Source: an optimization exercise on an open RTL-to-GDS flow (aim: small area). Production flows keep margins and buffers that such runs may drop. RTL that was checked went through simulation tests only; none was proved equivalent to the original. Not every run is shown, and edits may drop behaviour that the tests do not exercise. The RTL of runs 2 to 7 was laid out without a check of its function.

==> design/flow/design.v <==
`timescale 1ns / 1ps
module magnitude_wrapper(
	input aclk,
	input aresetn,
	input s_i_data_valid,
	output reg s_o_data_ready,
	input [31:0] s_i_data,
	output reg m_o_data_valid,
	input m_i_data_ready,
	output reg [31:0] m_o_data
    );
	reg [31:0] o_data_temp;
	reg [15:0] data_real;
	reg [15:0] data_imag;
	reg start_calc;
	reg ack_calc;
	wire [15:0] in_real = s_i_data[15:0];
	wire [15:0] in_imag = s_i_data[31:16];
	always @ (posedge aclk)
		begin
			if (aresetn == 0) begin
				s_o_data_ready <= 1'b0;
				start_calc <= 1'b0;
			end
			if (ack_calc == 1'b1) begin
				start_calc <= 0;
			end
			if ( (s_i_data_valid == 1'b1) && (ack_calc == 0)) begin
				if (in_real[15] == 1'b1)
					data_real <= ~in_real + 16'd1;
				else
					data_real <= in_real;
				if (in_imag[15] == 1'b1)
					data_imag <= ~in_imag + 16'd1;
				else
					data_imag <= in_imag;
				s_o_data_ready <= 1;
				start_calc <= 1'b1;
			end
		end
	always @ (posedge aclk)
		begin
			if (aresetn == 0) begin
				ack_calc <= 0;
			end
			if (start_calc == 1'b1) begin
				ack_calc <= 1;
				o_data_temp <= data_real*data_real + data_imag*data_imag;
			end
			else begin
				ack_calc <= 0;
			end
		end
	always @ (posedge aclk)
		begin
			if (aresetn == 0) begin
				m_o_data_valid <= 1'b0;
			end
			if (m_i_data_ready == 1'b1) begin
				if (ack_calc == 0) begin
					m_o_data_valid <= 1'b0;
				end
				else begin
					m_o_data_valid <= 1'b1;
					m_o_data <= o_data_temp;
				end
			end
		end
endmodule
==> design/flow/run.sh <==
#!/bin/bash
# synth_recipe.tcl (not shown) runs the flow's synth.tcl, then flattens the netlist and writes it again
# the make line also repeats each setting of config.mk as NAME=value (left out here)
make -C /OpenROAD-flow-scripts/flow DESIGN_CONFIG=/design/flow/config.mk WORK_HOME=/design/flow/orfs CLKGATE_MAP_FILE= SYNTH_SCRIPT=/design/flow/synth_recipe.tcl finish
==> design/flow/config.mk <==
export PLATFORM = sky130hd
export DESIGN_NAME = magnitude_wrapper
export DESIGN_NICKNAME = magnitude_wrapper
export VERILOG_FILES = /design/flow/design.v
export SDC_FILE = /design/flow/constraint.sdc
export NUM_CORES = 4
export LEC_CHECK = 0
export CAP_MARGIN = 20
export CORE_MARGIN = 2
export CORE_UTILIZATION = 40
export SLEW_MARGIN = 20
==> design/flow/constraint.sdc <==
create_clock -name core_clock -period 10.0 [get_ports {aclk}]
set_input_delay 2.0000 -clock core_clock [delete_from_list [all_inputs] [get_ports {aclk}]]
set_output_delay 2.0000 -clock core_clock [all_outputs]
set_load 0.01 [all_outputs]
==> run_1/congestion_map.png <==
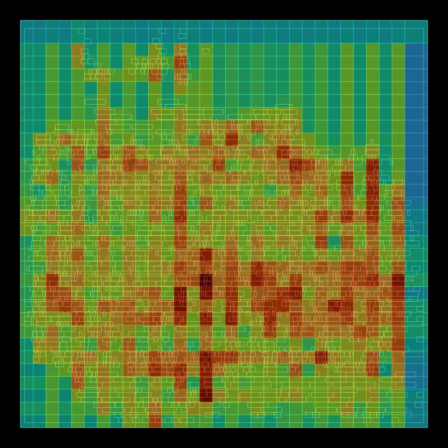
met3 Use GR: 2.25%
met2 usage: 33.2%
gr usage total: 17.5%
drt wl/cell: 15.7 µm
global route hottest layer: met2

==> run_1/gates.png <==
The bar under the picture is 50 µm long.
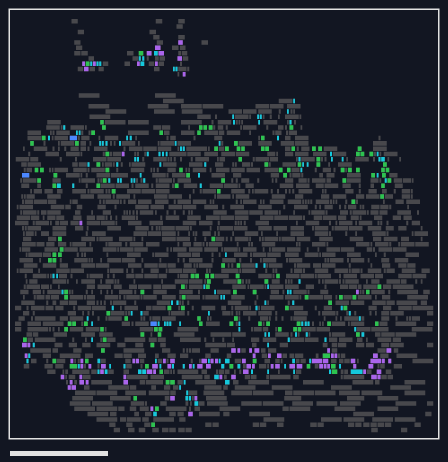
Cyan marks nand cells, cells 152. Purple marks aoi and oai cells, cells 87, where spread over the die. Green marks and/or cells, cells 146. Blue marks mux cells, cells 3.

==> run_1/m2.png <==
Cells faint in the background.
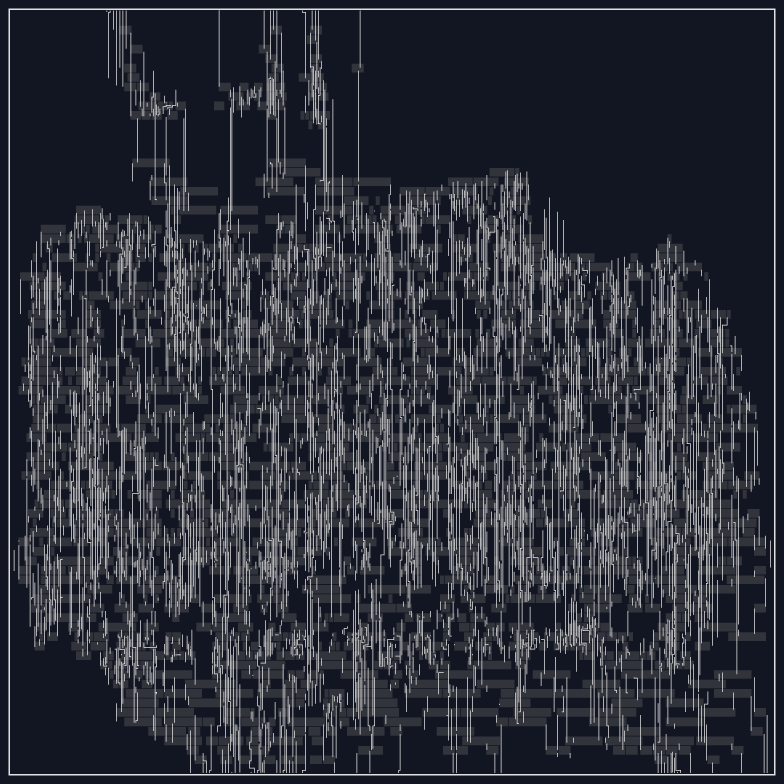
The wires run mostly vertical. 2,181 nets have wire on it. The layer holds 56% of the routed length. The longest straight run is 107 µm. The layer carries 21.4 mm of wire.
DR vias: 11,700
total length of routed wires: 38,300 µm

==> summary.md, run 1 <==
| Metric | Value |
|---|---|
| Post-synth EDFFs | `97` |
| End of the worst register-to-register path | `o_data_temp[31]$_DFFE_PP_` |
| Vias/cell | `between 4 and 5` |
| Number of non-clock inverters in the layout | `515` |
| Die Span Y | `approximately 220 µm` |
| Status | `timing/DRC/antenna clean` |
| Hold buffers post-CTS | `0` |
| Post-synthesis cell count | `1,791` |
| CLK BUF | `9` |
| Register bit total from synthesis | `100` |
| Max frequency | `about 120 MHz` |
| Worst Setup End Kind | `register` |
| Synthesized net count | `approximately 2,400` |
| DR WL met2 | `roughly 21,000 µm` |
| Clock slew at reported path FFs | `approximately 0.070 ns` |
| Layout area overhead | `8.51%` |
| Detailed Place HPWL | `between 30,000 and 40,000 µm` |
| Worst-margin pin slew | `about 1.1 ns` |
| Multi-input logic area | `approximately 13,000 µm²` |
| Number of non-clock buffers in the layout | `72` |
| Fin. Hold Viols | `0` |
| Die area | `48,100 µm²` |
| Post-synth top cells | `515 x inv_1, 384 x fa_1, 195 x ha_1` |
| Seq_cells | `100` |
==> run_1/m1.png <==
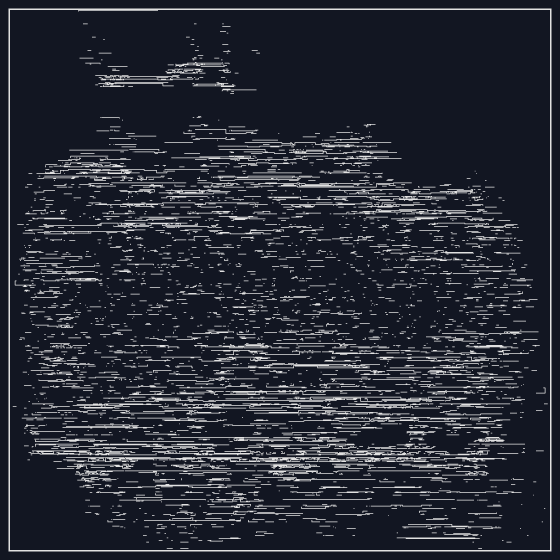

==> run 2: changes to the inputs <==
==> design/flow/design.v (replaced) <==
module magnitude_wrapper(
	input aclk,
	input aresetn,
	input s_i_data_valid,
	output reg s_o_data_ready,
	input [31:0] s_i_data,
	output reg m_o_data_valid,
	input m_i_data_ready,
	output reg [31:0] m_o_data
    );
	reg start, ack, f1, f2, f3;
	reg [15:0] a_re, a_im;
	reg [31:0] p;
	wire acc = s_i_data_valid & ~ack;
	wire [15:0] x = f2 ? a_re : (f1 | f3) ? a_im : ack ? 16'd0 : s_i_data[15:0];
	wire pm = f1 | (ack & ~f2);
	wire signed [31:0] xs = $signed(x);
	wire [31:0] t = (pm ? p : 32'd0) + xs * xs;
	always @(posedge aclk) begin
		start <= acc | (start & ~ack & aresetn);
		s_o_data_ready <= acc | (s_o_data_ready & aresetn);
		ack <= start;
		f1 <= acc & ~start;
		f2 <= acc & start;
		f3 <= f2;
		a_re <= s_i_data[15:0];
		if (acc) a_im <= s_i_data[31:16];
		p <= t;
		if (m_i_data_ready) m_o_data_valid <= ack;
		else if (!aresetn) m_o_data_valid <= 1'b0;
		if (m_i_data_ready & ack) m_o_data <= f3 ? t : p;
	end
endmodule
==> run_2/m1.png <==
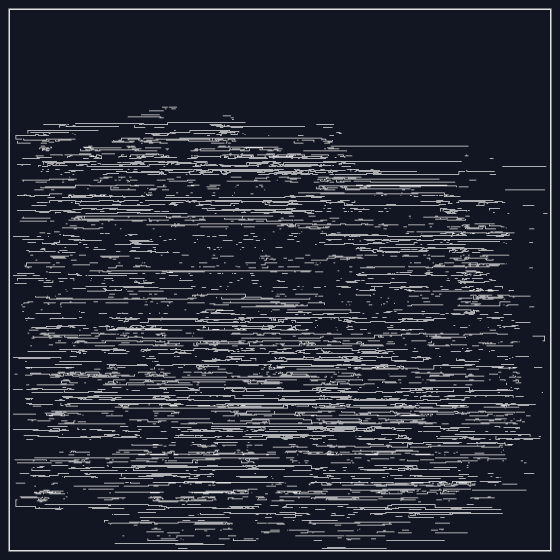
The layer carries 14,300 µm of wire. The layer holds 44% of the routed length. 1,715 nets have wire on it. The wires run mostly horizontal.
grt met1 use: 26.1%
total length of routed wires: 32,200 µm
DR vias: 9,117

==> run_2/sizing.png <==
The bar under the picture is 50 µm long.
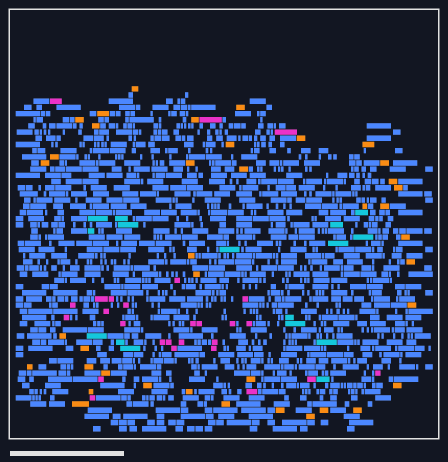
Orange marks x2, cells 39, share 2.7%. Cyan marks x6 and larger, cells 16, share 1.1%. Magenta marks x3 and x4, cells 27, share 1.9%. Blue marks x1 and smaller, cells 1,346, share 94%.

==> run 2 against run 1 <==
Effect of this change: sequential share of layout area increased by 2.0 points; synthesized area decreased by 27%; via count decreased by 22%; critical path depth increased by 3; die area decreased by 26%; worst setup slack got worse by 1.4 ns.
==> summary.md, run 2 <==
| Metric | Value |
|---|---|
| CP max stage cell | `o21ai_0` |
| Drt wl/cell | `17.2 µm (+9.2%)` |
| Number of non-clock inverters in the layout | `357 (-31%)` |
| Worst Setup End Kind | `register` |
| Fin. Hold Viols | `0 (unchanged)` |
| Register bit total from synthesis | `103 (+3.0%)` |
| Die Span Y | `188 µm (-14%)` |
| 1st-iter DRT viols | `between 300 and 400` |
| Distinct cells, synth | `57` |
| Post-Synth Adder-Cell Area | `around half` |
| CLK BUF | `9 (unchanged)` |
| DR WL met2 | `15,500 µm (-28%)` |
| Multi-input logic area | `9590 µm² (-29%)` |
| Hold buffers post-CTS | `0 (unchanged)` |
| End of the worst register-to-register path | `m_o_data[25]$_DFFE_PP_` |
| Clock slew at reported path FFs | `0.09 ns (+0.02 ns)` |
| Layout area overhead | `11.9%` |
| Met3 Use GR | `3.05% (+0.81 points)` |
| Reg2Reg Launch Point | `f1$_DFF_P_` |
| Max frequency | `106 MHz (-14%)` |
| Post-synthesis cell count | `1,356 (-24%)` |
| H-tree levels | `3` |
| Final core utilization | `a little under half` |
| Status | `timing/DRC/antenna clean` |
| Post-synth EDFFs | `49 (-49%)` |
| Post-synth top cells | `350 x inv_1, 262 x fa_1, 109 x ha_1, 109 x nand2_1, 87 x nor2_1` |
| Vias/cell | `4.86 (+0.97%)` |
| Number of non-clock buffers in the layout | `90 (+25%)` |
| Die area | `35,500 µm² (-26%)` |
| CTS Sinks | `around 100` |
| Detailed Place HPWL | `26,800 µm (-19%)` |
| Worst-margin pin slew | `0.986 ns (-0.0999 ns)` |
| Met2 usage | `33.0% (-0.13 points)` |
| Finish-stage setup viols | `0` |
| Largest family of logic cells by synthesized area | `adder cells` |
==> run_2/m2.png <==
Cells faint in the background.
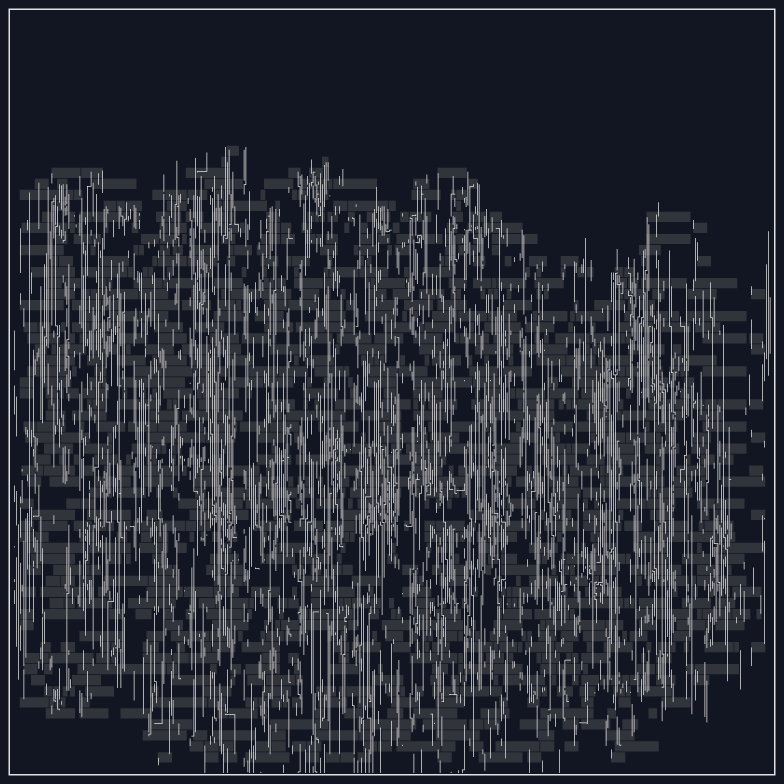
The layer holds 48% of the routed length. The layer carries 15,500 µm of wire. The wires run mostly vertical.

==> run_2/congestion_map.png <==
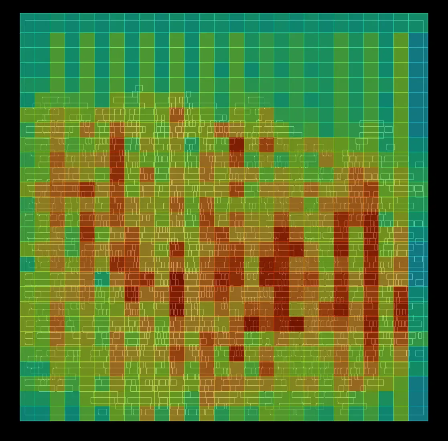

--- run 3 (changed files replaced; the others as in run 2) ---
removed: design/flow/run.sh
==> design/flow/design.v <==
module p_fa(input a, input b, input c, output s, output co);
  assign s = a ^ b ^ c;
  assign co = (a & b) | (c & (a ^ b));
endmodule
module p_ha(input a, input b, output s, output co);
  assign s = a ^ b;
  assign co = a & b;
endmodule
module p_nand2(input a, input b, output y);
  assign y = ~(a & b);
endmodule
module p_nor2(input a, input b, output y);
  assign y = ~(a | b);
endmodule
module p_or2(input a, input b, output y);
  assign y = a | b;
endmodule
module p_inv(input a, output y);
  assign y = ~a;
endmodule
module p_xor2(input a, input b, output y);
  assign y = a ^ b;
endmodule
module p_xnor2(input a, input b, output y);
  assign y = ~(a ^ b);
endmodule
module p_xor3(input a, input b, input c, output y);
  assign y = a ^ b ^ c;
endmodule
module p_a222oi(input a1, input a2, input b1, input b2, input c1, input c2, output y);
  assign y = ~((a1 & a2) | (b1 & b2) | (c1 & c2));
endmodule
module magnitude_wrapper(
	input aclk,
	input aresetn,
	input s_i_data_valid,
	output reg s_o_data_ready,
	input [31:0] s_i_data,
	output reg m_o_data_valid,
	input m_i_data_ready,
	output [31:0] m_o_data
    );
	reg start, ack;
	reg f1, f2, f3;
	reg [15:0] a_re, a_im;
	reg [31:0] pn;        
	reg [31:0] cq;        
	reg pcn_12, cc_12;     
	wire tn_12, ccd_12, ccn_12;
	reg pcn_20, cc_20;     
	wire tn_20, ccd_20, ccn_20;
	wire acc = s_i_data_valid & ~ack;
	wire [15:0] xn;       
	wire [15:0] x;
	wire [31:0] tn;       
	wire [31:0] cd;       
	wire [31:0] cn;       
	wire [31:0] mo;
	wire sel_re = f2;
	wire sel_im = f1 | f3;
	wire sel_pin = ~ack & ~f1;
	wire pmn = ~(f1 | (ack & ~f2));
	wire ld_t = m_i_data_ready & f3;
	wire ld_p = m_i_data_ready & ~f3;
	wire hold = ~m_i_data_ready;
	p_a222oi um0 (.a1(sel_re), .a2(a_re[0]), .b1(sel_im), .b2(a_im[0]), .c1(sel_pin), .c2(s_i_data[0]), .y(xn[0]));
	p_a222oi um1 (.a1(sel_re), .a2(a_re[1]), .b1(sel_im), .b2(a_im[1]), .c1(sel_pin), .c2(s_i_data[1]), .y(xn[1]));
	p_a222oi um2 (.a1(sel_re), .a2(a_re[2]), .b1(sel_im), .b2(a_im[2]), .c1(sel_pin), .c2(s_i_data[2]), .y(xn[2]));
	p_a222oi um3 (.a1(sel_re), .a2(a_re[3]), .b1(sel_im), .b2(a_im[3]), .c1(sel_pin), .c2(s_i_data[3]), .y(xn[3]));
	p_a222oi um4 (.a1(sel_re), .a2(a_re[4]), .b1(sel_im), .b2(a_im[4]), .c1(sel_pin), .c2(s_i_data[4]), .y(xn[4]));
	p_a222oi um5 (.a1(sel_re), .a2(a_re[5]), .b1(sel_im), .b2(a_im[5]), .c1(sel_pin), .c2(s_i_data[5]), .y(xn[5]));
	p_a222oi um6 (.a1(sel_re), .a2(a_re[6]), .b1(sel_im), .b2(a_im[6]), .c1(sel_pin), .c2(s_i_data[6]), .y(xn[6]));
	p_a222oi um7 (.a1(sel_re), .a2(a_re[7]), .b1(sel_im), .b2(a_im[7]), .c1(sel_pin), .c2(s_i_data[7]), .y(xn[7]));
	p_a222oi um8 (.a1(sel_re), .a2(a_re[8]), .b1(sel_im), .b2(a_im[8]), .c1(sel_pin), .c2(s_i_data[8]), .y(xn[8]));
	p_a222oi um9 (.a1(sel_re), .a2(a_re[9]), .b1(sel_im), .b2(a_im[9]), .c1(sel_pin), .c2(s_i_data[9]), .y(xn[9]));
	p_a222oi um10 (.a1(sel_re), .a2(a_re[10]), .b1(sel_im), .b2(a_im[10]), .c1(sel_pin), .c2(s_i_data[10]), .y(xn[10]));
	p_a222oi um11 (.a1(sel_re), .a2(a_re[11]), .b1(sel_im), .b2(a_im[11]), .c1(sel_pin), .c2(s_i_data[11]), .y(xn[11]));
	p_a222oi um12 (.a1(sel_re), .a2(a_re[12]), .b1(sel_im), .b2(a_im[12]), .c1(sel_pin), .c2(s_i_data[12]), .y(xn[12]));
	p_a222oi um13 (.a1(sel_re), .a2(a_re[13]), .b1(sel_im), .b2(a_im[13]), .c1(sel_pin), .c2(s_i_data[13]), .y(xn[13]));
	p_a222oi um14 (.a1(sel_re), .a2(a_re[14]), .b1(sel_im), .b2(a_im[14]), .c1(sel_pin), .c2(s_i_data[14]), .y(xn[14]));
	p_a222oi um15 (.a1(sel_re), .a2(a_re[15]), .b1(sel_im), .b2(a_im[15]), .c1(sel_pin), .c2(s_i_data[15]), .y(xn[15]));
	assign tn[0] = s_329;
	assign tn[1] = s_333;
	assign tn[2] = s_340;
	assign tn[3] = s_347;
	assign tn[4] = s_357;
	assign tn[5] = s_367;
	assign tn[6] = s_380;
	assign tn[7] = s_393;
	assign tn[8] = s_409;
	assign tn[9] = s_425;
	assign tn[10] = s_444;
	assign tn[11] = s_463;
	assign tn[12] = s_485;
	assign tn[13] = s_507;
	assign tn[14] = s_532;
	assign tn[15] = s_557;
	assign tn[16] = s_582;
	assign tn[17] = s_606;
	assign tn[18] = s_630;
	assign tn[19] = s_651;
	assign tn[20] = s_672;
	assign tn[21] = s_690;
	assign tn[22] = s_708;
	assign tn[23] = s_723;
	assign tn[24] = s_738;
	assign tn[25] = s_750;
	assign tn[26] = s_762;
	assign tn[27] = s_771;
	assign tn[28] = s_780;
	assign tn[29] = s_786;
	assign tn[30] = s_792;
	assign tn[31] = s_799;
	assign tn_12 = c_464;
	assign tn_20 = c_652;
	p_a222oi uc0 (.a1(ld_t), .a2(tn[0]), .b1(ld_p), .b2(pn[0]), .c1(hold), .c2(cn[0]), .y(cd[0]));
	p_inv ui0 (.a(cq[0]), .y(cn[0]));
	p_a222oi uc1 (.a1(ld_t), .a2(tn[1]), .b1(ld_p), .b2(pn[1]), .c1(hold), .c2(cn[1]), .y(cd[1]));
	p_inv ui1 (.a(cq[1]), .y(cn[1]));
	p_a222oi uc2 (.a1(ld_t), .a2(tn[2]), .b1(ld_p), .b2(pn[2]), .c1(hold), .c2(cn[2]), .y(cd[2]));
	p_inv ui2 (.a(cq[2]), .y(cn[2]));
	p_a222oi uc3 (.a1(ld_t), .a2(tn[3]), .b1(ld_p), .b2(pn[3]), .c1(hold), .c2(cn[3]), .y(cd[3]));
	p_inv ui3 (.a(cq[3]), .y(cn[3]));
	p_a222oi uc4 (.a1(ld_t), .a2(tn[4]), .b1(ld_p), .b2(pn[4]), .c1(hold), .c2(cn[4]), .y(cd[4]));
	p_inv ui4 (.a(cq[4]), .y(cn[4]));
	p_a222oi uc5 (.a1(ld_t), .a2(tn[5]), .b1(ld_p), .b2(pn[5]), .c1(hold), .c2(cn[5]), .y(cd[5]));
	p_inv ui5 (.a(cq[5]), .y(cn[5]));
	p_a222oi uc6 (.a1(ld_t), .a2(tn[6]), .b1(ld_p), .b2(pn[6]), .c1(hold), .c2(cn[6]), .y(cd[6]));
	p_inv ui6 (.a(cq[6]), .y(cn[6]));
	p_a222oi uc7 (.a1(ld_t), .a2(tn[7]), .b1(ld_p), .b2(pn[7]), .c1(hold), .c2(cn[7]), .y(cd[7]));
	p_inv ui7 (.a(cq[7]), .y(cn[7]));
	p_a222oi uc8 (.a1(ld_t), .a2(tn[8]), .b1(ld_p), .b2(pn[8]), .c1(hold), .c2(cn[8]), .y(cd[8]));
	p_inv ui8 (.a(cq[8]), .y(cn[8]));
	p_a222oi uc9 (.a1(ld_t), .a2(tn[9]), .b1(ld_p), .b2(pn[9]), .c1(hold), .c2(cn[9]), .y(cd[9]));
	p_inv ui9 (.a(cq[9]), .y(cn[9]));
	p_a222oi uc10 (.a1(ld_t), .a2(tn[10]), .b1(ld_p), .b2(pn[10]), .c1(hold), .c2(cn[10]), .y(cd[10]));
	p_inv ui10 (.a(cq[10]), .y(cn[10]));
	p_a222oi uc11 (.a1(ld_t), .a2(tn[11]), .b1(ld_p), .b2(pn[11]), .c1(hold), .c2(cn[11]), .y(cd[11]));
	p_inv ui11 (.a(cq[11]), .y(cn[11]));
	p_a222oi uc12 (.a1(ld_t), .a2(tn[12]), .b1(ld_p), .b2(pn[12]), .c1(hold), .c2(cn[12]), .y(cd[12]));
	p_inv ui12 (.a(cq[12]), .y(cn[12]));
	p_a222oi uc13 (.a1(ld_t), .a2(tn[13]), .b1(ld_p), .b2(pn[13]), .c1(hold), .c2(cn[13]), .y(cd[13]));
	p_inv ui13 (.a(cq[13]), .y(cn[13]));
	p_a222oi uc14 (.a1(ld_t), .a2(tn[14]), .b1(ld_p), .b2(pn[14]), .c1(hold), .c2(cn[14]), .y(cd[14]));
	p_inv ui14 (.a(cq[14]), .y(cn[14]));
	p_a222oi uc15 (.a1(ld_t), .a2(tn[15]), .b1(ld_p), .b2(pn[15]), .c1(hold), .c2(cn[15]), .y(cd[15]));
	p_inv ui15 (.a(cq[15]), .y(cn[15]));
	p_a222oi uc16 (.a1(ld_t), .a2(tn[16]), .b1(ld_p), .b2(pn[16]), .c1(hold), .c2(cn[16]), .y(cd[16]));
	p_inv ui16 (.a(cq[16]), .y(cn[16]));
	p_a222oi uc17 (.a1(ld_t), .a2(tn[17]), .b1(ld_p), .b2(pn[17]), .c1(hold), .c2(cn[17]), .y(cd[17]));
	p_inv ui17 (.a(cq[17]), .y(cn[17]));
	p_a222oi uc18 (.a1(ld_t), .a2(tn[18]), .b1(ld_p), .b2(pn[18]), .c1(hold), .c2(cn[18]), .y(cd[18]));
	p_inv ui18 (.a(cq[18]), .y(cn[18]));
	p_a222oi uc19 (.a1(ld_t), .a2(tn[19]), .b1(ld_p), .b2(pn[19]), .c1(hold), .c2(cn[19]), .y(cd[19]));
	p_inv ui19 (.a(cq[19]), .y(cn[19]));
	p_a222oi uc20 (.a1(ld_t), .a2(tn[20]), .b1(ld_p), .b2(pn[20]), .c1(hold), .c2(cn[20]), .y(cd[20]));
	p_inv ui20 (.a(cq[20]), .y(cn[20]));
	p_a222oi uc21 (.a1(ld_t), .a2(tn[21]), .b1(ld_p), .b2(pn[21]), .c1(hold), .c2(cn[21]), .y(cd[21]));
	p_inv ui21 (.a(cq[21]), .y(cn[21]));
	p_a222oi uc22 (.a1(ld_t), .a2(tn[22]), .b1(ld_p), .b2(pn[22]), .c1(hold), .c2(cn[22]), .y(cd[22]));
	p_inv ui22 (.a(cq[22]), .y(cn[22]));
	p_a222oi uc23 (.a1(ld_t), .a2(tn[23]), .b1(ld_p), .b2(pn[23]), .c1(hold), .c2(cn[23]), .y(cd[23]));
	p_inv ui23 (.a(cq[23]), .y(cn[23]));
	p_a222oi uc24 (.a1(ld_t), .a2(tn[24]), .b1(ld_p), .b2(pn[24]), .c1(hold), .c2(cn[24]), .y(cd[24]));
	p_inv ui24 (.a(cq[24]), .y(cn[24]));
	p_a222oi uc25 (.a1(ld_t), .a2(tn[25]), .b1(ld_p), .b2(pn[25]), .c1(hold), .c2(cn[25]), .y(cd[25]));
	p_inv ui25 (.a(cq[25]), .y(cn[25]));
	p_a222oi uc26 (.a1(ld_t), .a2(tn[26]), .b1(ld_p), .b2(pn[26]), .c1(hold), .c2(cn[26]), .y(cd[26]));
	p_inv ui26 (.a(cq[26]), .y(cn[26]));
	p_a222oi uc27 (.a1(ld_t), .a2(tn[27]), .b1(ld_p), .b2(pn[27]), .c1(hold), .c2(cn[27]), .y(cd[27]));
	p_inv ui27 (.a(cq[27]), .y(cn[27]));
	p_a222oi uc28 (.a1(ld_t), .a2(tn[28]), .b1(ld_p), .b2(pn[28]), .c1(hold), .c2(cn[28]), .y(cd[28]));
	p_inv ui28 (.a(cq[28]), .y(cn[28]));
	p_a222oi uc29 (.a1(ld_t), .a2(tn[29]), .b1(ld_p), .b2(pn[29]), .c1(hold), .c2(cn[29]), .y(cd[29]));
	p_inv ui29 (.a(cq[29]), .y(cn[29]));
	p_a222oi uc30 (.a1(ld_t), .a2(tn[30]), .b1(ld_p), .b2(pn[30]), .c1(hold), .c2(cn[30]), .y(cd[30]));
	p_inv ui30 (.a(cq[30]), .y(cn[30]));
	p_a222oi uc31 (.a1(ld_t), .a2(tn[31]), .b1(ld_p), .b2(pn[31]), .c1(hold), .c2(cn[31]), .y(cd[31]));
	p_inv ui31 (.a(cq[31]), .y(cn[31]));
	p_a222oi ucc12 (.a1(ld_t), .a2(tn_12), .b1(ld_p), .b2(pcn_12), .c1(hold), .c2(ccn_12), .y(ccd_12));
	p_inv uic12 (.a(cc_12), .y(ccn_12));
	p_a222oi ucc20 (.a1(ld_t), .a2(tn_20), .b1(ld_p), .b2(pcn_20), .c1(hold), .c2(ccn_20), .y(ccd_20));
	p_inv uic20 (.a(cc_20), .y(ccn_20));
	assign mo[0] = cq[0];
	assign mo[1] = cq[1];
	assign mo[2] = cq[2];
	assign mo[3] = cq[3];
	assign mo[4] = cq[4];
	assign mo[5] = cq[5];
	assign mo[6] = cq[6];
	assign mo[7] = cq[7];
	assign mo[8] = cq[8];
	assign mo[9] = cq[9];
	assign mo[10] = cq[10];
	assign mo[11] = cq[11];
	assign m_o_data = mo;
	wire pp_2;
	wire pp_4;
	wire pp_6;
	wire pp_8;
	wire pp_10;
	wire pp_12;
	wire pp_14;
	wire pp_16;
	wire pp_18;
	wire pp_20;
	wire pp_22;
	wire pp_24;
	wire pp_26;
	wire pp_28;
	wire pp_30;
	wire pp_33;
	wire pp_35;
	wire pp_37;
	wire pp_39;
	wire pp_41;
	wire pp_43;
	wire pp_45;
	wire pp_47;
	wire pp_49;
	wire pp_51;
	wire pp_53;
	wire pp_55;
	wire pp_57;
	wire pp_59;
	wire pp_62;
	wire pp_64;
	wire pp_66;
	wire pp_68;
	wire pp_70;
	wire pp_72;
	wire pp_74;
	wire pp_76;
	wire pp_78;
	wire pp_80;
	wire pp_82;
	wire pp_84;
	wire pp_86;
	wire pp_89;
	wire pp_91;
	wire pp_93;
	wire pp_95;
	wire pp_97;
	wire pp_99;
	wire pp_101;
	wire pp_103;
	wire pp_105;
	wire pp_107;
	wire pp_109;
	wire pp_111;
	wire pp_114;
	wire pp_116;
	wire pp_118;
	wire pp_120;
	wire pp_122;
	wire pp_124;
	wire pp_126;
	wire pp_128;
	wire pp_130;
	wire pp_132;
	wire pp_134;
	wire pp_137;
	wire pp_139;
	wire pp_141;
	wire pp_143;
	wire pp_145;
	wire pp_147;
	wire pp_149;
	wire pp_151;
	wire pp_153;
	wire pp_155;
	wire pp_158;
	wire pp_160;
	wire pp_162;
	wire pp_164;
	wire pp_166;
	wire pp_168;
	wire pp_170;
	wire pp_172;
	wire pp_174;
	wire pp_177;
	wire pp_179;
	wire pp_181;
	wire pp_183;
	wire pp_185;
	wire pp_187;
	wire pp_189;
	wire pp_191;
	wire pp_194;
	wire pp_196;
	wire pp_198;
	wire pp_200;
	wire pp_202;
	wire pp_204;
	wire pp_206;
	wire pp_209;
	wire pp_211;
	wire pp_213;
	wire pp_215;
	wire pp_217;
	wire pp_219;
	wire pp_222;
	wire pp_224;
	wire pp_226;
	wire pp_228;
	wire pp_230;
	wire pp_233;
	wire pp_235;
	wire pp_237;
	wire pp_239;
	wire pp_242;
	wire pp_244;
	wire pp_246;
	wire pp_249;
	wire pp_251;
	wire pp_254;
	wire pp_257;
	wire pm_258;
	wire pm_260;
	wire pm_262;
	wire pm_264;
	wire pm_266;
	wire pm_268;
	wire pm_270;
	wire pm_272;
	wire pm_274;
	wire pm_276;
	wire pm_278;
	wire pm_280;
	wire pm_282;
	wire pm_284;
	wire pm_286;
	wire pm_288;
	wire pm_290;
	wire pm_292;
	wire pm_294;
	wire pm_296;
	wire pm_298;
	wire pm_300;
	wire pm_302;
	wire pm_304;
	wire pm_306;
	wire pm_308;
	wire pm_310;
	wire pm_312;
	wire pm_314;
	wire pm_316;
	wire pm_318;
	wire pm_320;
	wire pmc_322;
	wire pmc_324;
	wire s_326;
	wire c_327;
	wire s_329;
	wire c_330;
	wire s_333;
	wire c_334;
	wire s_337;
	wire c_338;
	wire s_340;
	wire c_341;
	wire s_344;
	wire c_345;
	wire s_347;
	wire c_348;
	wire s_351;
	wire c_352;
	wire s_354;
	wire c_355;
	wire s_357;
	wire c_358;
	wire s_361;
	wire c_362;
	wire s_364;
	wire c_365;
	wire s_367;
	wire c_368;
	wire s_371;
	wire c_372;
	wire s_374;
	wire c_375;
	wire s_377;
	wire c_378;
	wire s_380;
	wire c_381;
	wire s_384;
	wire c_385;
	wire s_387;
	wire c_388;
	wire s_390;
	wire c_391;
	wire s_393;
	wire c_394;
	wire s_397;
	wire c_398;
	wire s_400;
	wire c_401;
	wire s_403;
	wire c_404;
	wire s_406;
	wire c_407;
	wire s_409;
	wire c_410;
	wire s_413;
	wire c_414;
	wire s_416;
	wire c_417;
	wire s_419;
	wire c_420;
	wire s_422;
	wire c_423;
	wire s_425;
	wire c_426;
	wire s_429;
	wire c_430;
	wire s_432;
	wire c_433;
	wire s_435;
	wire c_436;
	wire s_438;
	wire c_439;
	wire s_441;
	wire c_442;
	wire s_444;
	wire c_445;
	wire s_448;
	wire c_449;
	wire s_451;
	wire c_452;
	wire s_454;
	wire c_455;
	wire s_457;
	wire c_458;
	wire s_460;
	wire c_461;
	wire s_463;
	wire c_464;
	wire s_467;
	wire c_468;
	wire s_470;
	wire c_471;
	wire s_473;
	wire c_474;
	wire s_476;
	wire c_477;
	wire s_479;
	wire c_480;
	wire s_482;
	wire c_483;
	wire s_485;
	wire c_486;
	wire s_489;
	wire c_490;
	wire s_492;
	wire c_493;
	wire s_495;
	wire c_496;
	wire s_498;
	wire c_499;
	wire s_501;
	wire c_502;
	wire s_504;
	wire c_505;
	wire s_507;
	wire c_508;
	wire s_511;
	wire c_512;
	wire s_514;
	wire c_515;
	wire s_517;
	wire c_518;
	wire s_520;
	wire c_521;
	wire s_523;
	wire c_524;
	wire s_526;
	wire c_527;
	wire s_529;
	wire c_530;
	wire s_532;
	wire c_533;
	wire s_536;
	wire c_537;
	wire s_539;
	wire c_540;
	wire s_542;
	wire c_543;
	wire s_545;
	wire c_546;
	wire s_548;
	wire c_549;
	wire s_551;
	wire c_552;
	wire s_554;
	wire c_555;
	wire s_557;
	wire c_558;
	wire s_561;
	wire c_562;
	wire s_564;
	wire c_565;
	wire s_567;
	wire c_568;
	wire s_570;
	wire c_571;
	wire s_573;
	wire c_574;
	wire s_576;
	wire c_577;
	wire s_579;
	wire c_580;
	wire s_582;
	wire c_583;
	wire s_585;
	wire c_586;
	wire s_588;
	wire c_589;
	wire s_591;
	wire c_592;
	wire s_594;
	wire c_595;
	wire s_597;
	wire c_598;
	wire s_600;
	wire c_601;
	wire s_603;
	wire c_604;
	wire s_606;
	wire c_607;
	wire s_609;
	wire c_610;
	wire s_612;
	wire c_613;
	wire s_615;
	wire c_616;
	wire s_618;
	wire c_619;
	wire s_621;
	wire c_622;
	wire s_624;
	wire c_625;
	wire s_627;
	wire c_628;
	wire s_630;
	wire c_631;
	wire s_633;
	wire c_634;
	wire s_636;
	wire c_637;
	wire s_639;
	wire c_640;
	wire s_642;
	wire c_643;
	wire s_645;
	wire c_646;
	wire s_648;
	wire c_649;
	wire s_651;
	wire c_652;
	wire s_654;
	wire c_655;
	wire s_657;
	wire c_658;
	wire s_660;
	wire c_661;
	wire s_663;
	wire c_664;
	wire s_666;
	wire c_667;
	wire s_669;
	wire c_670;
	wire s_672;
	wire c_673;
	wire s_675;
	wire c_676;
	wire s_678;
	wire c_679;
	wire s_681;
	wire c_682;
	wire s_684;
	wire c_685;
	wire s_687;
	wire c_688;
	wire s_690;
	wire c_691;
	wire s_693;
	wire c_694;
	wire s_696;
	wire c_697;
	wire s_699;
	wire c_700;
	wire s_702;
	wire c_703;
	wire s_705;
	wire c_706;
	wire s_708;
	wire c_709;
	wire s_711;
	wire c_712;
	wire s_714;
	wire c_715;
	wire s_717;
	wire c_718;
	wire s_720;
	wire c_721;
	wire s_723;
	wire c_724;
	wire s_726;
	wire c_727;
	wire s_729;
	wire c_730;
	wire s_732;
	wire c_733;
	wire s_735;
	wire c_736;
	wire s_738;
	wire c_739;
	wire s_741;
	wire c_742;
	wire s_744;
	wire c_745;
	wire s_747;
	wire c_748;
	wire s_750;
	wire c_751;
	wire s_753;
	wire c_754;
	wire s_756;
	wire c_757;
	wire s_759;
	wire c_760;
	wire s_762;
	wire c_763;
	wire s_765;
	wire c_766;
	wire s_768;
	wire c_769;
	wire s_771;
	wire c_772;
	wire s_774;
	wire c_775;
	wire s_777;
	wire c_778;
	wire s_780;
	wire c_781;
	wire s_783;
	wire c_784;
	wire s_786;
	wire c_787;
	wire s_789;
	wire c_790;
	wire s_792;
	wire c_793;
	wire s_795;
	wire s_797;
	wire s_799;
	wire e_801;
	wire e_803;
	wire e_805;
	wire e_807;
	wire e_809;
	wire e_811;
	wire e_813;
	wire e_815;
	wire e_817;
	wire e_819;
	wire e_821;
	wire e_823;
	wire e_825;
	wire e_827;
	wire e_829;
	wire e_831;
	wire e_833;
	wire e_835;
	wire e_837;
	p_inv u1 (.a(xn[0]), .y(x[0]));
	p_nand2 u3 (.a(x[0]), .b(x[1]), .y(pp_2));
	p_nand2 u5 (.a(x[0]), .b(x[2]), .y(pp_4));
	p_nand2 u7 (.a(x[0]), .b(x[3]), .y(pp_6));
	p_nand2 u9 (.a(x[0]), .b(x[4]), .y(pp_8));
	p_nand2 u11 (.a(x[0]), .b(x[5]), .y(pp_10));
	p_nand2 u13 (.a(x[0]), .b(x[6]), .y(pp_12));
	p_nand2 u15 (.a(x[0]), .b(x[7]), .y(pp_14));
	p_nand2 u17 (.a(x[0]), .b(x[8]), .y(pp_16));
	p_nand2 u19 (.a(x[0]), .b(x[9]), .y(pp_18));
	p_nand2 u21 (.a(x[0]), .b(x[10]), .y(pp_20));
	p_nand2 u23 (.a(x[0]), .b(x[11]), .y(pp_22));
	p_nand2 u25 (.a(x[0]), .b(x[12]), .y(pp_24));
	p_nand2 u27 (.a(x[0]), .b(x[13]), .y(pp_26));
	p_nand2 u29 (.a(x[0]), .b(x[14]), .y(pp_28));
	p_nor2 u31 (.a(xn[0]), .b(xn[15]), .y(pp_30));
	p_inv u32 (.a(xn[1]), .y(x[1]));
	p_nand2 u34 (.a(x[1]), .b(x[2]), .y(pp_33));
	p_nand2 u36 (.a(x[1]), .b(x[3]), .y(pp_35));
	p_nand2 u38 (.a(x[1]), .b(x[4]), .y(pp_37));
	p_nand2 u40 (.a(x[1]), .b(x[5]), .y(pp_39));
	p_nand2 u42 (.a(x[1]), .b(x[6]), .y(pp_41));
	p_nand2 u44 (.a(x[1]), .b(x[7]), .y(pp_43));
	p_nand2 u46 (.a(x[1]), .b(x[8]), .y(pp_45));
	p_nand2 u48 (.a(x[1]), .b(x[9]), .y(pp_47));
	p_nand2 u50 (.a(x[1]), .b(x[10]), .y(pp_49));
	p_nand2 u52 (.a(x[1]), .b(x[11]), .y(pp_51));
	p_nand2 u54 (.a(x[1]), .b(x[12]), .y(pp_53));
	p_nand2 u56 (.a(x[1]), .b(x[13]), .y(pp_55));
	p_nand2 u58 (.a(x[1]), .b(x[14]), .y(pp_57));
	p_nor2 u60 (.a(xn[1]), .b(xn[15]), .y(pp_59));
	p_inv u61 (.a(xn[2]), .y(x[2]));
	p_nand2 u63 (.a(x[2]), .b(x[3]), .y(pp_62));
	p_nand2 u65 (.a(x[2]), .b(x[4]), .y(pp_64));
	p_nand2 u67 (.a(x[2]), .b(x[5]), .y(pp_66));
	p_nand2 u69 (.a(x[2]), .b(x[6]), .y(pp_68));
	p_nand2 u71 (.a(x[2]), .b(x[7]), .y(pp_70));
	p_nand2 u73 (.a(x[2]), .b(x[8]), .y(pp_72));
	p_nand2 u75 (.a(x[2]), .b(x[9]), .y(pp_74));
	p_nand2 u77 (.a(x[2]), .b(x[10]), .y(pp_76));
	p_nand2 u79 (.a(x[2]), .b(x[11]), .y(pp_78));
	p_nand2 u81 (.a(x[2]), .b(x[12]), .y(pp_80));
	p_nand2 u83 (.a(x[2]), .b(x[13]), .y(pp_82));
	p_nand2 u85 (.a(x[2]), .b(x[14]), .y(pp_84));
	p_nor2 u87 (.a(xn[2]), .b(xn[15]), .y(pp_86));
	p_inv u88 (.a(xn[3]), .y(x[3]));
	p_nand2 u90 (.a(x[3]), .b(x[4]), .y(pp_89));
	p_nand2 u92 (.a(x[3]), .b(x[5]), .y(pp_91));
	p_nand2 u94 (.a(x[3]), .b(x[6]), .y(pp_93));
	p_nand2 u96 (.a(x[3]), .b(x[7]), .y(pp_95));
	p_nand2 u98 (.a(x[3]), .b(x[8]), .y(pp_97));
	p_nand2 u100 (.a(x[3]), .b(x[9]), .y(pp_99));
	p_nand2 u102 (.a(x[3]), .b(x[10]), .y(pp_101));
	p_nand2 u104 (.a(x[3]), .b(x[11]), .y(pp_103));
	p_nand2 u106 (.a(x[3]), .b(x[12]), .y(pp_105));
	p_nand2 u108 (.a(x[3]), .b(x[13]), .y(pp_107));
	p_nand2 u110 (.a(x[3]), .b(x[14]), .y(pp_109));
	p_nor2 u112 (.a(xn[3]), .b(xn[15]), .y(pp_111));
	p_inv u113 (.a(xn[4]), .y(x[4]));
	p_nand2 u115 (.a(x[4]), .b(x[5]), .y(pp_114));
	p_nand2 u117 (.a(x[4]), .b(x[6]), .y(pp_116));
	p_nand2 u119 (.a(x[4]), .b(x[7]), .y(pp_118));
	p_nand2 u121 (.a(x[4]), .b(x[8]), .y(pp_120));
	p_nand2 u123 (.a(x[4]), .b(x[9]), .y(pp_122));
	p_nand2 u125 (.a(x[4]), .b(x[10]), .y(pp_124));
	p_nand2 u127 (.a(x[4]), .b(x[11]), .y(pp_126));
	p_nand2 u129 (.a(x[4]), .b(x[12]), .y(pp_128));
	p_nand2 u131 (.a(x[4]), .b(x[13]), .y(pp_130));
	p_nand2 u133 (.a(x[4]), .b(x[14]), .y(pp_132));
	p_nor2 u135 (.a(xn[4]), .b(xn[15]), .y(pp_134));
	p_inv u136 (.a(xn[5]), .y(x[5]));
	p_nand2 u138 (.a(x[5]), .b(x[6]), .y(pp_137));
	p_nand2 u140 (.a(x[5]), .b(x[7]), .y(pp_139));
	p_nand2 u142 (.a(x[5]), .b(x[8]), .y(pp_141));
	p_nand2 u144 (.a(x[5]), .b(x[9]), .y(pp_143));
	p_nand2 u146 (.a(x[5]), .b(x[10]), .y(pp_145));
	p_nand2 u148 (.a(x[5]), .b(x[11]), .y(pp_147));
	p_nand2 u150 (.a(x[5]), .b(x[12]), .y(pp_149));
	p_nand2 u152 (.a(x[5]), .b(x[13]), .y(pp_151));
	p_nand2 u154 (.a(x[5]), .b(x[14]), .y(pp_153));
	p_nor2 u156 (.a(xn[5]), .b(xn[15]), .y(pp_155));
	p_inv u157 (.a(xn[6]), .y(x[6]));
	p_nand2 u159 (.a(x[6]), .b(x[7]), .y(pp_158));
	p_nand2 u161 (.a(x[6]), .b(x[8]), .y(pp_160));
	p_nand2 u163 (.a(x[6]), .b(x[9]), .y(pp_162));
	p_nand2 u165 (.a(x[6]), .b(x[10]), .y(pp_164));
	p_nand2 u167 (.a(x[6]), .b(x[11]), .y(pp_166));
	p_nand2 u169 (.a(x[6]), .b(x[12]), .y(pp_168));
	p_nand2 u171 (.a(x[6]), .b(x[13]), .y(pp_170));
	p_nand2 u173 (.a(x[6]), .b(x[14]), .y(pp_172));
	p_nor2 u175 (.a(xn[6]), .b(xn[15]), .y(pp_174));
	p_inv u176 (.a(xn[7]), .y(x[7]));
	p_nand2 u178 (.a(x[7]), .b(x[8]), .y(pp_177));
	p_nand2 u180 (.a(x[7]), .b(x[9]), .y(pp_179));
	p_nand2 u182 (.a(x[7]), .b(x[10]), .y(pp_181));
	p_nand2 u184 (.a(x[7]), .b(x[11]), .y(pp_183));
	p_nand2 u186 (.a(x[7]), .b(x[12]), .y(pp_185));
	p_nand2 u188 (.a(x[7]), .b(x[13]), .y(pp_187));
	p_nand2 u190 (.a(x[7]), .b(x[14]), .y(pp_189));
	p_nor2 u192 (.a(xn[7]), .b(xn[15]), .y(pp_191));
	p_inv u193 (.a(xn[8]), .y(x[8]));
	p_nand2 u195 (.a(x[8]), .b(x[9]), .y(pp_194));
	p_nand2 u197 (.a(x[8]), .b(x[10]), .y(pp_196));
	p_nand2 u199 (.a(x[8]), .b(x[11]), .y(pp_198));
	p_nand2 u201 (.a(x[8]), .b(x[12]), .y(pp_200));
	p_nand2 u203 (.a(x[8]), .b(x[13]), .y(pp_202));
	p_nand2 u205 (.a(x[8]), .b(x[14]), .y(pp_204));
	p_nor2 u207 (.a(xn[8]), .b(xn[15]), .y(pp_206));
	p_inv u208 (.a(xn[9]), .y(x[9]));
	p_nand2 u210 (.a(x[9]), .b(x[10]), .y(pp_209));
	p_nand2 u212 (.a(x[9]), .b(x[11]), .y(pp_211));
	p_nand2 u214 (.a(x[9]), .b(x[12]), .y(pp_213));
	p_nand2 u216 (.a(x[9]), .b(x[13]), .y(pp_215));
	p_nand2 u218 (.a(x[9]), .b(x[14]), .y(pp_217));
	p_nor2 u220 (.a(xn[9]), .b(xn[15]), .y(pp_219));
	p_inv u221 (.a(xn[10]), .y(x[10]));
	p_nand2 u223 (.a(x[10]), .b(x[11]), .y(pp_222));
	p_nand2 u225 (.a(x[10]), .b(x[12]), .y(pp_224));
	p_nand2 u227 (.a(x[10]), .b(x[13]), .y(pp_226));
	p_nand2 u229 (.a(x[10]), .b(x[14]), .y(pp_228));
	p_nor2 u231 (.a(xn[10]), .b(xn[15]), .y(pp_230));
	p_inv u232 (.a(xn[11]), .y(x[11]));
	p_nand2 u234 (.a(x[11]), .b(x[12]), .y(pp_233));
	p_nand2 u236 (.a(x[11]), .b(x[13]), .y(pp_235));
	p_nand2 u238 (.a(x[11]), .b(x[14]), .y(pp_237));
	p_nor2 u240 (.a(xn[11]), .b(xn[15]), .y(pp_239));
	p_inv u241 (.a(xn[12]), .y(x[12]));
	p_nand2 u243 (.a(x[12]), .b(x[13]), .y(pp_242));
	p_nand2 u245 (.a(x[12]), .b(x[14]), .y(pp_244));
	p_nor2 u247 (.a(xn[12]), .b(xn[15]), .y(pp_246));
	p_inv u248 (.a(xn[13]), .y(x[13]));
	p_nand2 u250 (.a(x[13]), .b(x[14]), .y(pp_249));
	p_nor2 u252 (.a(xn[13]), .b(xn[15]), .y(pp_251));
	p_inv u253 (.a(xn[14]), .y(x[14]));
	p_nor2 u255 (.a(xn[14]), .b(xn[15]), .y(pp_254));
	p_inv u256 (.a(xn[15]), .y(x[15]));
	p_or2 u259 (.a(pn[0]), .b(pmn), .y(pm_258));
	p_or2 u261 (.a(pn[1]), .b(pmn), .y(pm_260));
	p_or2 u263 (.a(pn[2]), .b(pmn), .y(pm_262));
	p_or2 u265 (.a(pn[3]), .b(pmn), .y(pm_264));
	p_or2 u267 (.a(pn[4]), .b(pmn), .y(pm_266));
	p_or2 u269 (.a(pn[5]), .b(pmn), .y(pm_268));
	p_or2 u271 (.a(pn[6]), .b(pmn), .y(pm_270));
	p_or2 u273 (.a(pn[7]), .b(pmn), .y(pm_272));
	p_or2 u275 (.a(pn[8]), .b(pmn), .y(pm_274));
	p_or2 u277 (.a(pn[9]), .b(pmn), .y(pm_276));
	p_or2 u279 (.a(pn[10]), .b(pmn), .y(pm_278));
	p_or2 u281 (.a(pn[11]), .b(pmn), .y(pm_280));
	p_or2 u283 (.a(pn[12]), .b(pmn), .y(pm_282));
	p_or2 u285 (.a(pn[13]), .b(pmn), .y(pm_284));
	p_or2 u287 (.a(pn[14]), .b(pmn), .y(pm_286));
	p_or2 u289 (.a(pn[15]), .b(pmn), .y(pm_288));
	p_or2 u291 (.a(pn[16]), .b(pmn), .y(pm_290));
	p_or2 u293 (.a(pn[17]), .b(pmn), .y(pm_292));
	p_or2 u295 (.a(pn[18]), .b(pmn), .y(pm_294));
	p_or2 u297 (.a(pn[19]), .b(pmn), .y(pm_296));
	p_or2 u299 (.a(pn[20]), .b(pmn), .y(pm_298));
	p_or2 u301 (.a(pn[21]), .b(pmn), .y(pm_300));
	p_or2 u303 (.a(pn[22]), .b(pmn), .y(pm_302));
	p_or2 u305 (.a(pn[23]), .b(pmn), .y(pm_304));
	p_or2 u307 (.a(pn[24]), .b(pmn), .y(pm_306));
	p_or2 u309 (.a(pn[25]), .b(pmn), .y(pm_308));
	p_or2 u311 (.a(pn[26]), .b(pmn), .y(pm_310));
	p_or2 u313 (.a(pn[27]), .b(pmn), .y(pm_312));
	p_or2 u315 (.a(pn[28]), .b(pmn), .y(pm_314));
	p_or2 u317 (.a(pn[29]), .b(pmn), .y(pm_316));
	p_or2 u319 (.a(pn[30]), .b(pmn), .y(pm_318));
	p_or2 u321 (.a(pn[31]), .b(pmn), .y(pm_320));
	p_or2 u323 (.a(pcn_12), .b(pmn), .y(pmc_322));
	p_or2 u325 (.a(pcn_20), .b(pmn), .y(pmc_324));
	p_ha u328 (.a(pm_290), .b(xn[8]), .s(s_326), .co(c_327));
	p_xnor2 u331 (.a(pm_258), .b(xn[0]), .y(s_329));
	p_or2 u332 (.a(pm_258), .b(xn[0]), .y(c_330));
	p_xnor2 u335 (.a(pm_260), .b(c_330), .y(s_333));
	p_or2 u336 (.a(pm_260), .b(c_330), .y(c_334));
	p_fa u339 (.a(pm_262), .b(xn[1]), .c(pp_2), .s(s_337), .co(c_338));
	p_xnor2 u342 (.a(c_334), .b(s_337), .y(s_340));
	p_or2 u343 (.a(c_334), .b(s_337), .y(c_341));
	p_fa u346 (.a(pm_264), .b(pp_4), .c(c_338), .s(s_344), .co(c_345));
	p_xnor2 u349 (.a(c_341), .b(s_344), .y(s_347));
	p_or2 u350 (.a(c_341), .b(s_344), .y(c_348));
	p_fa u353 (.a(pm_266), .b(xn[2]), .c(pp_33), .s(s_351), .co(c_352));
	p_fa u356 (.a(pp_6), .b(s_351), .c(c_345), .s(s_354), .co(c_355));
	p_xnor2 u359 (.a(c_348), .b(s_354), .y(s_357));
	p_or2 u360 (.a(c_348), .b(s_354), .y(c_358));
	p_fa u363 (.a(pm_268), .b(pp_35), .c(pp_8), .s(s_361), .co(c_362));
	p_fa u366 (.a(c_352), .b(s_361), .c(c_355), .s(s_364), .co(c_365));
	p_xnor2 u369 (.a(c_358), .b(s_364), .y(s_367));
	p_or2 u370 (.a(c_358), .b(s_364), .y(c_368));
	p_fa u373 (.a(pm_270), .b(xn[3]), .c(pp_10), .s(s_371), .co(c_372));
	p_fa u376 (.a(pp_37), .b(pp_62), .c(c_362), .s(s_374), .co(c_375));
	p_fa u379 (.a(s_371), .b(s_374), .c(c_365), .s(s_377), .co(c_378));
	p_xnor2 u382 (.a(c_368), .b(s_377), .y(s_380));
	p_or2 u383 (.a(c_368), .b(s_377), .y(c_381));
	p_fa u386 (.a(pm_272), .b(pp_12), .c(pp_39), .s(s_384), .co(c_385));
	p_fa u389 (.a(pp_64), .b(c_372), .c(s_384), .s(s_387), .co(c_388));
	p_fa u392 (.a(c_375), .b(s_387), .c(c_378), .s(s_390), .co(c_391));
	p_xnor2 u395 (.a(c_381), .b(s_390), .y(s_393));
	p_or2 u396 (.a(c_381), .b(s_390), .y(c_394));
	p_fa u399 (.a(pm_274), .b(xn[4]), .c(pp_14), .s(s_397), .co(c_398));
	p_fa u402 (.a(pp_41), .b(pp_66), .c(pp_89), .s(s_400), .co(c_401));
	p_fa u405 (.a(c_385), .b(s_397), .c(s_400), .s(s_403), .co(c_404));
	p_fa u408 (.a(c_388), .b(s_403), .c(c_391), .s(s_406), .co(c_407));
	p_xnor2 u411 (.a(c_394), .b(s_406), .y(s_409));
	p_or2 u412 (.a(c_394), .b(s_406), .y(c_410));
	p_fa u415 (.a(pm_276), .b(pp_16), .c(pp_43), .s(s_413), .co(c_414));
	p_fa u418 (.a(pp_68), .b(pp_91), .c(c_398), .s(s_416), .co(c_417));
	p_fa u421 (.a(c_401), .b(s_413), .c(s_416), .s(s_419), .co(c_420));
	p_fa u424 (.a(c_404), .b(s_419), .c(c_407), .s(s_422), .co(c_423));
	p_xnor2 u427 (.a(c_410), .b(s_422), .y(s_425));
	p_or2 u428 (.a(c_410), .b(s_422), .y(c_426));
	p_fa u431 (.a(pm_278), .b(xn[5]), .c(pp_114), .s(s_429), .co(c_430));
	p_fa u434 (.a(pp_18), .b(pp_45), .c(pp_70), .s(s_432), .co(c_433));
	p_fa u437 (.a(pp_93), .b(c_414), .c(s_429), .s(s_435), .co(c_436));
	p_fa u440 (.a(s_432), .b(c_417), .c(s_435), .s(s_438), .co(c_439));
	p_fa u443 (.a(c_420), .b(s_438), .c(c_423), .s(s_441), .co(c_442));
	p_xnor2 u446 (.a(c_426), .b(s_441), .y(s_444));
	p_or2 u447 (.a(c_426), .b(s_441), .y(c_445));
	p_fa u450 (.a(pm_280), .b(pp_116), .c(pp_20), .s(s_448), .co(c_449));
	p_fa u453 (.a(pp_47), .b(pp_72), .c(pp_95), .s(s_451), .co(c_452));
	p_fa u456 (.a(c_430), .b(c_433), .c(s_448), .s(s_454), .co(c_455));
	p_fa u459 (.a(s_451), .b(c_436), .c(s_454), .s(s_457), .co(c_458));
	p_fa u462 (.a(c_439), .b(s_457), .c(c_442), .s(s_460), .co(c_461));
	p_xnor2 u465 (.a(c_445), .b(s_460), .y(s_463));
	p_or2 u466 (.a(c_445), .b(s_460), .y(c_464));
	p_fa u469 (.a(pm_282), .b(pmc_322), .c(xn[6]), .s(s_467), .co(c_468));
	p_fa u472 (.a(pp_118), .b(pp_137), .c(pp_22), .s(s_470), .co(c_471));
	p_fa u475 (.a(pp_49), .b(pp_74), .c(pp_97), .s(s_473), .co(c_474));
	p_fa u478 (.a(s_467), .b(c_449), .c(c_452), .s(s_476), .co(c_477));
	p_fa u481 (.a(s_470), .b(s_473), .c(c_455), .s(s_479), .co(c_480));
	p_fa u484 (.a(s_476), .b(c_458), .c(s_479), .s(s_482), .co(c_483));
	p_xnor2 u487 (.a(s_482), .b(c_461), .y(s_485));
	p_or2 u488 (.a(s_482), .b(c_461), .y(c_486));
	p_fa u491 (.a(pm_284), .b(pp_120), .c(pp_139), .s(s_489), .co(c_490));
	p_fa u494 (.a(pp_24), .b(pp_51), .c(pp_76), .s(s_492), .co(c_493));
	p_fa u497 (.a(pp_99), .b(c_468), .c(c_471), .s(s_495), .co(c_496));
	p_fa u500 (.a(c_474), .b(s_489), .c(s_492), .s(s_498), .co(c_499));
	p_fa u503 (.a(c_477), .b(s_495), .c(s_498), .s(s_501), .co(c_502));
	p_fa u506 (.a(c_480), .b(s_501), .c(c_483), .s(s_504), .co(c_505));
	p_xnor2 u509 (.a(s_504), .b(c_486), .y(s_507));
	p_or2 u510 (.a(s_504), .b(c_486), .y(c_508));
	p_fa u513 (.a(pm_286), .b(xn[7]), .c(pp_101), .s(s_511), .co(c_512));
	p_fa u516 (.a(pp_122), .b(pp_141), .c(pp_158), .s(s_514), .co(c_515));
	p_fa u519 (.a(pp_26), .b(pp_53), .c(pp_78), .s(s_517), .co(c_518));
	p_fa u522 (.a(c_490), .b(c_493), .c(s_511), .s(s_520), .co(c_521));
	p_fa u525 (.a(s_514), .b(s_517), .c(c_496), .s(s_523), .co(c_524));
	p_fa u528 (.a(c_499), .b(s_520), .c(s_523), .s(s_526), .co(c_527));
	p_fa u531 (.a(c_502), .b(s_526), .c(c_505), .s(s_529), .co(c_530));
	p_xnor2 u534 (.a(s_529), .b(c_508), .y(s_532));
	p_or2 u535 (.a(s_529), .b(c_508), .y(c_533));
	p_fa u538 (.a(pm_288), .b(pp_103), .c(pp_124), .s(s_536), .co(c_537));
	p_fa u541 (.a(pp_143), .b(pp_160), .c(pp_28), .s(s_539), .co(c_540));
	p_fa u544 (.a(pp_55), .b(pp_80), .c(c_512), .s(s_542), .co(c_543));
	p_fa u547 (.a(c_515), .b(c_518), .c(s_536), .s(s_545), .co(c_546));
	p_fa u550 (.a(s_539), .b(c_521), .c(s_542), .s(s_548), .co(c_549));
	p_fa u553 (.a(s_545), .b(c_524), .c(s_548), .s(s_551), .co(c_552));
	p_fa u556 (.a(c_527), .b(s_551), .c(c_530), .s(s_554), .co(c_555));
	p_xnor2 u559 (.a(s_554), .b(c_533), .y(s_557));
	p_or2 u560 (.a(s_554), .b(c_533), .y(c_558));
	p_fa u563 (.a(pp_105), .b(pp_126), .c(pp_145), .s(s_561), .co(c_562));
	p_fa u566 (.a(pp_162), .b(pp_177), .c(pp_30), .s(s_564), .co(c_565));
	p_fa u569 (.a(pp_57), .b(pp_82), .c(s_326), .s(s_567), .co(c_568));
	p_fa u572 (.a(c_537), .b(c_540), .c(s_561), .s(s_570), .co(c_571));
	p_fa u575 (.a(s_564), .b(s_567), .c(c_543), .s(s_573), .co(c_574));
	p_fa u578 (.a(c_546), .b(s_570), .c(s_573), .s(s_576), .co(c_577));
	p_fa u581 (.a(c_549), .b(s_576), .c(c_552), .s(s_579), .co(c_580));
	p_fa u584 (.a(s_579), .b(c_555), .c(c_558), .s(s_582), .co(c_583));
	p_fa u587 (.a(pm_292), .b(pp_107), .c(pp_128), .s(s_585), .co(c_586));
	p_fa u590 (.a(pp_147), .b(pp_164), .c(pp_179), .s(s_588), .co(c_589));
	p_fa u593 (.a(pp_59), .b(pp_84), .c(c_327), .s(s_591), .co(c_592));
	p_fa u596 (.a(c_562), .b(c_565), .c(c_568), .s(s_594), .co(c_595));
	p_fa u599 (.a(s_585), .b(s_588), .c(s_591), .s(s_597), .co(c_598));
	p_fa u602 (.a(c_571), .b(s_594), .c(s_597), .s(s_600), .co(c_601));
	p_fa u605 (.a(c_574), .b(s_600), .c(c_577), .s(s_603), .co(c_604));
	p_fa u608 (.a(s_603), .b(c_580), .c(c_583), .s(s_606), .co(c_607));
	p_fa u611 (.a(pm_294), .b(xn[9]), .c(pp_109), .s(s_609), .co(c_610));
	p_fa u614 (.a(pp_130), .b(pp_149), .c(pp_166), .s(s_612), .co(c_613));
	p_fa u617 (.a(pp_181), .b(pp_194), .c(pp_86), .s(s_615), .co(c_616));
	p_fa u620 (.a(c_586), .b(c_589), .c(c_592), .s(s_618), .co(c_619));
	p_fa u623 (.a(s_609), .b(s_612), .c(s_615), .s(s_621), .co(c_622));
	p_fa u626 (.a(c_595), .b(c_598), .c(s_618), .s(s_624), .co(c_625));
	p_fa u629 (.a(s_621), .b(c_601), .c(s_624), .s(s_627), .co(c_628));
	p_fa u632 (.a(s_627), .b(c_604), .c(c_607), .s(s_630), .co(c_631));
	p_fa u635 (.a(pm_296), .b(pp_111), .c(pp_132), .s(s_633), .co(c_634));
	p_fa u638 (.a(pp_151), .b(pp_168), .c(pp_183), .s(s_636), .co(c_637));
	p_fa u641 (.a(pp_196), .b(c_610), .c(c_613), .s(s_639), .co(c_640));
	p_fa u644 (.a(c_616), .b(s_633), .c(s_636), .s(s_642), .co(c_643));
	p_fa u647 (.a(c_619), .b(s_639), .c(c_622), .s(s_645), .co(c_646));
	p_fa u650 (.a(s_642), .b(c_625), .c(s_645), .s(s_648), .co(c_649));
	p_fa u653 (.a(c_628), .b(s_648), .c(c_631), .s(s_651), .co(c_652));
	p_fa u656 (.a(pm_298), .b(pmc_324), .c(xn[10]), .s(s_654), .co(c_655));
	p_fa u659 (.a(pp_134), .b(pp_153), .c(pp_170), .s(s_657), .co(c_658));
	p_fa u662 (.a(pp_185), .b(pp_198), .c(pp_209), .s(s_660), .co(c_661));
	p_fa u665 (.a(s_654), .b(c_634), .c(c_637), .s(s_663), .co(c_664));
	p_fa u668 (.a(s_657), .b(s_660), .c(c_640), .s(s_666), .co(c_667));
	p_fa u671 (.a(c_643), .b(s_663), .c(s_666), .s(s_669), .co(c_670));
	p_fa u674 (.a(c_646), .b(s_669), .c(c_649), .s(s_672), .co(c_673));
	p_fa u677 (.a(pm_300), .b(pp_155), .c(pp_172), .s(s_675), .co(c_676));
	p_fa u680 (.a(pp_187), .b(pp_200), .c(pp_211), .s(s_678), .co(c_679));
	p_fa u683 (.a(c_655), .b(c_658), .c(c_661), .s(s_681), .co(c_682));
	p_fa u686 (.a(s_675), .b(s_678), .c(c_664), .s(s_684), .co(c_685));
	p_fa u689 (.a(s_681), .b(c_667), .c(s_684), .s(s_687), .co(c_688));
	p_fa u692 (.a(c_670), .b(s_687), .c(c_673), .s(s_690), .co(c_691));
	p_fa u695 (.a(pm_302), .b(xn[11]), .c(pp_174), .s(s_693), .co(c_694));
	p_fa u698 (.a(pp_189), .b(pp_202), .c(pp_213), .s(s_696), .co(c_697));
	p_fa u701 (.a(pp_222), .b(c_676), .c(c_679), .s(s_699), .co(c_700));
	p_fa u704 (.a(s_693), .b(s_696), .c(c_682), .s(s_702), .co(c_703));
	p_fa u707 (.a(s_699), .b(c_685), .c(s_702), .s(s_705), .co(c_706));
	p_fa u710 (.a(c_688), .b(s_705), .c(c_691), .s(s_708), .co(c_709));
	p_fa u713 (.a(pm_304), .b(pp_191), .c(pp_204), .s(s_711), .co(c_712));
	p_fa u716 (.a(pp_215), .b(pp_224), .c(c_694), .s(s_714), .co(c_715));
	p_fa u719 (.a(c_697), .b(s_711), .c(c_700), .s(s_717), .co(c_718));
	p_fa u722 (.a(s_714), .b(c_703), .c(s_717), .s(s_720), .co(c_721));
	p_fa u725 (.a(c_706), .b(s_720), .c(c_709), .s(s_723), .co(c_724));
	p_fa u728 (.a(pm_306), .b(xn[12]), .c(pp_206), .s(s_726), .co(c_727));
	p_fa u731 (.a(pp_217), .b(pp_226), .c(pp_233), .s(s_729), .co(c_730));
	p_fa u734 (.a(c_712), .b(s_726), .c(s_729), .s(s_732), .co(c_733));
	p_fa u737 (.a(c_715), .b(s_732), .c(c_718), .s(s_735), .co(c_736));
	p_fa u740 (.a(c_721), .b(s_735), .c(c_724), .s(s_738), .co(c_739));
	p_fa u743 (.a(pm_308), .b(pp_219), .c(pp_228), .s(s_741), .co(c_742));
	p_fa u746 (.a(pp_235), .b(c_727), .c(c_730), .s(s_744), .co(c_745));
	p_fa u749 (.a(s_741), .b(c_733), .c(s_744), .s(s_747), .co(c_748));
	p_fa u752 (.a(s_747), .b(c_736), .c(c_739), .s(s_750), .co(c_751));
	p_fa u755 (.a(pm_310), .b(xn[13]), .c(pp_230), .s(s_753), .co(c_754));
	p_fa u758 (.a(pp_237), .b(pp_242), .c(c_742), .s(s_756), .co(c_757));
	p_fa u761 (.a(s_753), .b(c_745), .c(s_756), .s(s_759), .co(c_760));
	p_fa u764 (.a(c_748), .b(s_759), .c(c_751), .s(s_762), .co(c_763));
	p_fa u767 (.a(pm_312), .b(pp_239), .c(pp_244), .s(s_765), .co(c_766));
	p_fa u770 (.a(c_754), .b(s_765), .c(c_757), .s(s_768), .co(c_769));
	p_fa u773 (.a(c_760), .b(s_768), .c(c_763), .s(s_771), .co(c_772));
	p_fa u776 (.a(pm_314), .b(xn[14]), .c(pp_246), .s(s_774), .co(c_775));
	p_fa u779 (.a(pp_249), .b(c_766), .c(s_774), .s(s_777), .co(c_778));
	p_fa u782 (.a(s_777), .b(c_769), .c(c_772), .s(s_780), .co(c_781));
	p_fa u785 (.a(pm_316), .b(pp_251), .c(c_775), .s(s_783), .co(c_784));
	p_fa u788 (.a(c_778), .b(s_783), .c(c_781), .s(s_786), .co(c_787));
	p_fa u791 (.a(pm_318), .b(xn[15]), .c(pp_254), .s(s_789), .co(c_790));
	p_fa u794 (.a(s_789), .b(c_784), .c(c_787), .s(s_792), .co(c_793));
	p_xor2 u796 (.a(pm_320), .b(c_790), .y(s_795));
	p_xor2 u798 (.a(s_795), .b(c_793), .y(s_797));
	p_inv u800 (.a(s_797), .y(s_799));
	p_ha u802 (.a(cq[12]), .b(cc_12), .s(mo[12]), .co(e_801));
	p_ha u804 (.a(cq[13]), .b(e_801), .s(mo[13]), .co(e_803));
	p_ha u806 (.a(cq[14]), .b(e_803), .s(mo[14]), .co(e_805));
	p_ha u808 (.a(cq[15]), .b(e_805), .s(mo[15]), .co(e_807));
	p_ha u810 (.a(cq[16]), .b(e_807), .s(mo[16]), .co(e_809));
	p_ha u812 (.a(cq[17]), .b(e_809), .s(mo[17]), .co(e_811));
	p_ha u814 (.a(cq[18]), .b(e_811), .s(mo[18]), .co(e_813));
	p_ha u816 (.a(cq[19]), .b(e_813), .s(mo[19]), .co(e_815));
	p_fa u818 (.a(cq[20]), .b(cc_20), .c(e_815), .s(mo[20]), .co(e_817));
	p_ha u820 (.a(cq[21]), .b(e_817), .s(mo[21]), .co(e_819));
	p_ha u822 (.a(cq[22]), .b(e_819), .s(mo[22]), .co(e_821));
	p_ha u824 (.a(cq[23]), .b(e_821), .s(mo[23]), .co(e_823));
	p_ha u826 (.a(cq[24]), .b(e_823), .s(mo[24]), .co(e_825));
	p_ha u828 (.a(cq[25]), .b(e_825), .s(mo[25]), .co(e_827));
	p_ha u830 (.a(cq[26]), .b(e_827), .s(mo[26]), .co(e_829));
	p_ha u832 (.a(cq[27]), .b(e_829), .s(mo[27]), .co(e_831));
	p_ha u834 (.a(cq[28]), .b(e_831), .s(mo[28]), .co(e_833));
	p_ha u836 (.a(cq[29]), .b(e_833), .s(mo[29]), .co(e_835));
	p_ha u838 (.a(cq[30]), .b(e_835), .s(mo[30]), .co(e_837));
	p_xor2 u839 (.a(cq[31]), .b(e_837), .y(mo[31]));
	always @(posedge aclk) begin
		start <= acc | (start & ~ack & aresetn);
		s_o_data_ready <= acc | (s_o_data_ready & aresetn);
		ack <= start;
		f1 <= acc & ~start;
		f2 <= acc & start;
		f3 <= f2;
		if (m_i_data_ready) m_o_data_valid <= ack;
		else if (!aresetn) m_o_data_valid <= 1'b0;
		a_re <= s_i_data[15:0];
		if (acc) a_im <= s_i_data[31:16];
		pn <= tn;
		cq <= cd;
		pcn_12 <= tn_12;
		cc_12 <= ccd_12;
		pcn_20 <= tn_20;
		cc_20 <= ccd_20;
	end
endmodule
==> design/flow/flow/run.sh <==
#!/bin/bash
# Standard layout, but the port buffers are the smallest plain buffer and
# the clock tree uses smaller buffers without dummy loads.
set -euo pipefail
export BUFFER_PORTS_ARGS="-buffer_cell sky130_fd_sc_hd__buf_1"
export CTS_ARGS="-sink_clustering_enable -repair_clock_nets -dont_use_dummy_load -buf_list sky130_fd_sc_hd__clkbuf_8"
bash standard.sh finish > standard_flow.log 2>&1
==> design/flow/standard.sh <==
#!/bin/bash
# synth_recipe.tcl (not shown) runs the flow's synth.tcl, then flattens the netlist and writes it again
# the make line also repeats each setting of config.mk as NAME=value (left out here)
make -C /OpenROAD-flow-scripts/flow DESIGN_CONFIG=/design/flow/config.mk WORK_HOME=/design/flow/orfs CLKGATE_MAP_FILE= SYNTH_SCRIPT=/design/flow/synth_recipe.tcl "${@:-finish}"
==> design/flow/config.mk <==
export PLATFORM = sky130hd
export DESIGN_NAME = magnitude_wrapper
export DESIGN_NICKNAME = magnitude_wrapper
export VERILOG_FILES = /design/flow/design.v
export SDC_FILE = /design/flow/constraint.sdc
export NUM_CORES = 4
export LEC_CHECK = 0
export CAP_MARGIN = 20
export CORE_MARGIN = 2
export CORE_UTILIZATION = 40
export SLEW_MARGIN = 20
export SYNTH_HIERARCHICAL = 1
export SYNTH_MINIMUM_KEEP_SIZE = 0
==> run_3/congestion_map.png <==
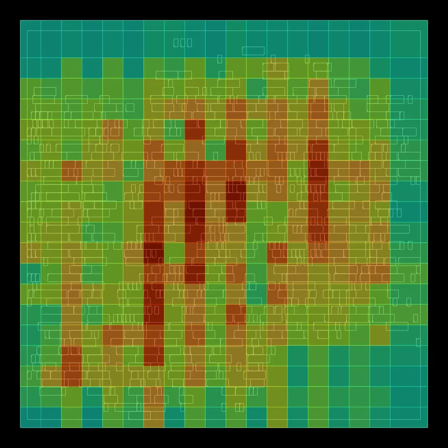
gr usage total: 18.8%
met3 Use GR: 3.56%
drt wl/cell: 17.3 µm
final core utilization: 45.8%

==> run_3/m1.png <==
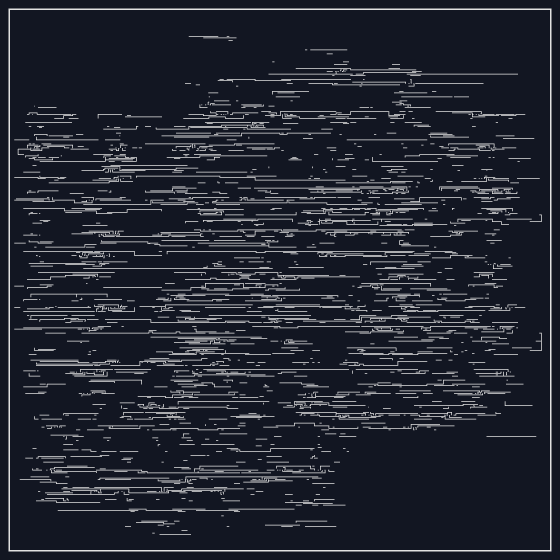
The layer carries 6,970 µm of wire. The wires run mostly horizontal.

==> run_3/sizing.png <==
The bar under the picture is 50 µm long.
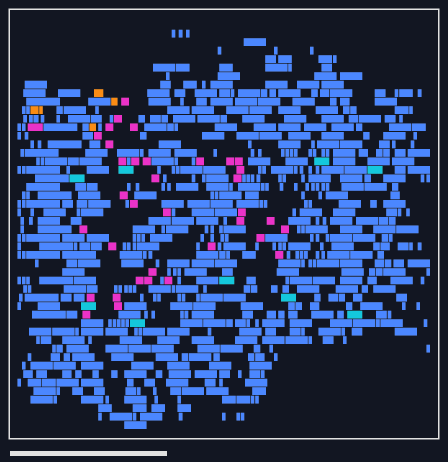
Magenta marks x3 and x4, cells 36, share 5.3%. Blue marks x1 and smaller, cells 630, share 93%. Orange marks x2, cells 5, share 0.74%. Cyan marks x6 and larger, cells 9, share 1.3%.
number of non-clock buffers in the layout: 104
Layout area overhead: 12.0%
fin area: 7890 µm²

==> run 3 against run 2 <==
Effect of this change: register-to-register slack worse by 0.36 ns; still clean; synthesized cell count is 57% lower; critical path depth fell by 3; flip-flop and latch count is 4 higher; first-iteration DRC count shrank 7.8%; final cell count shrank 52%; global-route usage fell by 0.74 points; sequential share of layout area rose by 13 points; die area decreased by 47%.
==> summary.md, run 3 <==
| Metric | Value |
|---|---|
| CTS Sinks | `107 (+3.9%)` |
| Top class by area | `multi-input gates` |
| Finish-stage setup viols | `0 (unchanged)` |
| End of the worst register-to-register path | `cq[31]$_DFF_P_` |
| Met2 usage | `30.9% (-2.2 points)` |
| Post-synth top cells | `135 x fa_1, 108 x nand2_1, 90 x dfxtp_1` |
| Most frequent CP cell | `fa_1` |
| Max frequency | `105 MHz (-0.95%)` |
| Multi-input logic area | `4450 µm² (-54%)` |
| CP max stage cell | `a222oi_1` |
| Vias/cell | `5.21 (+7.1%)` |
| DR vias | `4,716 (-48%)` |
| Status | `timing/DRC/antenna clean` |
| Post-Syn Area | `approximately 7000 µm²` |
| Number of non-clock inverters in the layout | `53 (-85%)` |
| Hold buffers post-CTS | `0 (unchanged)` |
| Post-Synth Adder-Cell Area | `41.7% (-6.9 points)` |
| Die Span Y | `137 µm (-27%)` |
| Largest family of logic cells by synthesized area | `adder cells` |
| Commonest non-fill, non-tap cell in the layout | `fa_1` |
| Reg2Reg Launch Point | `f2$_DFF_P_` |
| DR WL met2 | `7570 µm (-51%)` |
| Fin. Hold Viols | `0 (unchanged)` |
| Grt met1 use | `25.4% (-0.72 points)` |
| Distinct cells, synth | `18 (-68%)` |
| Worst Hold End | `ack$_DFF_P_` |
| CLK BUF | `9 (unchanged)` |
| Worst-margin pin slew | `0.916 ns (-0.0698 ns)` |
| Detailed Place HPWL | `12,500 µm (-53%)` |
| Post-synthesis cell count | `579 (-57%)` |
| Worst Setup End Kind | `register` |
| 1st-iter DRT viols | `357 (-7.8%)` |
==> run_3/gates.png <==
The bar under the picture is 50 µm long.
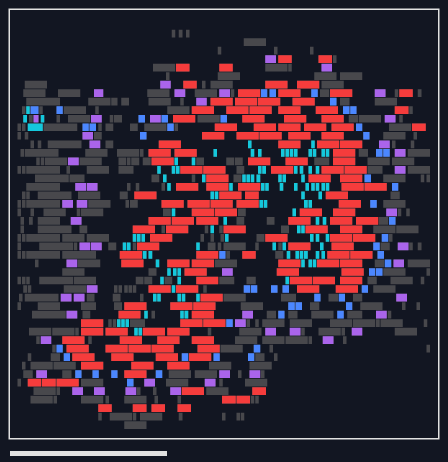

==> run 4: changes to the inputs <==
--- a/design/flow/config.mk
+++ b/design/flow/config.mk
@@ -7,7 +7,7 @@
 export LEC_CHECK = 0
 export CAP_MARGIN = 20
 export CORE_MARGIN = 2
-export CORE_UTILIZATION = 40
+export CORE_UTILIZATION = 65
 export SLEW_MARGIN = 20
 export SYNTH_HIERARCHICAL = 1
 export SYNTH_MINIMUM_KEEP_SIZE = 0
==> run_4/gates.png <==
The bar under the picture is 20 µm long.
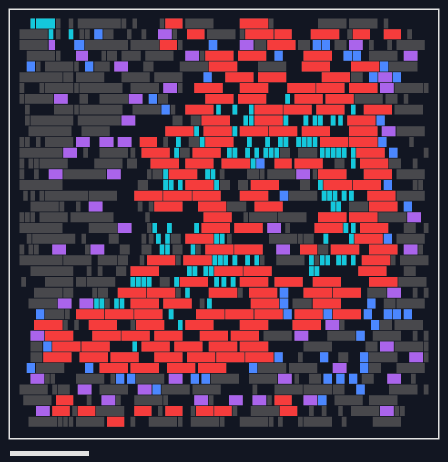
Cyan marks nand cells, cells 109. Red marks fa/ha/maj cells, cells 154. Blue marks and/or cells, cells 54, where spread over the die. Purple marks aoi and oai cells, cells 52, where spread over the die.

==> run_4/m2.png <==
Cells faint in the background.
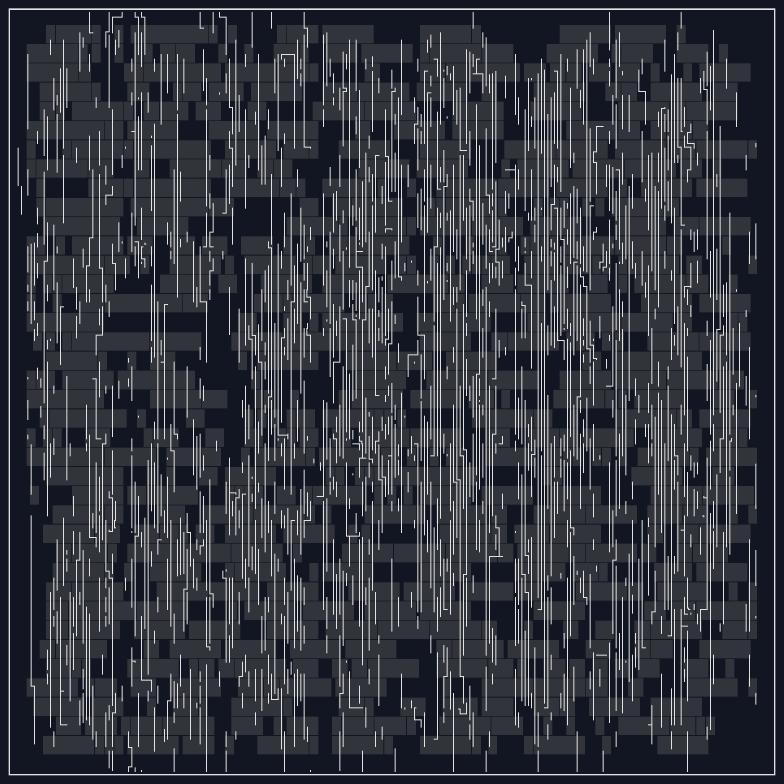
The wires run mostly vertical. The longest straight run is 89.6 µm. The layer holds 50% of the routed length. 784 nets have wire on it.

==> run 4 against run 3 <==
Effect of this change: first-iteration DRC count grew 59%; via count grew 1.2%; clock skew shrank 0.013 ns; global-route usage grew 10 points; final cell count shrank 9.9%; still clean; sequential share of layout area grew 0.50 points; non-clock buffer count shrank 4.
==> summary.md, run 4 <==
| Metric | Value |
|---|---|
| Worst Setup End Kind | `register` |
| Die Span Y | `108 µm (-21%)` |
| Detailed Place HPWL | `11,900 µm (-4.5%)` |
| Commonest non-fill, non-tap cell in the layout | `fa_1` |
| Number of non-clock buffers in the layout | `100 (-3.8%)` |
| Final core utilization | `72.6% (+27 points)` |
| Status | `timing/DRC/antenna clean` |
| DR WL met2 | `7740 µm (+2.2%)` |
| Max frequency | `103 MHz (-2.1%)` |
| DR vias | `4,772 (+1.2%)` |
| Reg2Reg Launch Point | `f2$_DFF_P_` |
| Multi-input logic area | `4460 µm² (+0.17%)` |
| Distinct cells, synth | `18 (unchanged)` |
| CTS Sinks | `107 (unchanged)` |
| Top class by area | `multi-input gates` |
| Post-Syn Area | `7050 µm² (unchanged)` |
| CLK BUF | `9 (unchanged)` |
| Worst Hold End | `ack$_DFF_P_` |
| Fin area | `7760 µm² (-1.7%)` |
| Finish-stage setup viols | `0 (unchanged)` |
| Post-synthesis cell count | `579 (unchanged)` |
| Hold buffers post-CTS | `0 (unchanged)` |
| Layout area overhead | `10.1%` |
==> run_4/congestion_map.png <==
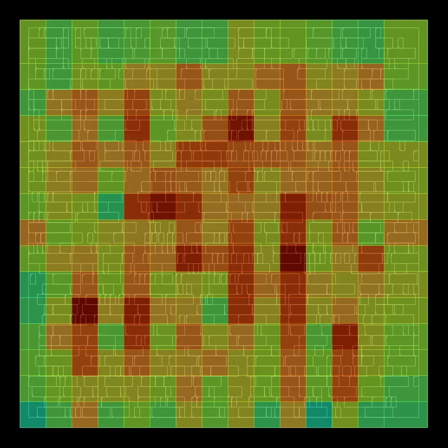
gr usage total: 29.3%
drt wl/cell: 18.9 µm
grt met1 use: 39.0%
met2 usage: 47.9%
met3 Use GR: 6.99%

==> run_4/m1.png <==
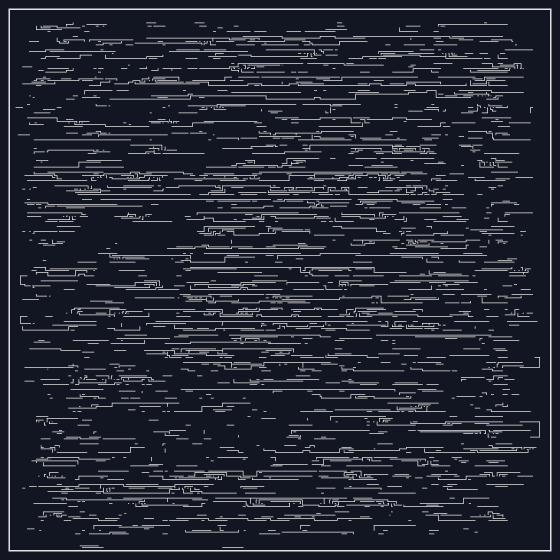

==> run 5: changes to the inputs <==
--- a/design/flow/config.mk
+++ b/design/flow/config.mk
@@ -7,7 +7,8 @@
 export LEC_CHECK = 0
 export CAP_MARGIN = 20
 export CORE_MARGIN = 2
-export CORE_UTILIZATION = 65
+export CORE_UTILIZATION = 40
+export GPL_TIMING_DRIVEN = 0
 export SLEW_MARGIN = 20
 export SYNTH_HIERARCHICAL = 1
 export SYNTH_MINIMUM_KEEP_SIZE = 0
==> run_5/m1.png <==
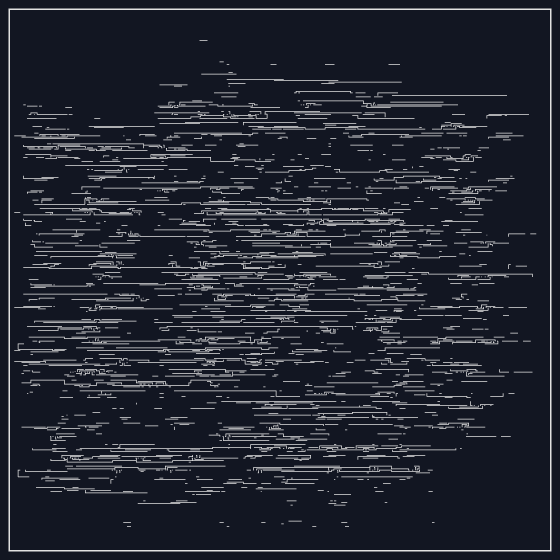
The layer holds 45% of the routed length. The layer carries 6,790 µm of wire. The longest straight run is 46.9 µm. The wires run mostly horizontal. 740 nets have wire on it.

==> run_5/m2.png <==
Cells faint in the background.
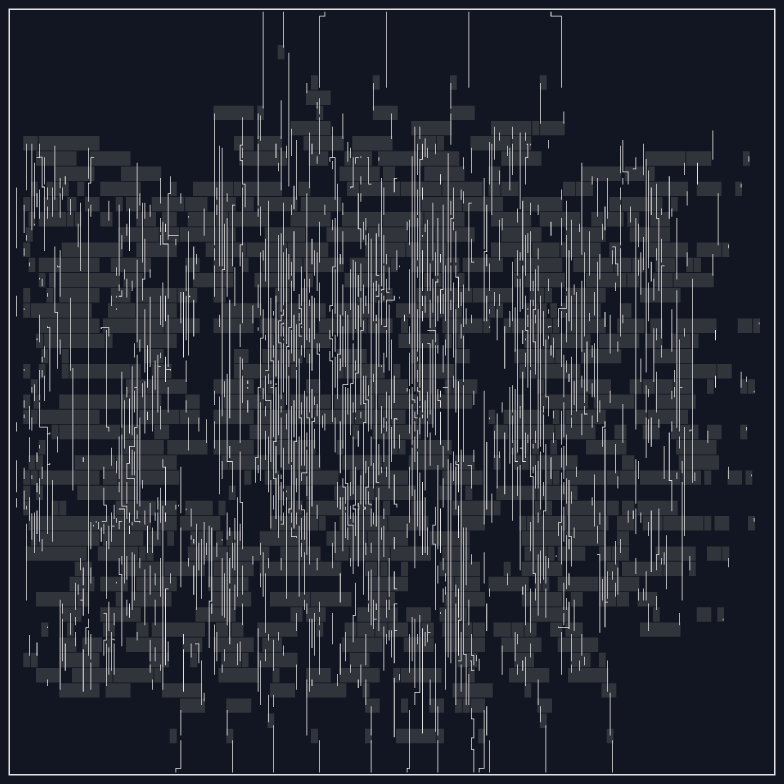
775 nets have wire on it. The wires run mostly vertical.

==> run_5/gates.png <==
The bar under the picture is 50 µm long.
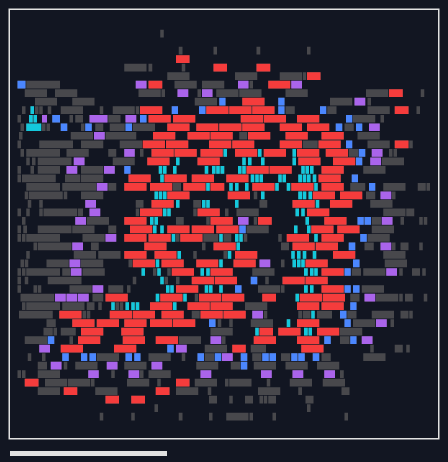
Cyan marks nand cells, cells 109, where centre. Purple marks aoi and oai cells, cells 52, where spread over the die. Blue marks and/or cells, cells 54. Red marks fa/ha/maj cells, cells 154.
fraction of area in multi-input gates: 56.3%
commonest non-fill, non-tap cell in the layout: fa_1
Non-Filler Instances: 904

==> run 5 against run 4 <==
Effect of this change: synthesized cell count stayed put; wire length is 1.6% lower; cell area is 2.2% higher; register-to-register slack worse by 0.21 ns; hold slack worse by 0.0030 ns; clock skew is 0.0051 ns lower; sequential share of layout area is 0.63 points lower; non-clock buffer count is 3 higher; global-route usage is 11 points lower.
==> summary.md, run 5 <==
| Metric | Value |
|---|---|
| Clock root cell | `clkbuf_8` |
| Gr usage total | `18.5% (-11 points)` |
| DR vias | `4,733 (-0.82%)` |
| Port-buffer cells | `69` |
| DR WL met2 | `7280 µm (-5.9%)` |
| Multi-input logic area | `4470 µm² (+0.14%)` |
| CTS Sinks | `107 (unchanged)` |
| Post-Syn Area | `7050 µm² (unchanged)` |
| Finish-stage setup viols | `0 (unchanged)` |
| Largest cells by area after synthesis | `fa_1 38%, dfxtp_1 26%, edfxtp_1 7.2%` |
| Worst Setup End Kind | `register` |
| Status | `timing/DRC/antenna clean` |
| Detailed Place HPWL | `11,400 µm (-4.6%)` |
| CLK BUF | `9 (unchanged)` |
| First drt pass iteration count | `7` |
| Reg2Reg Launch Point | `ack$_DFF_P_` |
| Vias/cell | `approximately 5.2` |
| Number of non-clock buffers in the layout | `103 (+3.0%)` |
| Grt met1 use | `25.2% (-14 points)` |
| Max frequency | `102 MHz (-0.82%)` |
| Final core utilization | `46.0% (-27 points)` |
| Worst Hold End | `ack$_DFF_P_` |
| Met3 Use GR | `3.89% (-3.1 points)` |
| Post-synth EDFFs | `17` |
| Met2 usage | `29.6% (-18 points)` |
| Die Span Y | `137 µm (+26%)` |
| Post-synthesis cell count | `579 (unchanged)` |
| Top class by area | `multi-input gates` |
| H-tree levels | `3` |
| Layout area overhead | `12.5%` |
| Distinct cells, synth | `18 (unchanged)` |
| Hold buffers post-CTS | `0 (unchanged)` |
| CP Data Required Time | `just over 10 ns` |
==> run_5/congestion_map.png <==
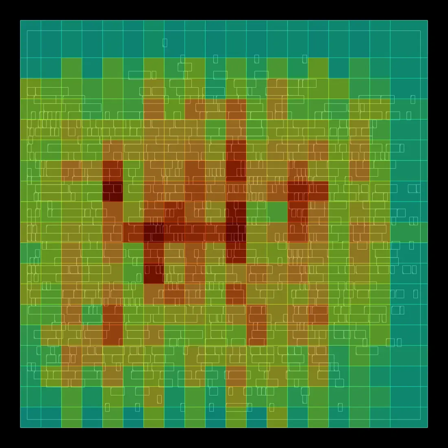

--- run 6: outline of the changes from run 5 ---
design/flow/design.v: 1054 -> 1090 lines; modules unchanged: 10
  p_and2: new, 3 lines
  p_andn: new, 3 lines
  magnitude_wrapper: edited, 1022 -> 1052 lines
==> module p_andn as of run 6 <==
module p_andn(input a, input b, output y);
  assign y = a & ~b;
endmodule
==> module p_and2 as of run 6 <==
module p_and2(input a, input b, output y);
  assign y = a & b;
endmodule
--- a/design/flow/config.mk
+++ b/design/flow/config.mk
@@ -9,5 +9,4 @@
 export CORE_MARGIN = 2
 export CORE_UTILIZATION = 40
-export GPL_TIMING_DRIVEN = 0
 export SLEW_MARGIN = 20
 export SYNTH_HIERARCHICAL = 1
==> run_6/congestion_map.png <==
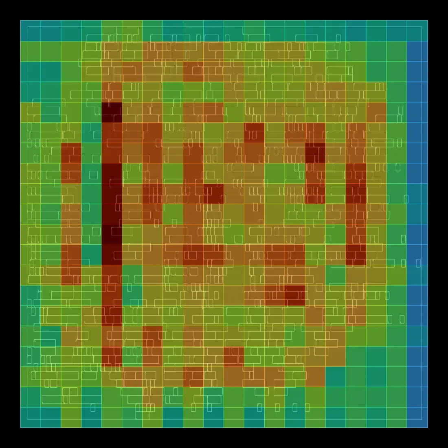
grt met1 use: 29.9%
drt wl/cell: 21.2 µm
met3 Use GR: 3.78%

==> run_6/m1.png <==
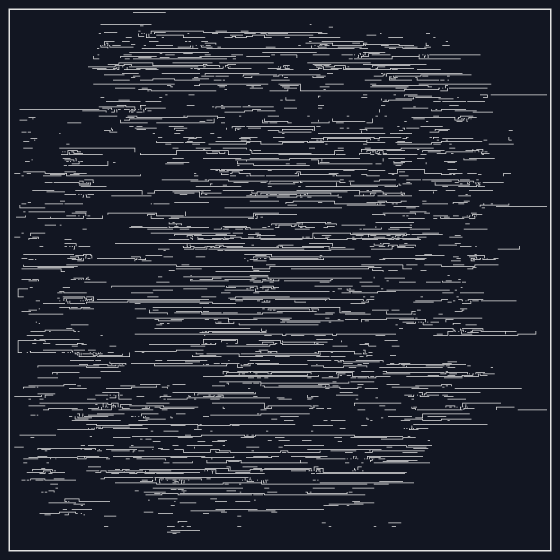
802 nets have wire on it. The layer holds 41% of the routed length. The longest straight run is 37.7 µm. The layer carries 8,270 µm of wire.
total length of routed wires: 20,100 µm
DR vias: 5,031

==> run 6 against run 5 <==
Effect of this change: first-iteration DRC count up 36%; worst setup slack better by 0.42 ns; clock-buffer cell count unchanged; non-clock buffer count up 14; global-route usage up 3.4 points; wire length up 32%; critical endpoint is now cq[19]$_DFF_P_; highest routed layer unchanged.
==> summary.md, run 6 <==
| Metric | Value |
|---|---|
| Status | `timing/DRC/antenna clean` |
| Clock root cell | `clkbuf_8` |
| Top class by area | `multi-input gates` |
| Largest cells by area after synthesis | `fa_1 38%, dfxtp_1 25%, a222oi_1 7.2%` |
| Vias/cell | `5.31 (+1.4%)` |
| Fraction of layout cells with a size suffix above 1 | `approximately 9.0%` |
| Die Span Y | `138 µm (+1.0%)` |
| Final core utilization | `45.6% (-0.39 points)` |
| Worst Hold End | `ack$_DFF_P_` |
| Hold buffers post-CTS | `0 (unchanged)` |
| First drt pass iteration count | `6 (-1)` |
| H-tree levels | `3 (unchanged)` |
| Finish-stage setup viols | `0 (unchanged)` |
| Port-buffer cells | `69 (unchanged)` |
| Post-synth EDFFs | `17 (unchanged)` |
| Commonest non-fill, non-tap cell in the layout | `fa_1` |
| Leading area contributor after synthesis | `fa_1` |
| Die area | `roughly 19,000 µm²` |
| Layout area overhead | `13.1%` |
| Core area | `17,800 µm²` |
| DR WL met2 | `9810 µm (+35%)` |
| CP Data Required Time | `10.28 ns (-0.02 ns)` |
| Area post-placement | `between 8000 and 9000 µm²` |
| CTS Sinks | `107 (unchanged)` |
| Reg2Reg Launch Point | `f3$_DFF_P_` |
| Compound-Gate Fraction of Synth Area | `7.42%` |
| Hold_sp | `start$_DFF_P_` |
| Post-synthesis cell count | `605 (+4.5%)` |
| Gr usage total | `21.9% (+3.4 points)` |
| Worst Setup End Kind | `register` |
| Post-Syn Area | `7200 µm² (+2.1%)` |
| Max frequency | `107 MHz (+4.5%)` |
| Number of non-clock buffers in the layout | `117 (+14%)` |
| Met2 usage | `35.6% (+6.0 points)` |
| Synthesized net count | `a little under 800` |
| CLK BUF | `9 (unchanged)` |
| Fin area | `approximately 8100 µm²` |
==> run_6/gates.png <==
The bar under the picture is 50 µm long.
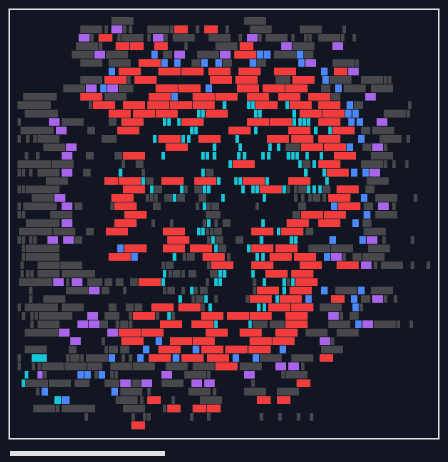
Cyan marks nand cells, cells 109. Blue marks and/or cells, cells 56. Purple marks aoi and oai cells, cells 53, where spread over the die. Red marks fa/ha/maj cells, cells 154.
fraction of area in multi-input gates: 55.6%
Non-Filler Instances: 948

==> run_6/m2.png <==
Cells faint in the background.
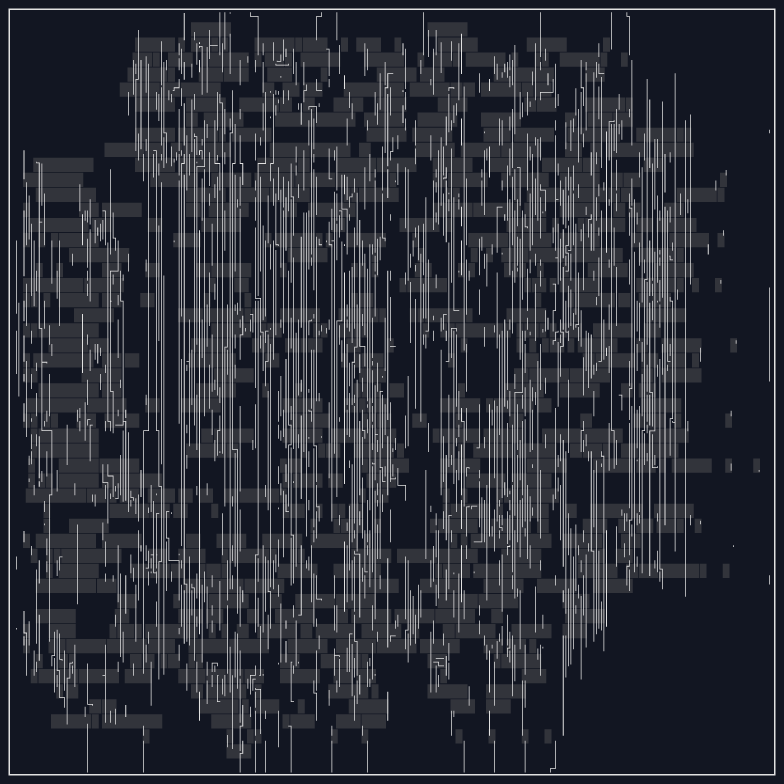

==> run 7: changes to the inputs <==
--- a/design/flow/config.mk
+++ b/design/flow/config.mk
@@ -7,7 +7,7 @@
 export LEC_CHECK = 0
 export CAP_MARGIN = 20
 export CORE_MARGIN = 2
-export CORE_UTILIZATION = 40
+export CORE_UTILIZATION = 65
 export SLEW_MARGIN = 20
 export SYNTH_HIERARCHICAL = 1
 export SYNTH_MINIMUM_KEEP_SIZE = 0
==> run_7/m2.png <==
Cells faint in the background.
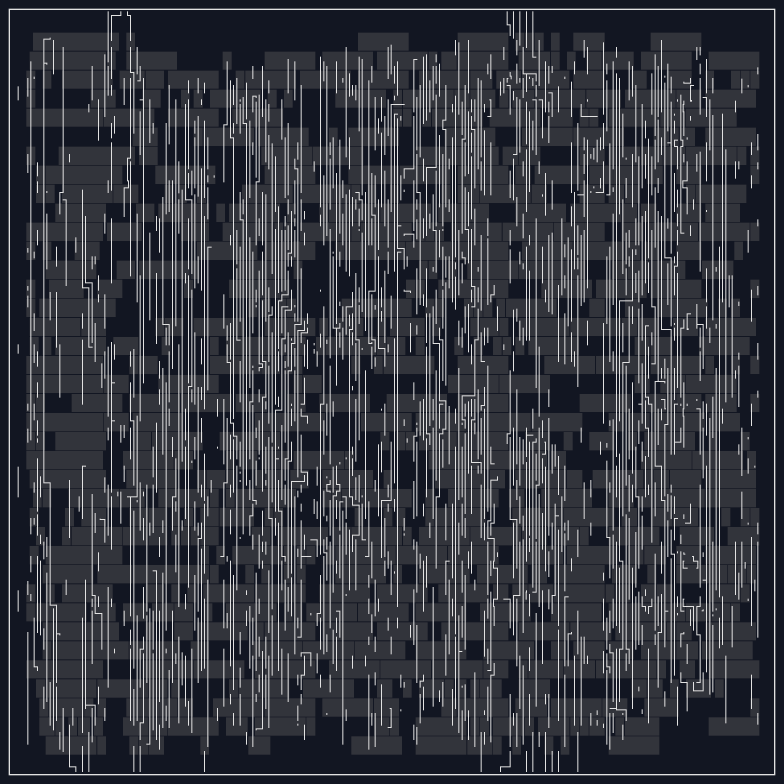
The wires run mostly vertical. The longest straight run is 63.4 µm.
total length of routed wires: 18,500 µm
met2 usage: 53.2%
DR vias: 5,116

==> run_7/congestion_map.png <==
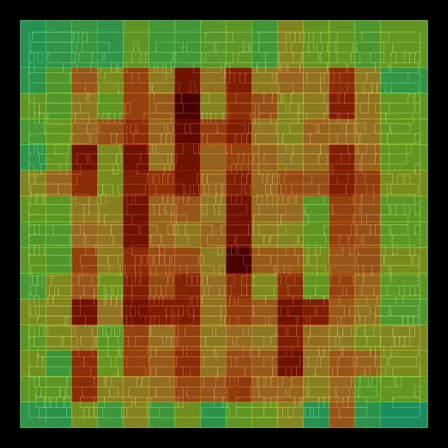
grt met1 use: 46.8%
met3 Use GR: 12.0%
gr usage total: 34.6%
final core utilization: 72.7%
drt wl/cell: 22.0 µm

==> run_7/gates.png <==
The bar under the picture is 20 µm long.
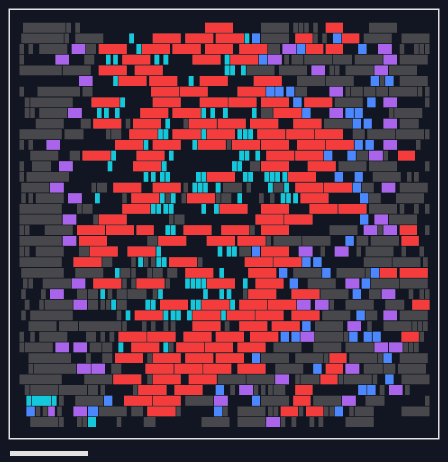
Cyan marks nand cells, cells 109. Purple marks aoi and oai cells, cells 53, where spread over the die. Blue marks and/or cells, cells 56. Red marks fa/ha/maj cells, cells 154.

==> run 7 against run 6 <==
Effect of this change: still clean on timing, DRC and antenna; clock skew grew 0.015 ns; maximum frequency shrank 1.2%; via count grew 1.7%; critical path depth is the same; flip-flop and latch count is the same; register-to-register slack lost 0.22 ns; global-route usage grew 13 points; non-clock buffer count shrank 20; core utilization grew 27 points; final cell count shrank 11%; die area shrank 37%; critical endpoint unchanged.
==> summary.md, run 7 <==
| Metric | Value |
|---|---|
| DR WL met2 | `8670 µm (-12%)` |
| Port-buffer cells | `69 (unchanged)` |
| Largest family of logic cells by synthesized area | `adder cells` |
| Max frequency | `106 MHz (-1.2%)` |
| Max layer used | `met4` |
| Syn Area/Cell | `between 10 and 15 µm²` |
| Fin area | `7880 µm² (-3.2%)` |
| Clock root cell | `clkbuf_8` |
| Hold_sp | `start$_DFF_P_` |
| Die Span Y | `109 µm (-21%)` |
| Post-synth top cells | `135 x fa_1, 107 x nand2_1, 90 x dfxtp_1` |
| Non-Filler Instances | `839 (-11%)` |
| End of the worst register-to-register path | `cq[19]$_DFF_P_` |
| Clock Tree Buf Depth | `2` |
| Tapcell count | `140` |
| Fraction of layout cells with a size suffix above 1 | `6.44% (-2.6 points)` |
| Initial core utilization | `between 60% and 70%` |
| CLK BUF | `9 (unchanged)` |
| Worst Setup End Kind | `register` |
| CTS Sinks | `107 (unchanged)` |
| Number of multi-input logic gates | `roughly 410` |
| Layout area overhead | `9.42%` |
| Commonest non-fill, non-tap cell in the layout | `fa_1` |
| Worst Hold End | `ack$_DFF_P_` |
| Finish-stage setup viols | `0 (unchanged)` |
| Status | `timing/DRC/antenna clean` |
| Area post-placement | `7750 µm² (-3.3%)` |
| Number of non-clock buffers in the layout | `97 (-17%)` |
| Post-synthesis cell count | `605 (unchanged)` |
| Leading area contributor after synthesis | `fa_1` |
| Reg2Reg Launch Point | `f3$_DFF_P_` |
| Detailed Place HPWL | `~15,000 µm` |
| Synthesized net count | `795 (unchanged)` |
| Post-Syn Area | `7200 µm² (unchanged)` |
| Post-synth EDFFs | `17 (unchanged)` |
| Vias/cell | `6.10 (+15%)` |
| First drt pass iteration count | `8 (+2)` |
| Top class by area | `multi-input gates` |
| Fraction of area in multi-input gates | `57.4% (+1.8 points)` |
| Largest cells by area after synthesis | `fa_1 38%, dfxtp_1 25%, a222oi_1 7.2%` |
| Synth Area in Simple Gates | `between 10% and 20%` |
| Metal-1 WL | `approximately 7400 µm` |
| Clock buffer count from CTS | `9` |
| Crit Path Class | `in2reg` |
| CP Data Required Time | `10.30 ns (+0.02 ns)` |
| Critical Path Source Type | `input pin` |
==> run_7/sizing.png <==
The bar under the picture is 20 µm long.
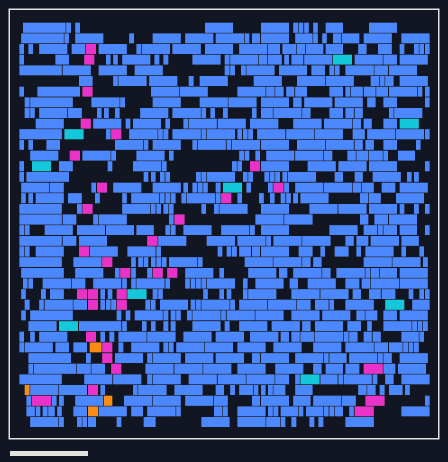

--- run 8: outline of the changes from run 7 ---
design/flow/design.v: 1090 -> 1082 lines; modules unchanged: 10
  p_fac: new, 4 lines
  magnitude_wrapper: edited, 1052 -> 1046 lines
  removed: p_nand2, p_andn
==> module p_fac as of run 8 <==
module p_fac(input a, input b, output s, output co);
  assign s = ~(a ^ b);
  assign co = a | b;
endmodule
==> design/flow/run.sh (new file) <==
#!/bin/bash
# synth_recipe.tcl (not shown) runs the flow's synth.tcl, then flattens the netlist and writes it again
# the make line also repeats each setting of config.mk as NAME=value (left out here)
make -C /OpenROAD-flow-scripts/flow DESIGN_CONFIG=/design/flow/config.mk WORK_HOME=/design/flow/orfs CLKGATE_MAP_FILE= SYNTH_SCRIPT=/design/flow/synth_recipe.tcl finish
--- a/design/flow/config.mk
+++ b/design/flow/config.mk
@@ -8,5 +8,5 @@
 export CAP_MARGIN = 20
 export CORE_MARGIN = 2
-export CORE_UTILIZATION = 65
+export CORE_UTILIZATION = 40
 export SLEW_MARGIN = 20
 export SYNTH_HIERARCHICAL = 1
removed: design/flow/flow/run.sh
removed: design/flow/standard.sh
==> run_8/sizing.png <==
The bar under the picture is 50 µm long.
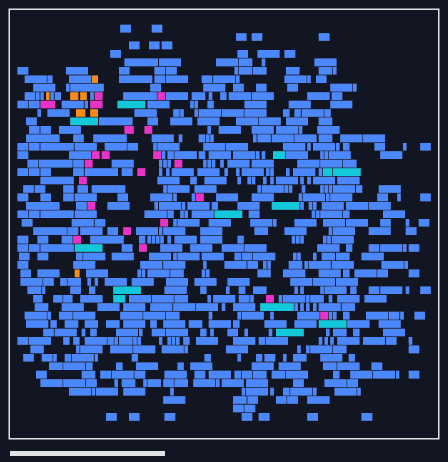
Cyan marks x6 and larger, cells 13, share 2.0%. Magenta marks x3 and x4, cells 21, share 3.2%. Orange marks x2, cells 7, share 1.1%. Blue marks x1 and smaller, cells 624, share 94%.

==> run_8/m2.png <==
Cells faint in the background.
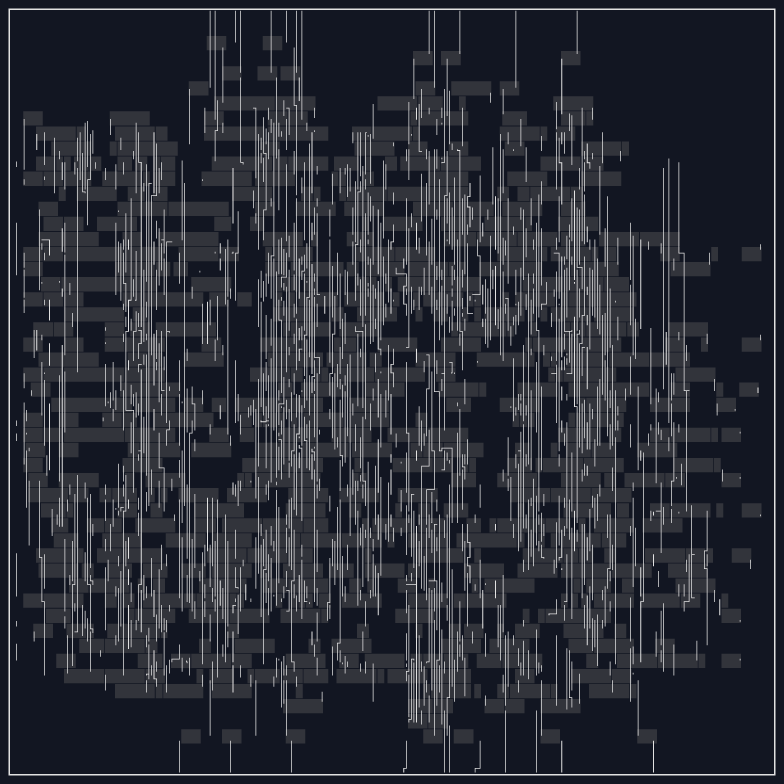
The layer carries 8,310 µm of wire. 780 nets have wire on it. The wires run mostly vertical.

==> run_8/m1.png <==
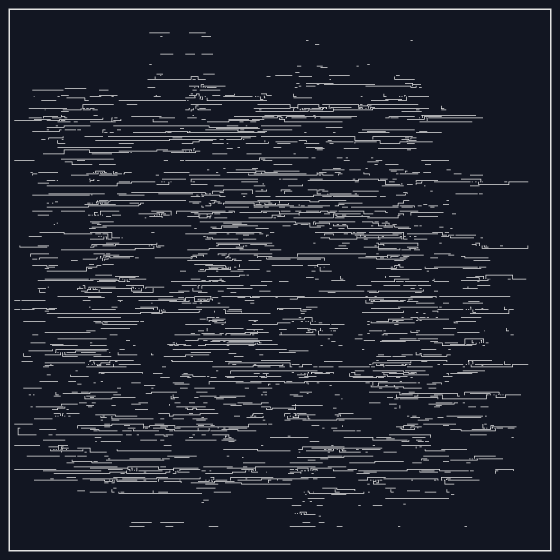
783 nets have wire on it. The layer holds 41% of the routed length.
total length of routed wires: 16,200 µm
grt met1 use: 23.4%
DR vias: 4,767

==> run 8 against run 7 <==
Effect of this change: register-to-register slack gained 1.5 ns; die area grew 59%; core utilization shrank 24 points; hold slack lost 0.0094 ns; clock-buffer cell count is the same; cell area grew 7.7%; still clean.
==> summary.md, run 8 <==
| Metric | Value |
|---|---|
| Status | `timing/DRC/antenna clean` |
| Metal-1 WL | `6600 µm (-11%)` |
| Tapcell count | `225 (+61%)` |
| Max frequency | `117 MHz (+11%)` |
| Max layer used | `met4` |
| Drt wl/cell | `18.2 µm (-17%)` |
| First drt pass iteration count | `8 (unchanged)` |
| Leading area contributor after synthesis | `fa_1` |
| DR WL met2 | `8310 µm (-4.1%)` |
| Post-synthesis cell count | `577 (-4.6%)` |
| Layout area overhead | `18.3%` |
| Met3 Use GR | `3.98% (-8.0 points)` |
| Detailed Place HPWL | `11,700 µm (-20%)` |
| Hold_sp | `start$_DFF_P_` |
| Number of non-clock buffers in the layout | `86 (-11%)` |
| Die Span Y | `138 µm (+26%)` |
| Critical Path Source Type | `input pin` |
| Fraction of area in multi-input gates | `53.6% (-3.8 points)` |
| Largest cells by area after synthesis | `fa_1 37%, dfxtp_1 25%, ha_1 7.7%` |
==> run_8/ir_map.png <==
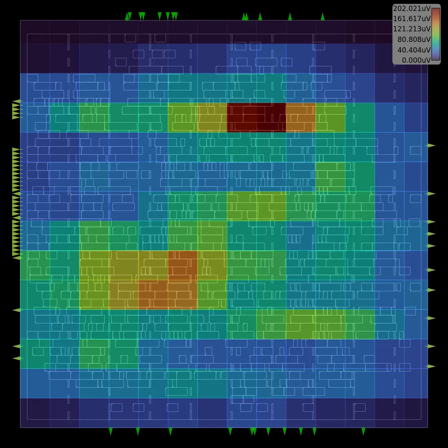

==> run 9: changes to the inputs <==
==> design/flow/flow/run.sh (new file) <==
#!/bin/bash
# Standard layout, but the port buffers are the smallest plain buffer.
set -euo pipefail
export BUFFER_PORTS_ARGS="-buffer_cell sky130_fd_sc_hd__buf_1"
bash standard.sh finish > standard_flow.log 2>&1
==> design/flow/standard.sh (new file) <==
#!/bin/bash
# synth_recipe.tcl (not shown) runs the flow's synth.tcl, then flattens the netlist and writes it again
# the make line also repeats each setting of config.mk as NAME=value (left out here)
make -C /OpenROAD-flow-scripts/flow DESIGN_CONFIG=/design/flow/config.mk WORK_HOME=/design/flow/orfs CLKGATE_MAP_FILE= SYNTH_SCRIPT=/design/flow/synth_recipe.tcl "${@:-finish}"
removed: design/flow/run.sh
==> run_9/ir_map.png <==
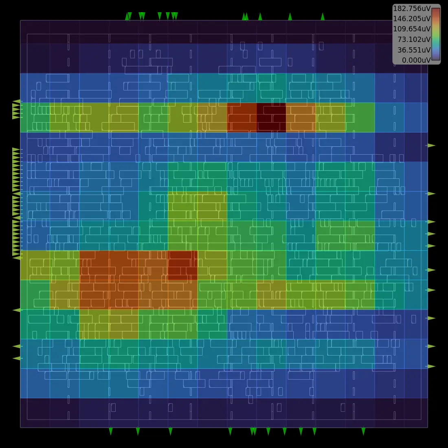

==> run_9/m1.png <==
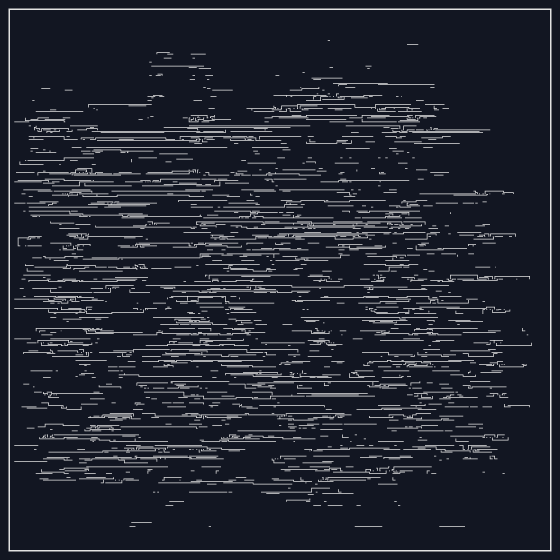
The layer carries 6,710 µm of wire. The wires run mostly horizontal.

==> run 9 against run 8 <==
Effect of this change: still clean on timing, DRC and antenna; clock-buffer cell count unchanged; critical path depth unchanged; first-iteration DRC count increased by 43%; worst setup slack improved by 0.35 ns; flip-flop and latch count unchanged; non-clock buffer count increased by 1.
==> summary.md, run 9 <==
| Metric | Value |
|---|---|
| Status | `timing/DRC/antenna clean` |
| Final ANT Viol Nets | `0` |
| Clock latency (worst-skew pair) | `about 0.37 ns` |
| Post-synthesis cell count | `577 (unchanged)` |
| First drt pass iteration count | `5 (-3)` |
| Grt met1 use | `24.0% (+0.54 points)` |
| Finish-stage setup viols | `0` |
| Metal-1 WL | `6710 µm (+1.7%)` |
| Leading area contributor after synthesis | `fa_1` |
| Detailed Place HPWL | `12,000 µm (+2.3%)` |
| Class of the worst hold path | `reg2reg` |
| Die Span Y | `138 µm (unchanged)` |
| Hold_sp | `start$_DFF_P_` |
| Count leader, synth | `fa_1` |
| Max frequency | `122 MHz (+4.3%)` |
| Fill cells | `around 1,600` |
| Met3 Use GR | `4.39% (+0.40 points)` |
| Critical Path Source Type | `input pin` |
| Layout area overhead | `12.6%` |
| CP endpoint | `cn[31]$_DFF_P_` |
| Largest cells by area after synthesis | `fa_1 37%, dfxtp_1 25%, ha_1 7.7%` |
| Total length of routed wires | `16,100 µm (-0.55%)` |
| DR WL met2 | `8140 µm (-2.1%)` |
| Flop-to-flop setup slack | `between 2 and 3 ns` |
| Max layer used | `met4` |
| Drt wl/cell | `18.1 µm (-0.66%)` |
| Commonest cells after routing, fill and taps aside | `134 x fa_1, 107 x nor2_1, 90 x dfxtp_1` |
| Number of non-clock buffers in the layout | `87 (+1.2%)` |
| DR vias | `4,695 (-1.5%)` |
==> run_9/sizing.png <==
The bar under the picture is 50 µm long.
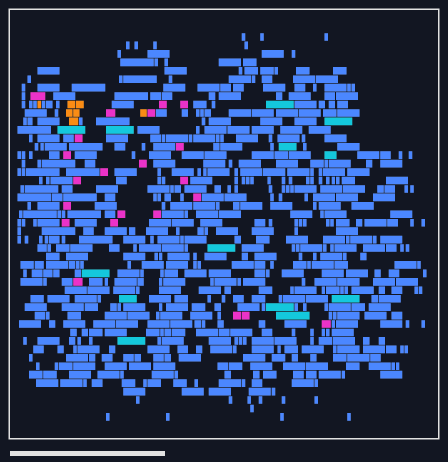
Magenta marks x3 and x4, cells 22, share 3.3%. Cyan marks x6 and larger, cells 13, share 2.0%. Blue marks x1 and smaller, cells 624, share 94%. Orange marks x2, cells 7, share 1.1%.
final worst slack: 1.80 ns
fin area: 8070 µm²

==> run_9/m2.png <==
Cells faint in the background.
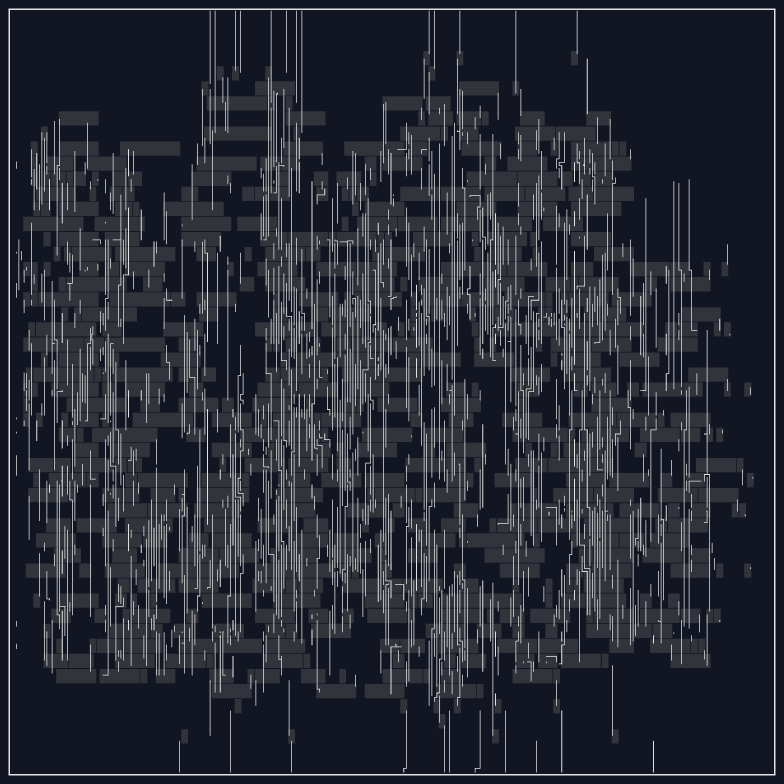

==> run 10: changes to the inputs <==
--- a/design/flow/config.mk
+++ b/design/flow/config.mk
@@ -5,9 +5,9 @@
 export SDC_FILE = /design/flow/constraint.sdc
 export NUM_CORES = 4
 export LEC_CHECK = 0
-export CAP_MARGIN = 20
+export CAP_MARGIN = 0
 export CORE_MARGIN = 2
 export CORE_UTILIZATION = 40
-export SLEW_MARGIN = 20
+export SLEW_MARGIN = 0
 export SYNTH_HIERARCHICAL = 1
 export SYNTH_MINIMUM_KEEP_SIZE = 0
==> run_10/m2.png <==
Cells faint in the background.
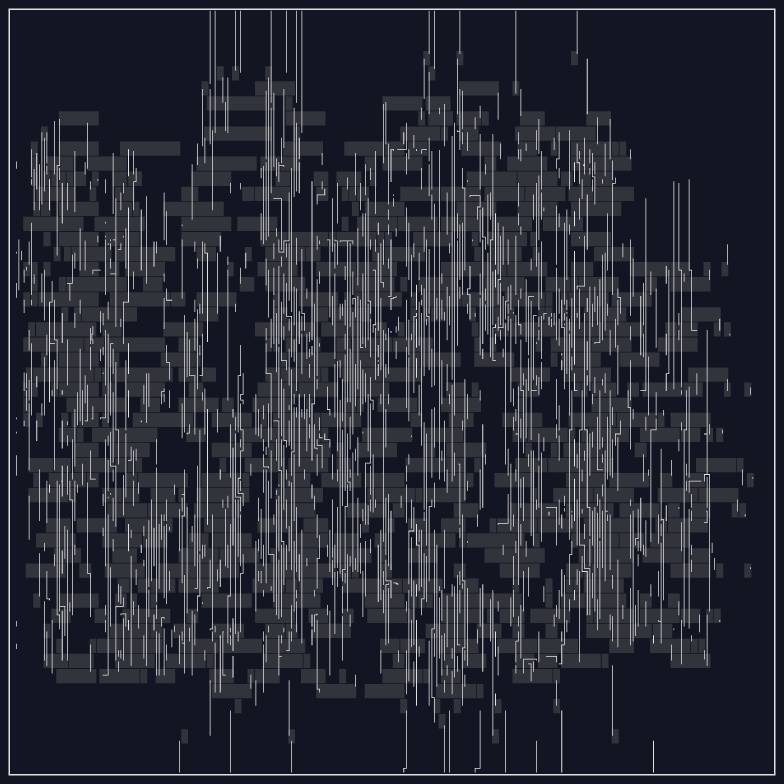
The layer holds 50% of the routed length. The layer carries 8,140 µm of wire. The wires run mostly vertical.
DR vias: 4,725
total length of routed wires: 16,100 µm
met2 usage: 32.6%

==> run_10/m1.png <==
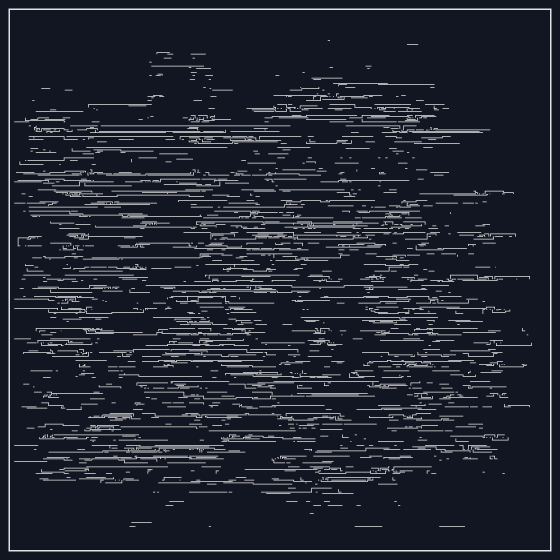
The layer holds 42% of the routed length. 783 nets have wire on it.

==> run_10/ir_map.png <==
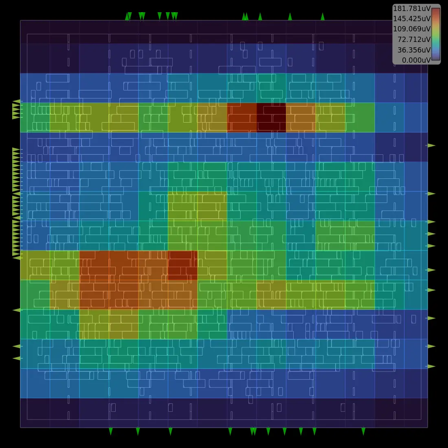

==> run 10 against run 9 <==
Effect of this change: sequential share of layout area about the same; core utilization about the same; critical endpoint unchanged; highest routed layer unchanged; critical path depth unchanged; still clean on timing, DRC and antenna.
==> summary.md, run 10 <==
| Metric | Value |
|---|---|
| Fill cells | `1,625 (+0.062%)` |
| Critical Path Source Type | `input pin` |
| Final ANT Viol Nets | `0 (unchanged)` |
| Number of non-clock buffers in the layout | `87 (unchanged)` |
| Max frequency | `122 MHz (about the same)` |
| Status | `timing/DRC/antenna clean` |
| Leading area contributor after synthesis | `fa_1` |
| Clock latency (worst-skew pair) | `0.37 ns (about the same)` |
| Final worst slack | `1.80 ns (+0.00201 ns)` |
| First drt pass iteration count | `5 (unchanged)` |
| DR WL met2 | `8140 µm (unchanged)` |
| Fin area | `8070 µm² (about the same)` |
| Class of the worst hold path | `reg2reg` |
| Commonest cells after routing, fill and taps aside | `134 x fa_1, 108 x nor2_1, 90 x dfxtp_1` |
| Largest cells by area after synthesis | `fa_1 37%, dfxtp_1 25%, ha_1 7.7%` |
| Met3 Use GR | `4.39% (unchanged)` |
| Grt met1 use | `24.0% (unchanged)` |
| Layout area overhead | `12.5% (about the same)` |
| Drt wl/cell | `18.1 µm (about the same)` |
| Count leader, synth | `fa_1` |

==> gallery <==
Cells by drive strength.
panel A
The bar under the picture is 20 µm long.
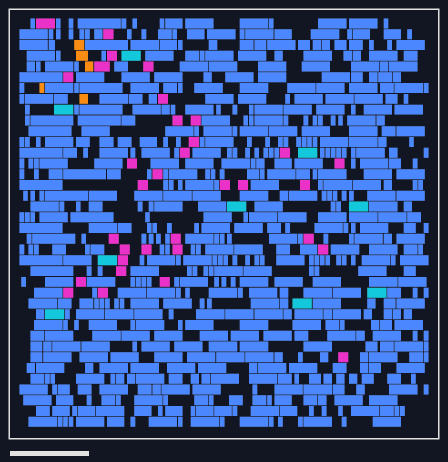
panel B
The bar under the picture is 50 µm long.
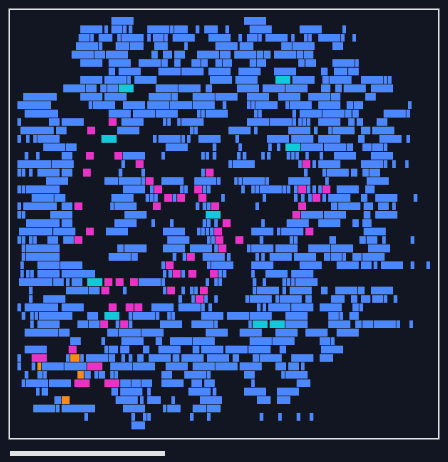
panel C
The bar under the picture is 50 µm long.
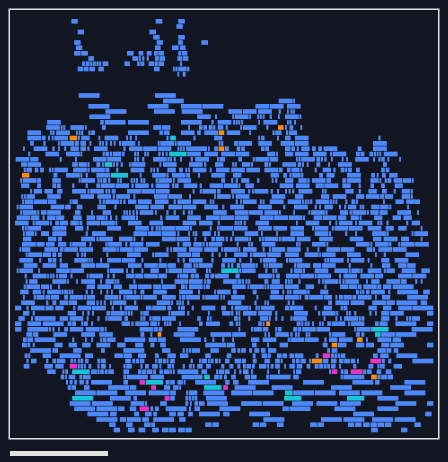
panel D
The bar under the picture is 50 µm long.
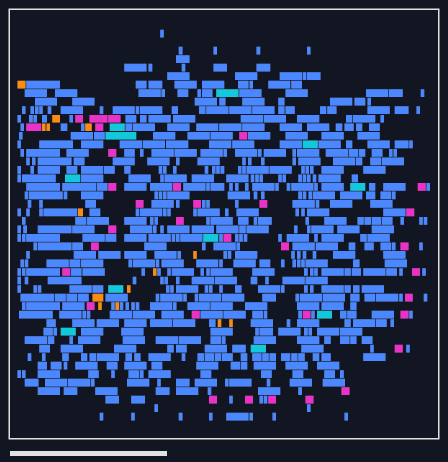
panel E
The bar under the picture is 50 µm long.
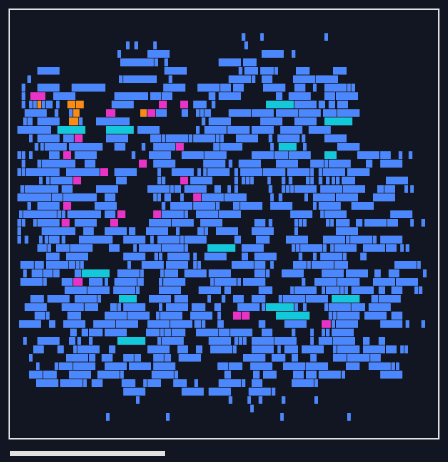
Run 4 is panel A.
Run 10 is panel E.
Run 1 is panel C.
Run 6 is panel B.
Run 5 is panel D.
Of these, most cells: panel C
Of these, largest die: panel C

[re-timing with driven ports]
How much do the figures lean on ideal ports? The routed layouts below were timed once more, with nothing changed but the port constraints. Step 1 sets driving cells, clkbuf_16 on the clock port and buf_2 on the other inputs (assumed; they add their load-dependent delay and slew). Step 2 adds t to the input delays and takes it off the output delays; t is the mean of the earliest and latest rising clock arrival at the registers after step 1. Input paths then give back, and output paths get back, about the clock's delay inside the block. a / b / c = ideal ports / drivers / drivers and shift; a / b = the first two.
run | t (ns) | setup slack, ns | hold slack, ns | pins driven straight from the clock port
run 1 | 0.428 | 1.966 / 1.966 / 1.966 | 0.421 / 0.421 / 0.421 | 1
run 2 | 0.418 | 0.610 / 0.629 / 0.211 | 0.387 / 0.387 / 0.387 | 1
run 3 | 0.413 | 0.519 / 0.539 / 0.126 | 0.397 / 0.397 / 0.397 | 1
run 4 | 0.415 | 0.315 / 0.329 / -0.087 | 0.398 / 0.398 / 0.398 | 1
run 5 | 0.419 | 0.235 / 0.251 / -0.168 | 0.395 / 0.395 / 0.395 | 1
run 6 | 0.411 | 0.656 / 0.673 / 0.262 | 0.388 / 0.388 / 0.388 | 1
run 7 | 0.428 | 0.539 / 0.554 / 0.125 | 0.397 / 0.397 / 0.397 | 1
run 8 | 0.392 | 1.454 / 1.467 / 1.075 | 0.387 / 0.387 / 0.387 | 1
run 9 | 0.404 | 1.803 / 1.816 / 1.412 | 0.383 / 0.383 / 0.383 | 1
run 10 | 0.405 | 1.805 / 1.819 / 1.414 | 0.383 / 0.383 / 0.383 | 1
Met with ideal ports but missed after step 2: setup timing in run 4 and run 5. For run 7, which loses most, drivers alone change the setup slack by +0.015 ns; drivers and shift together by -0.414 ns.
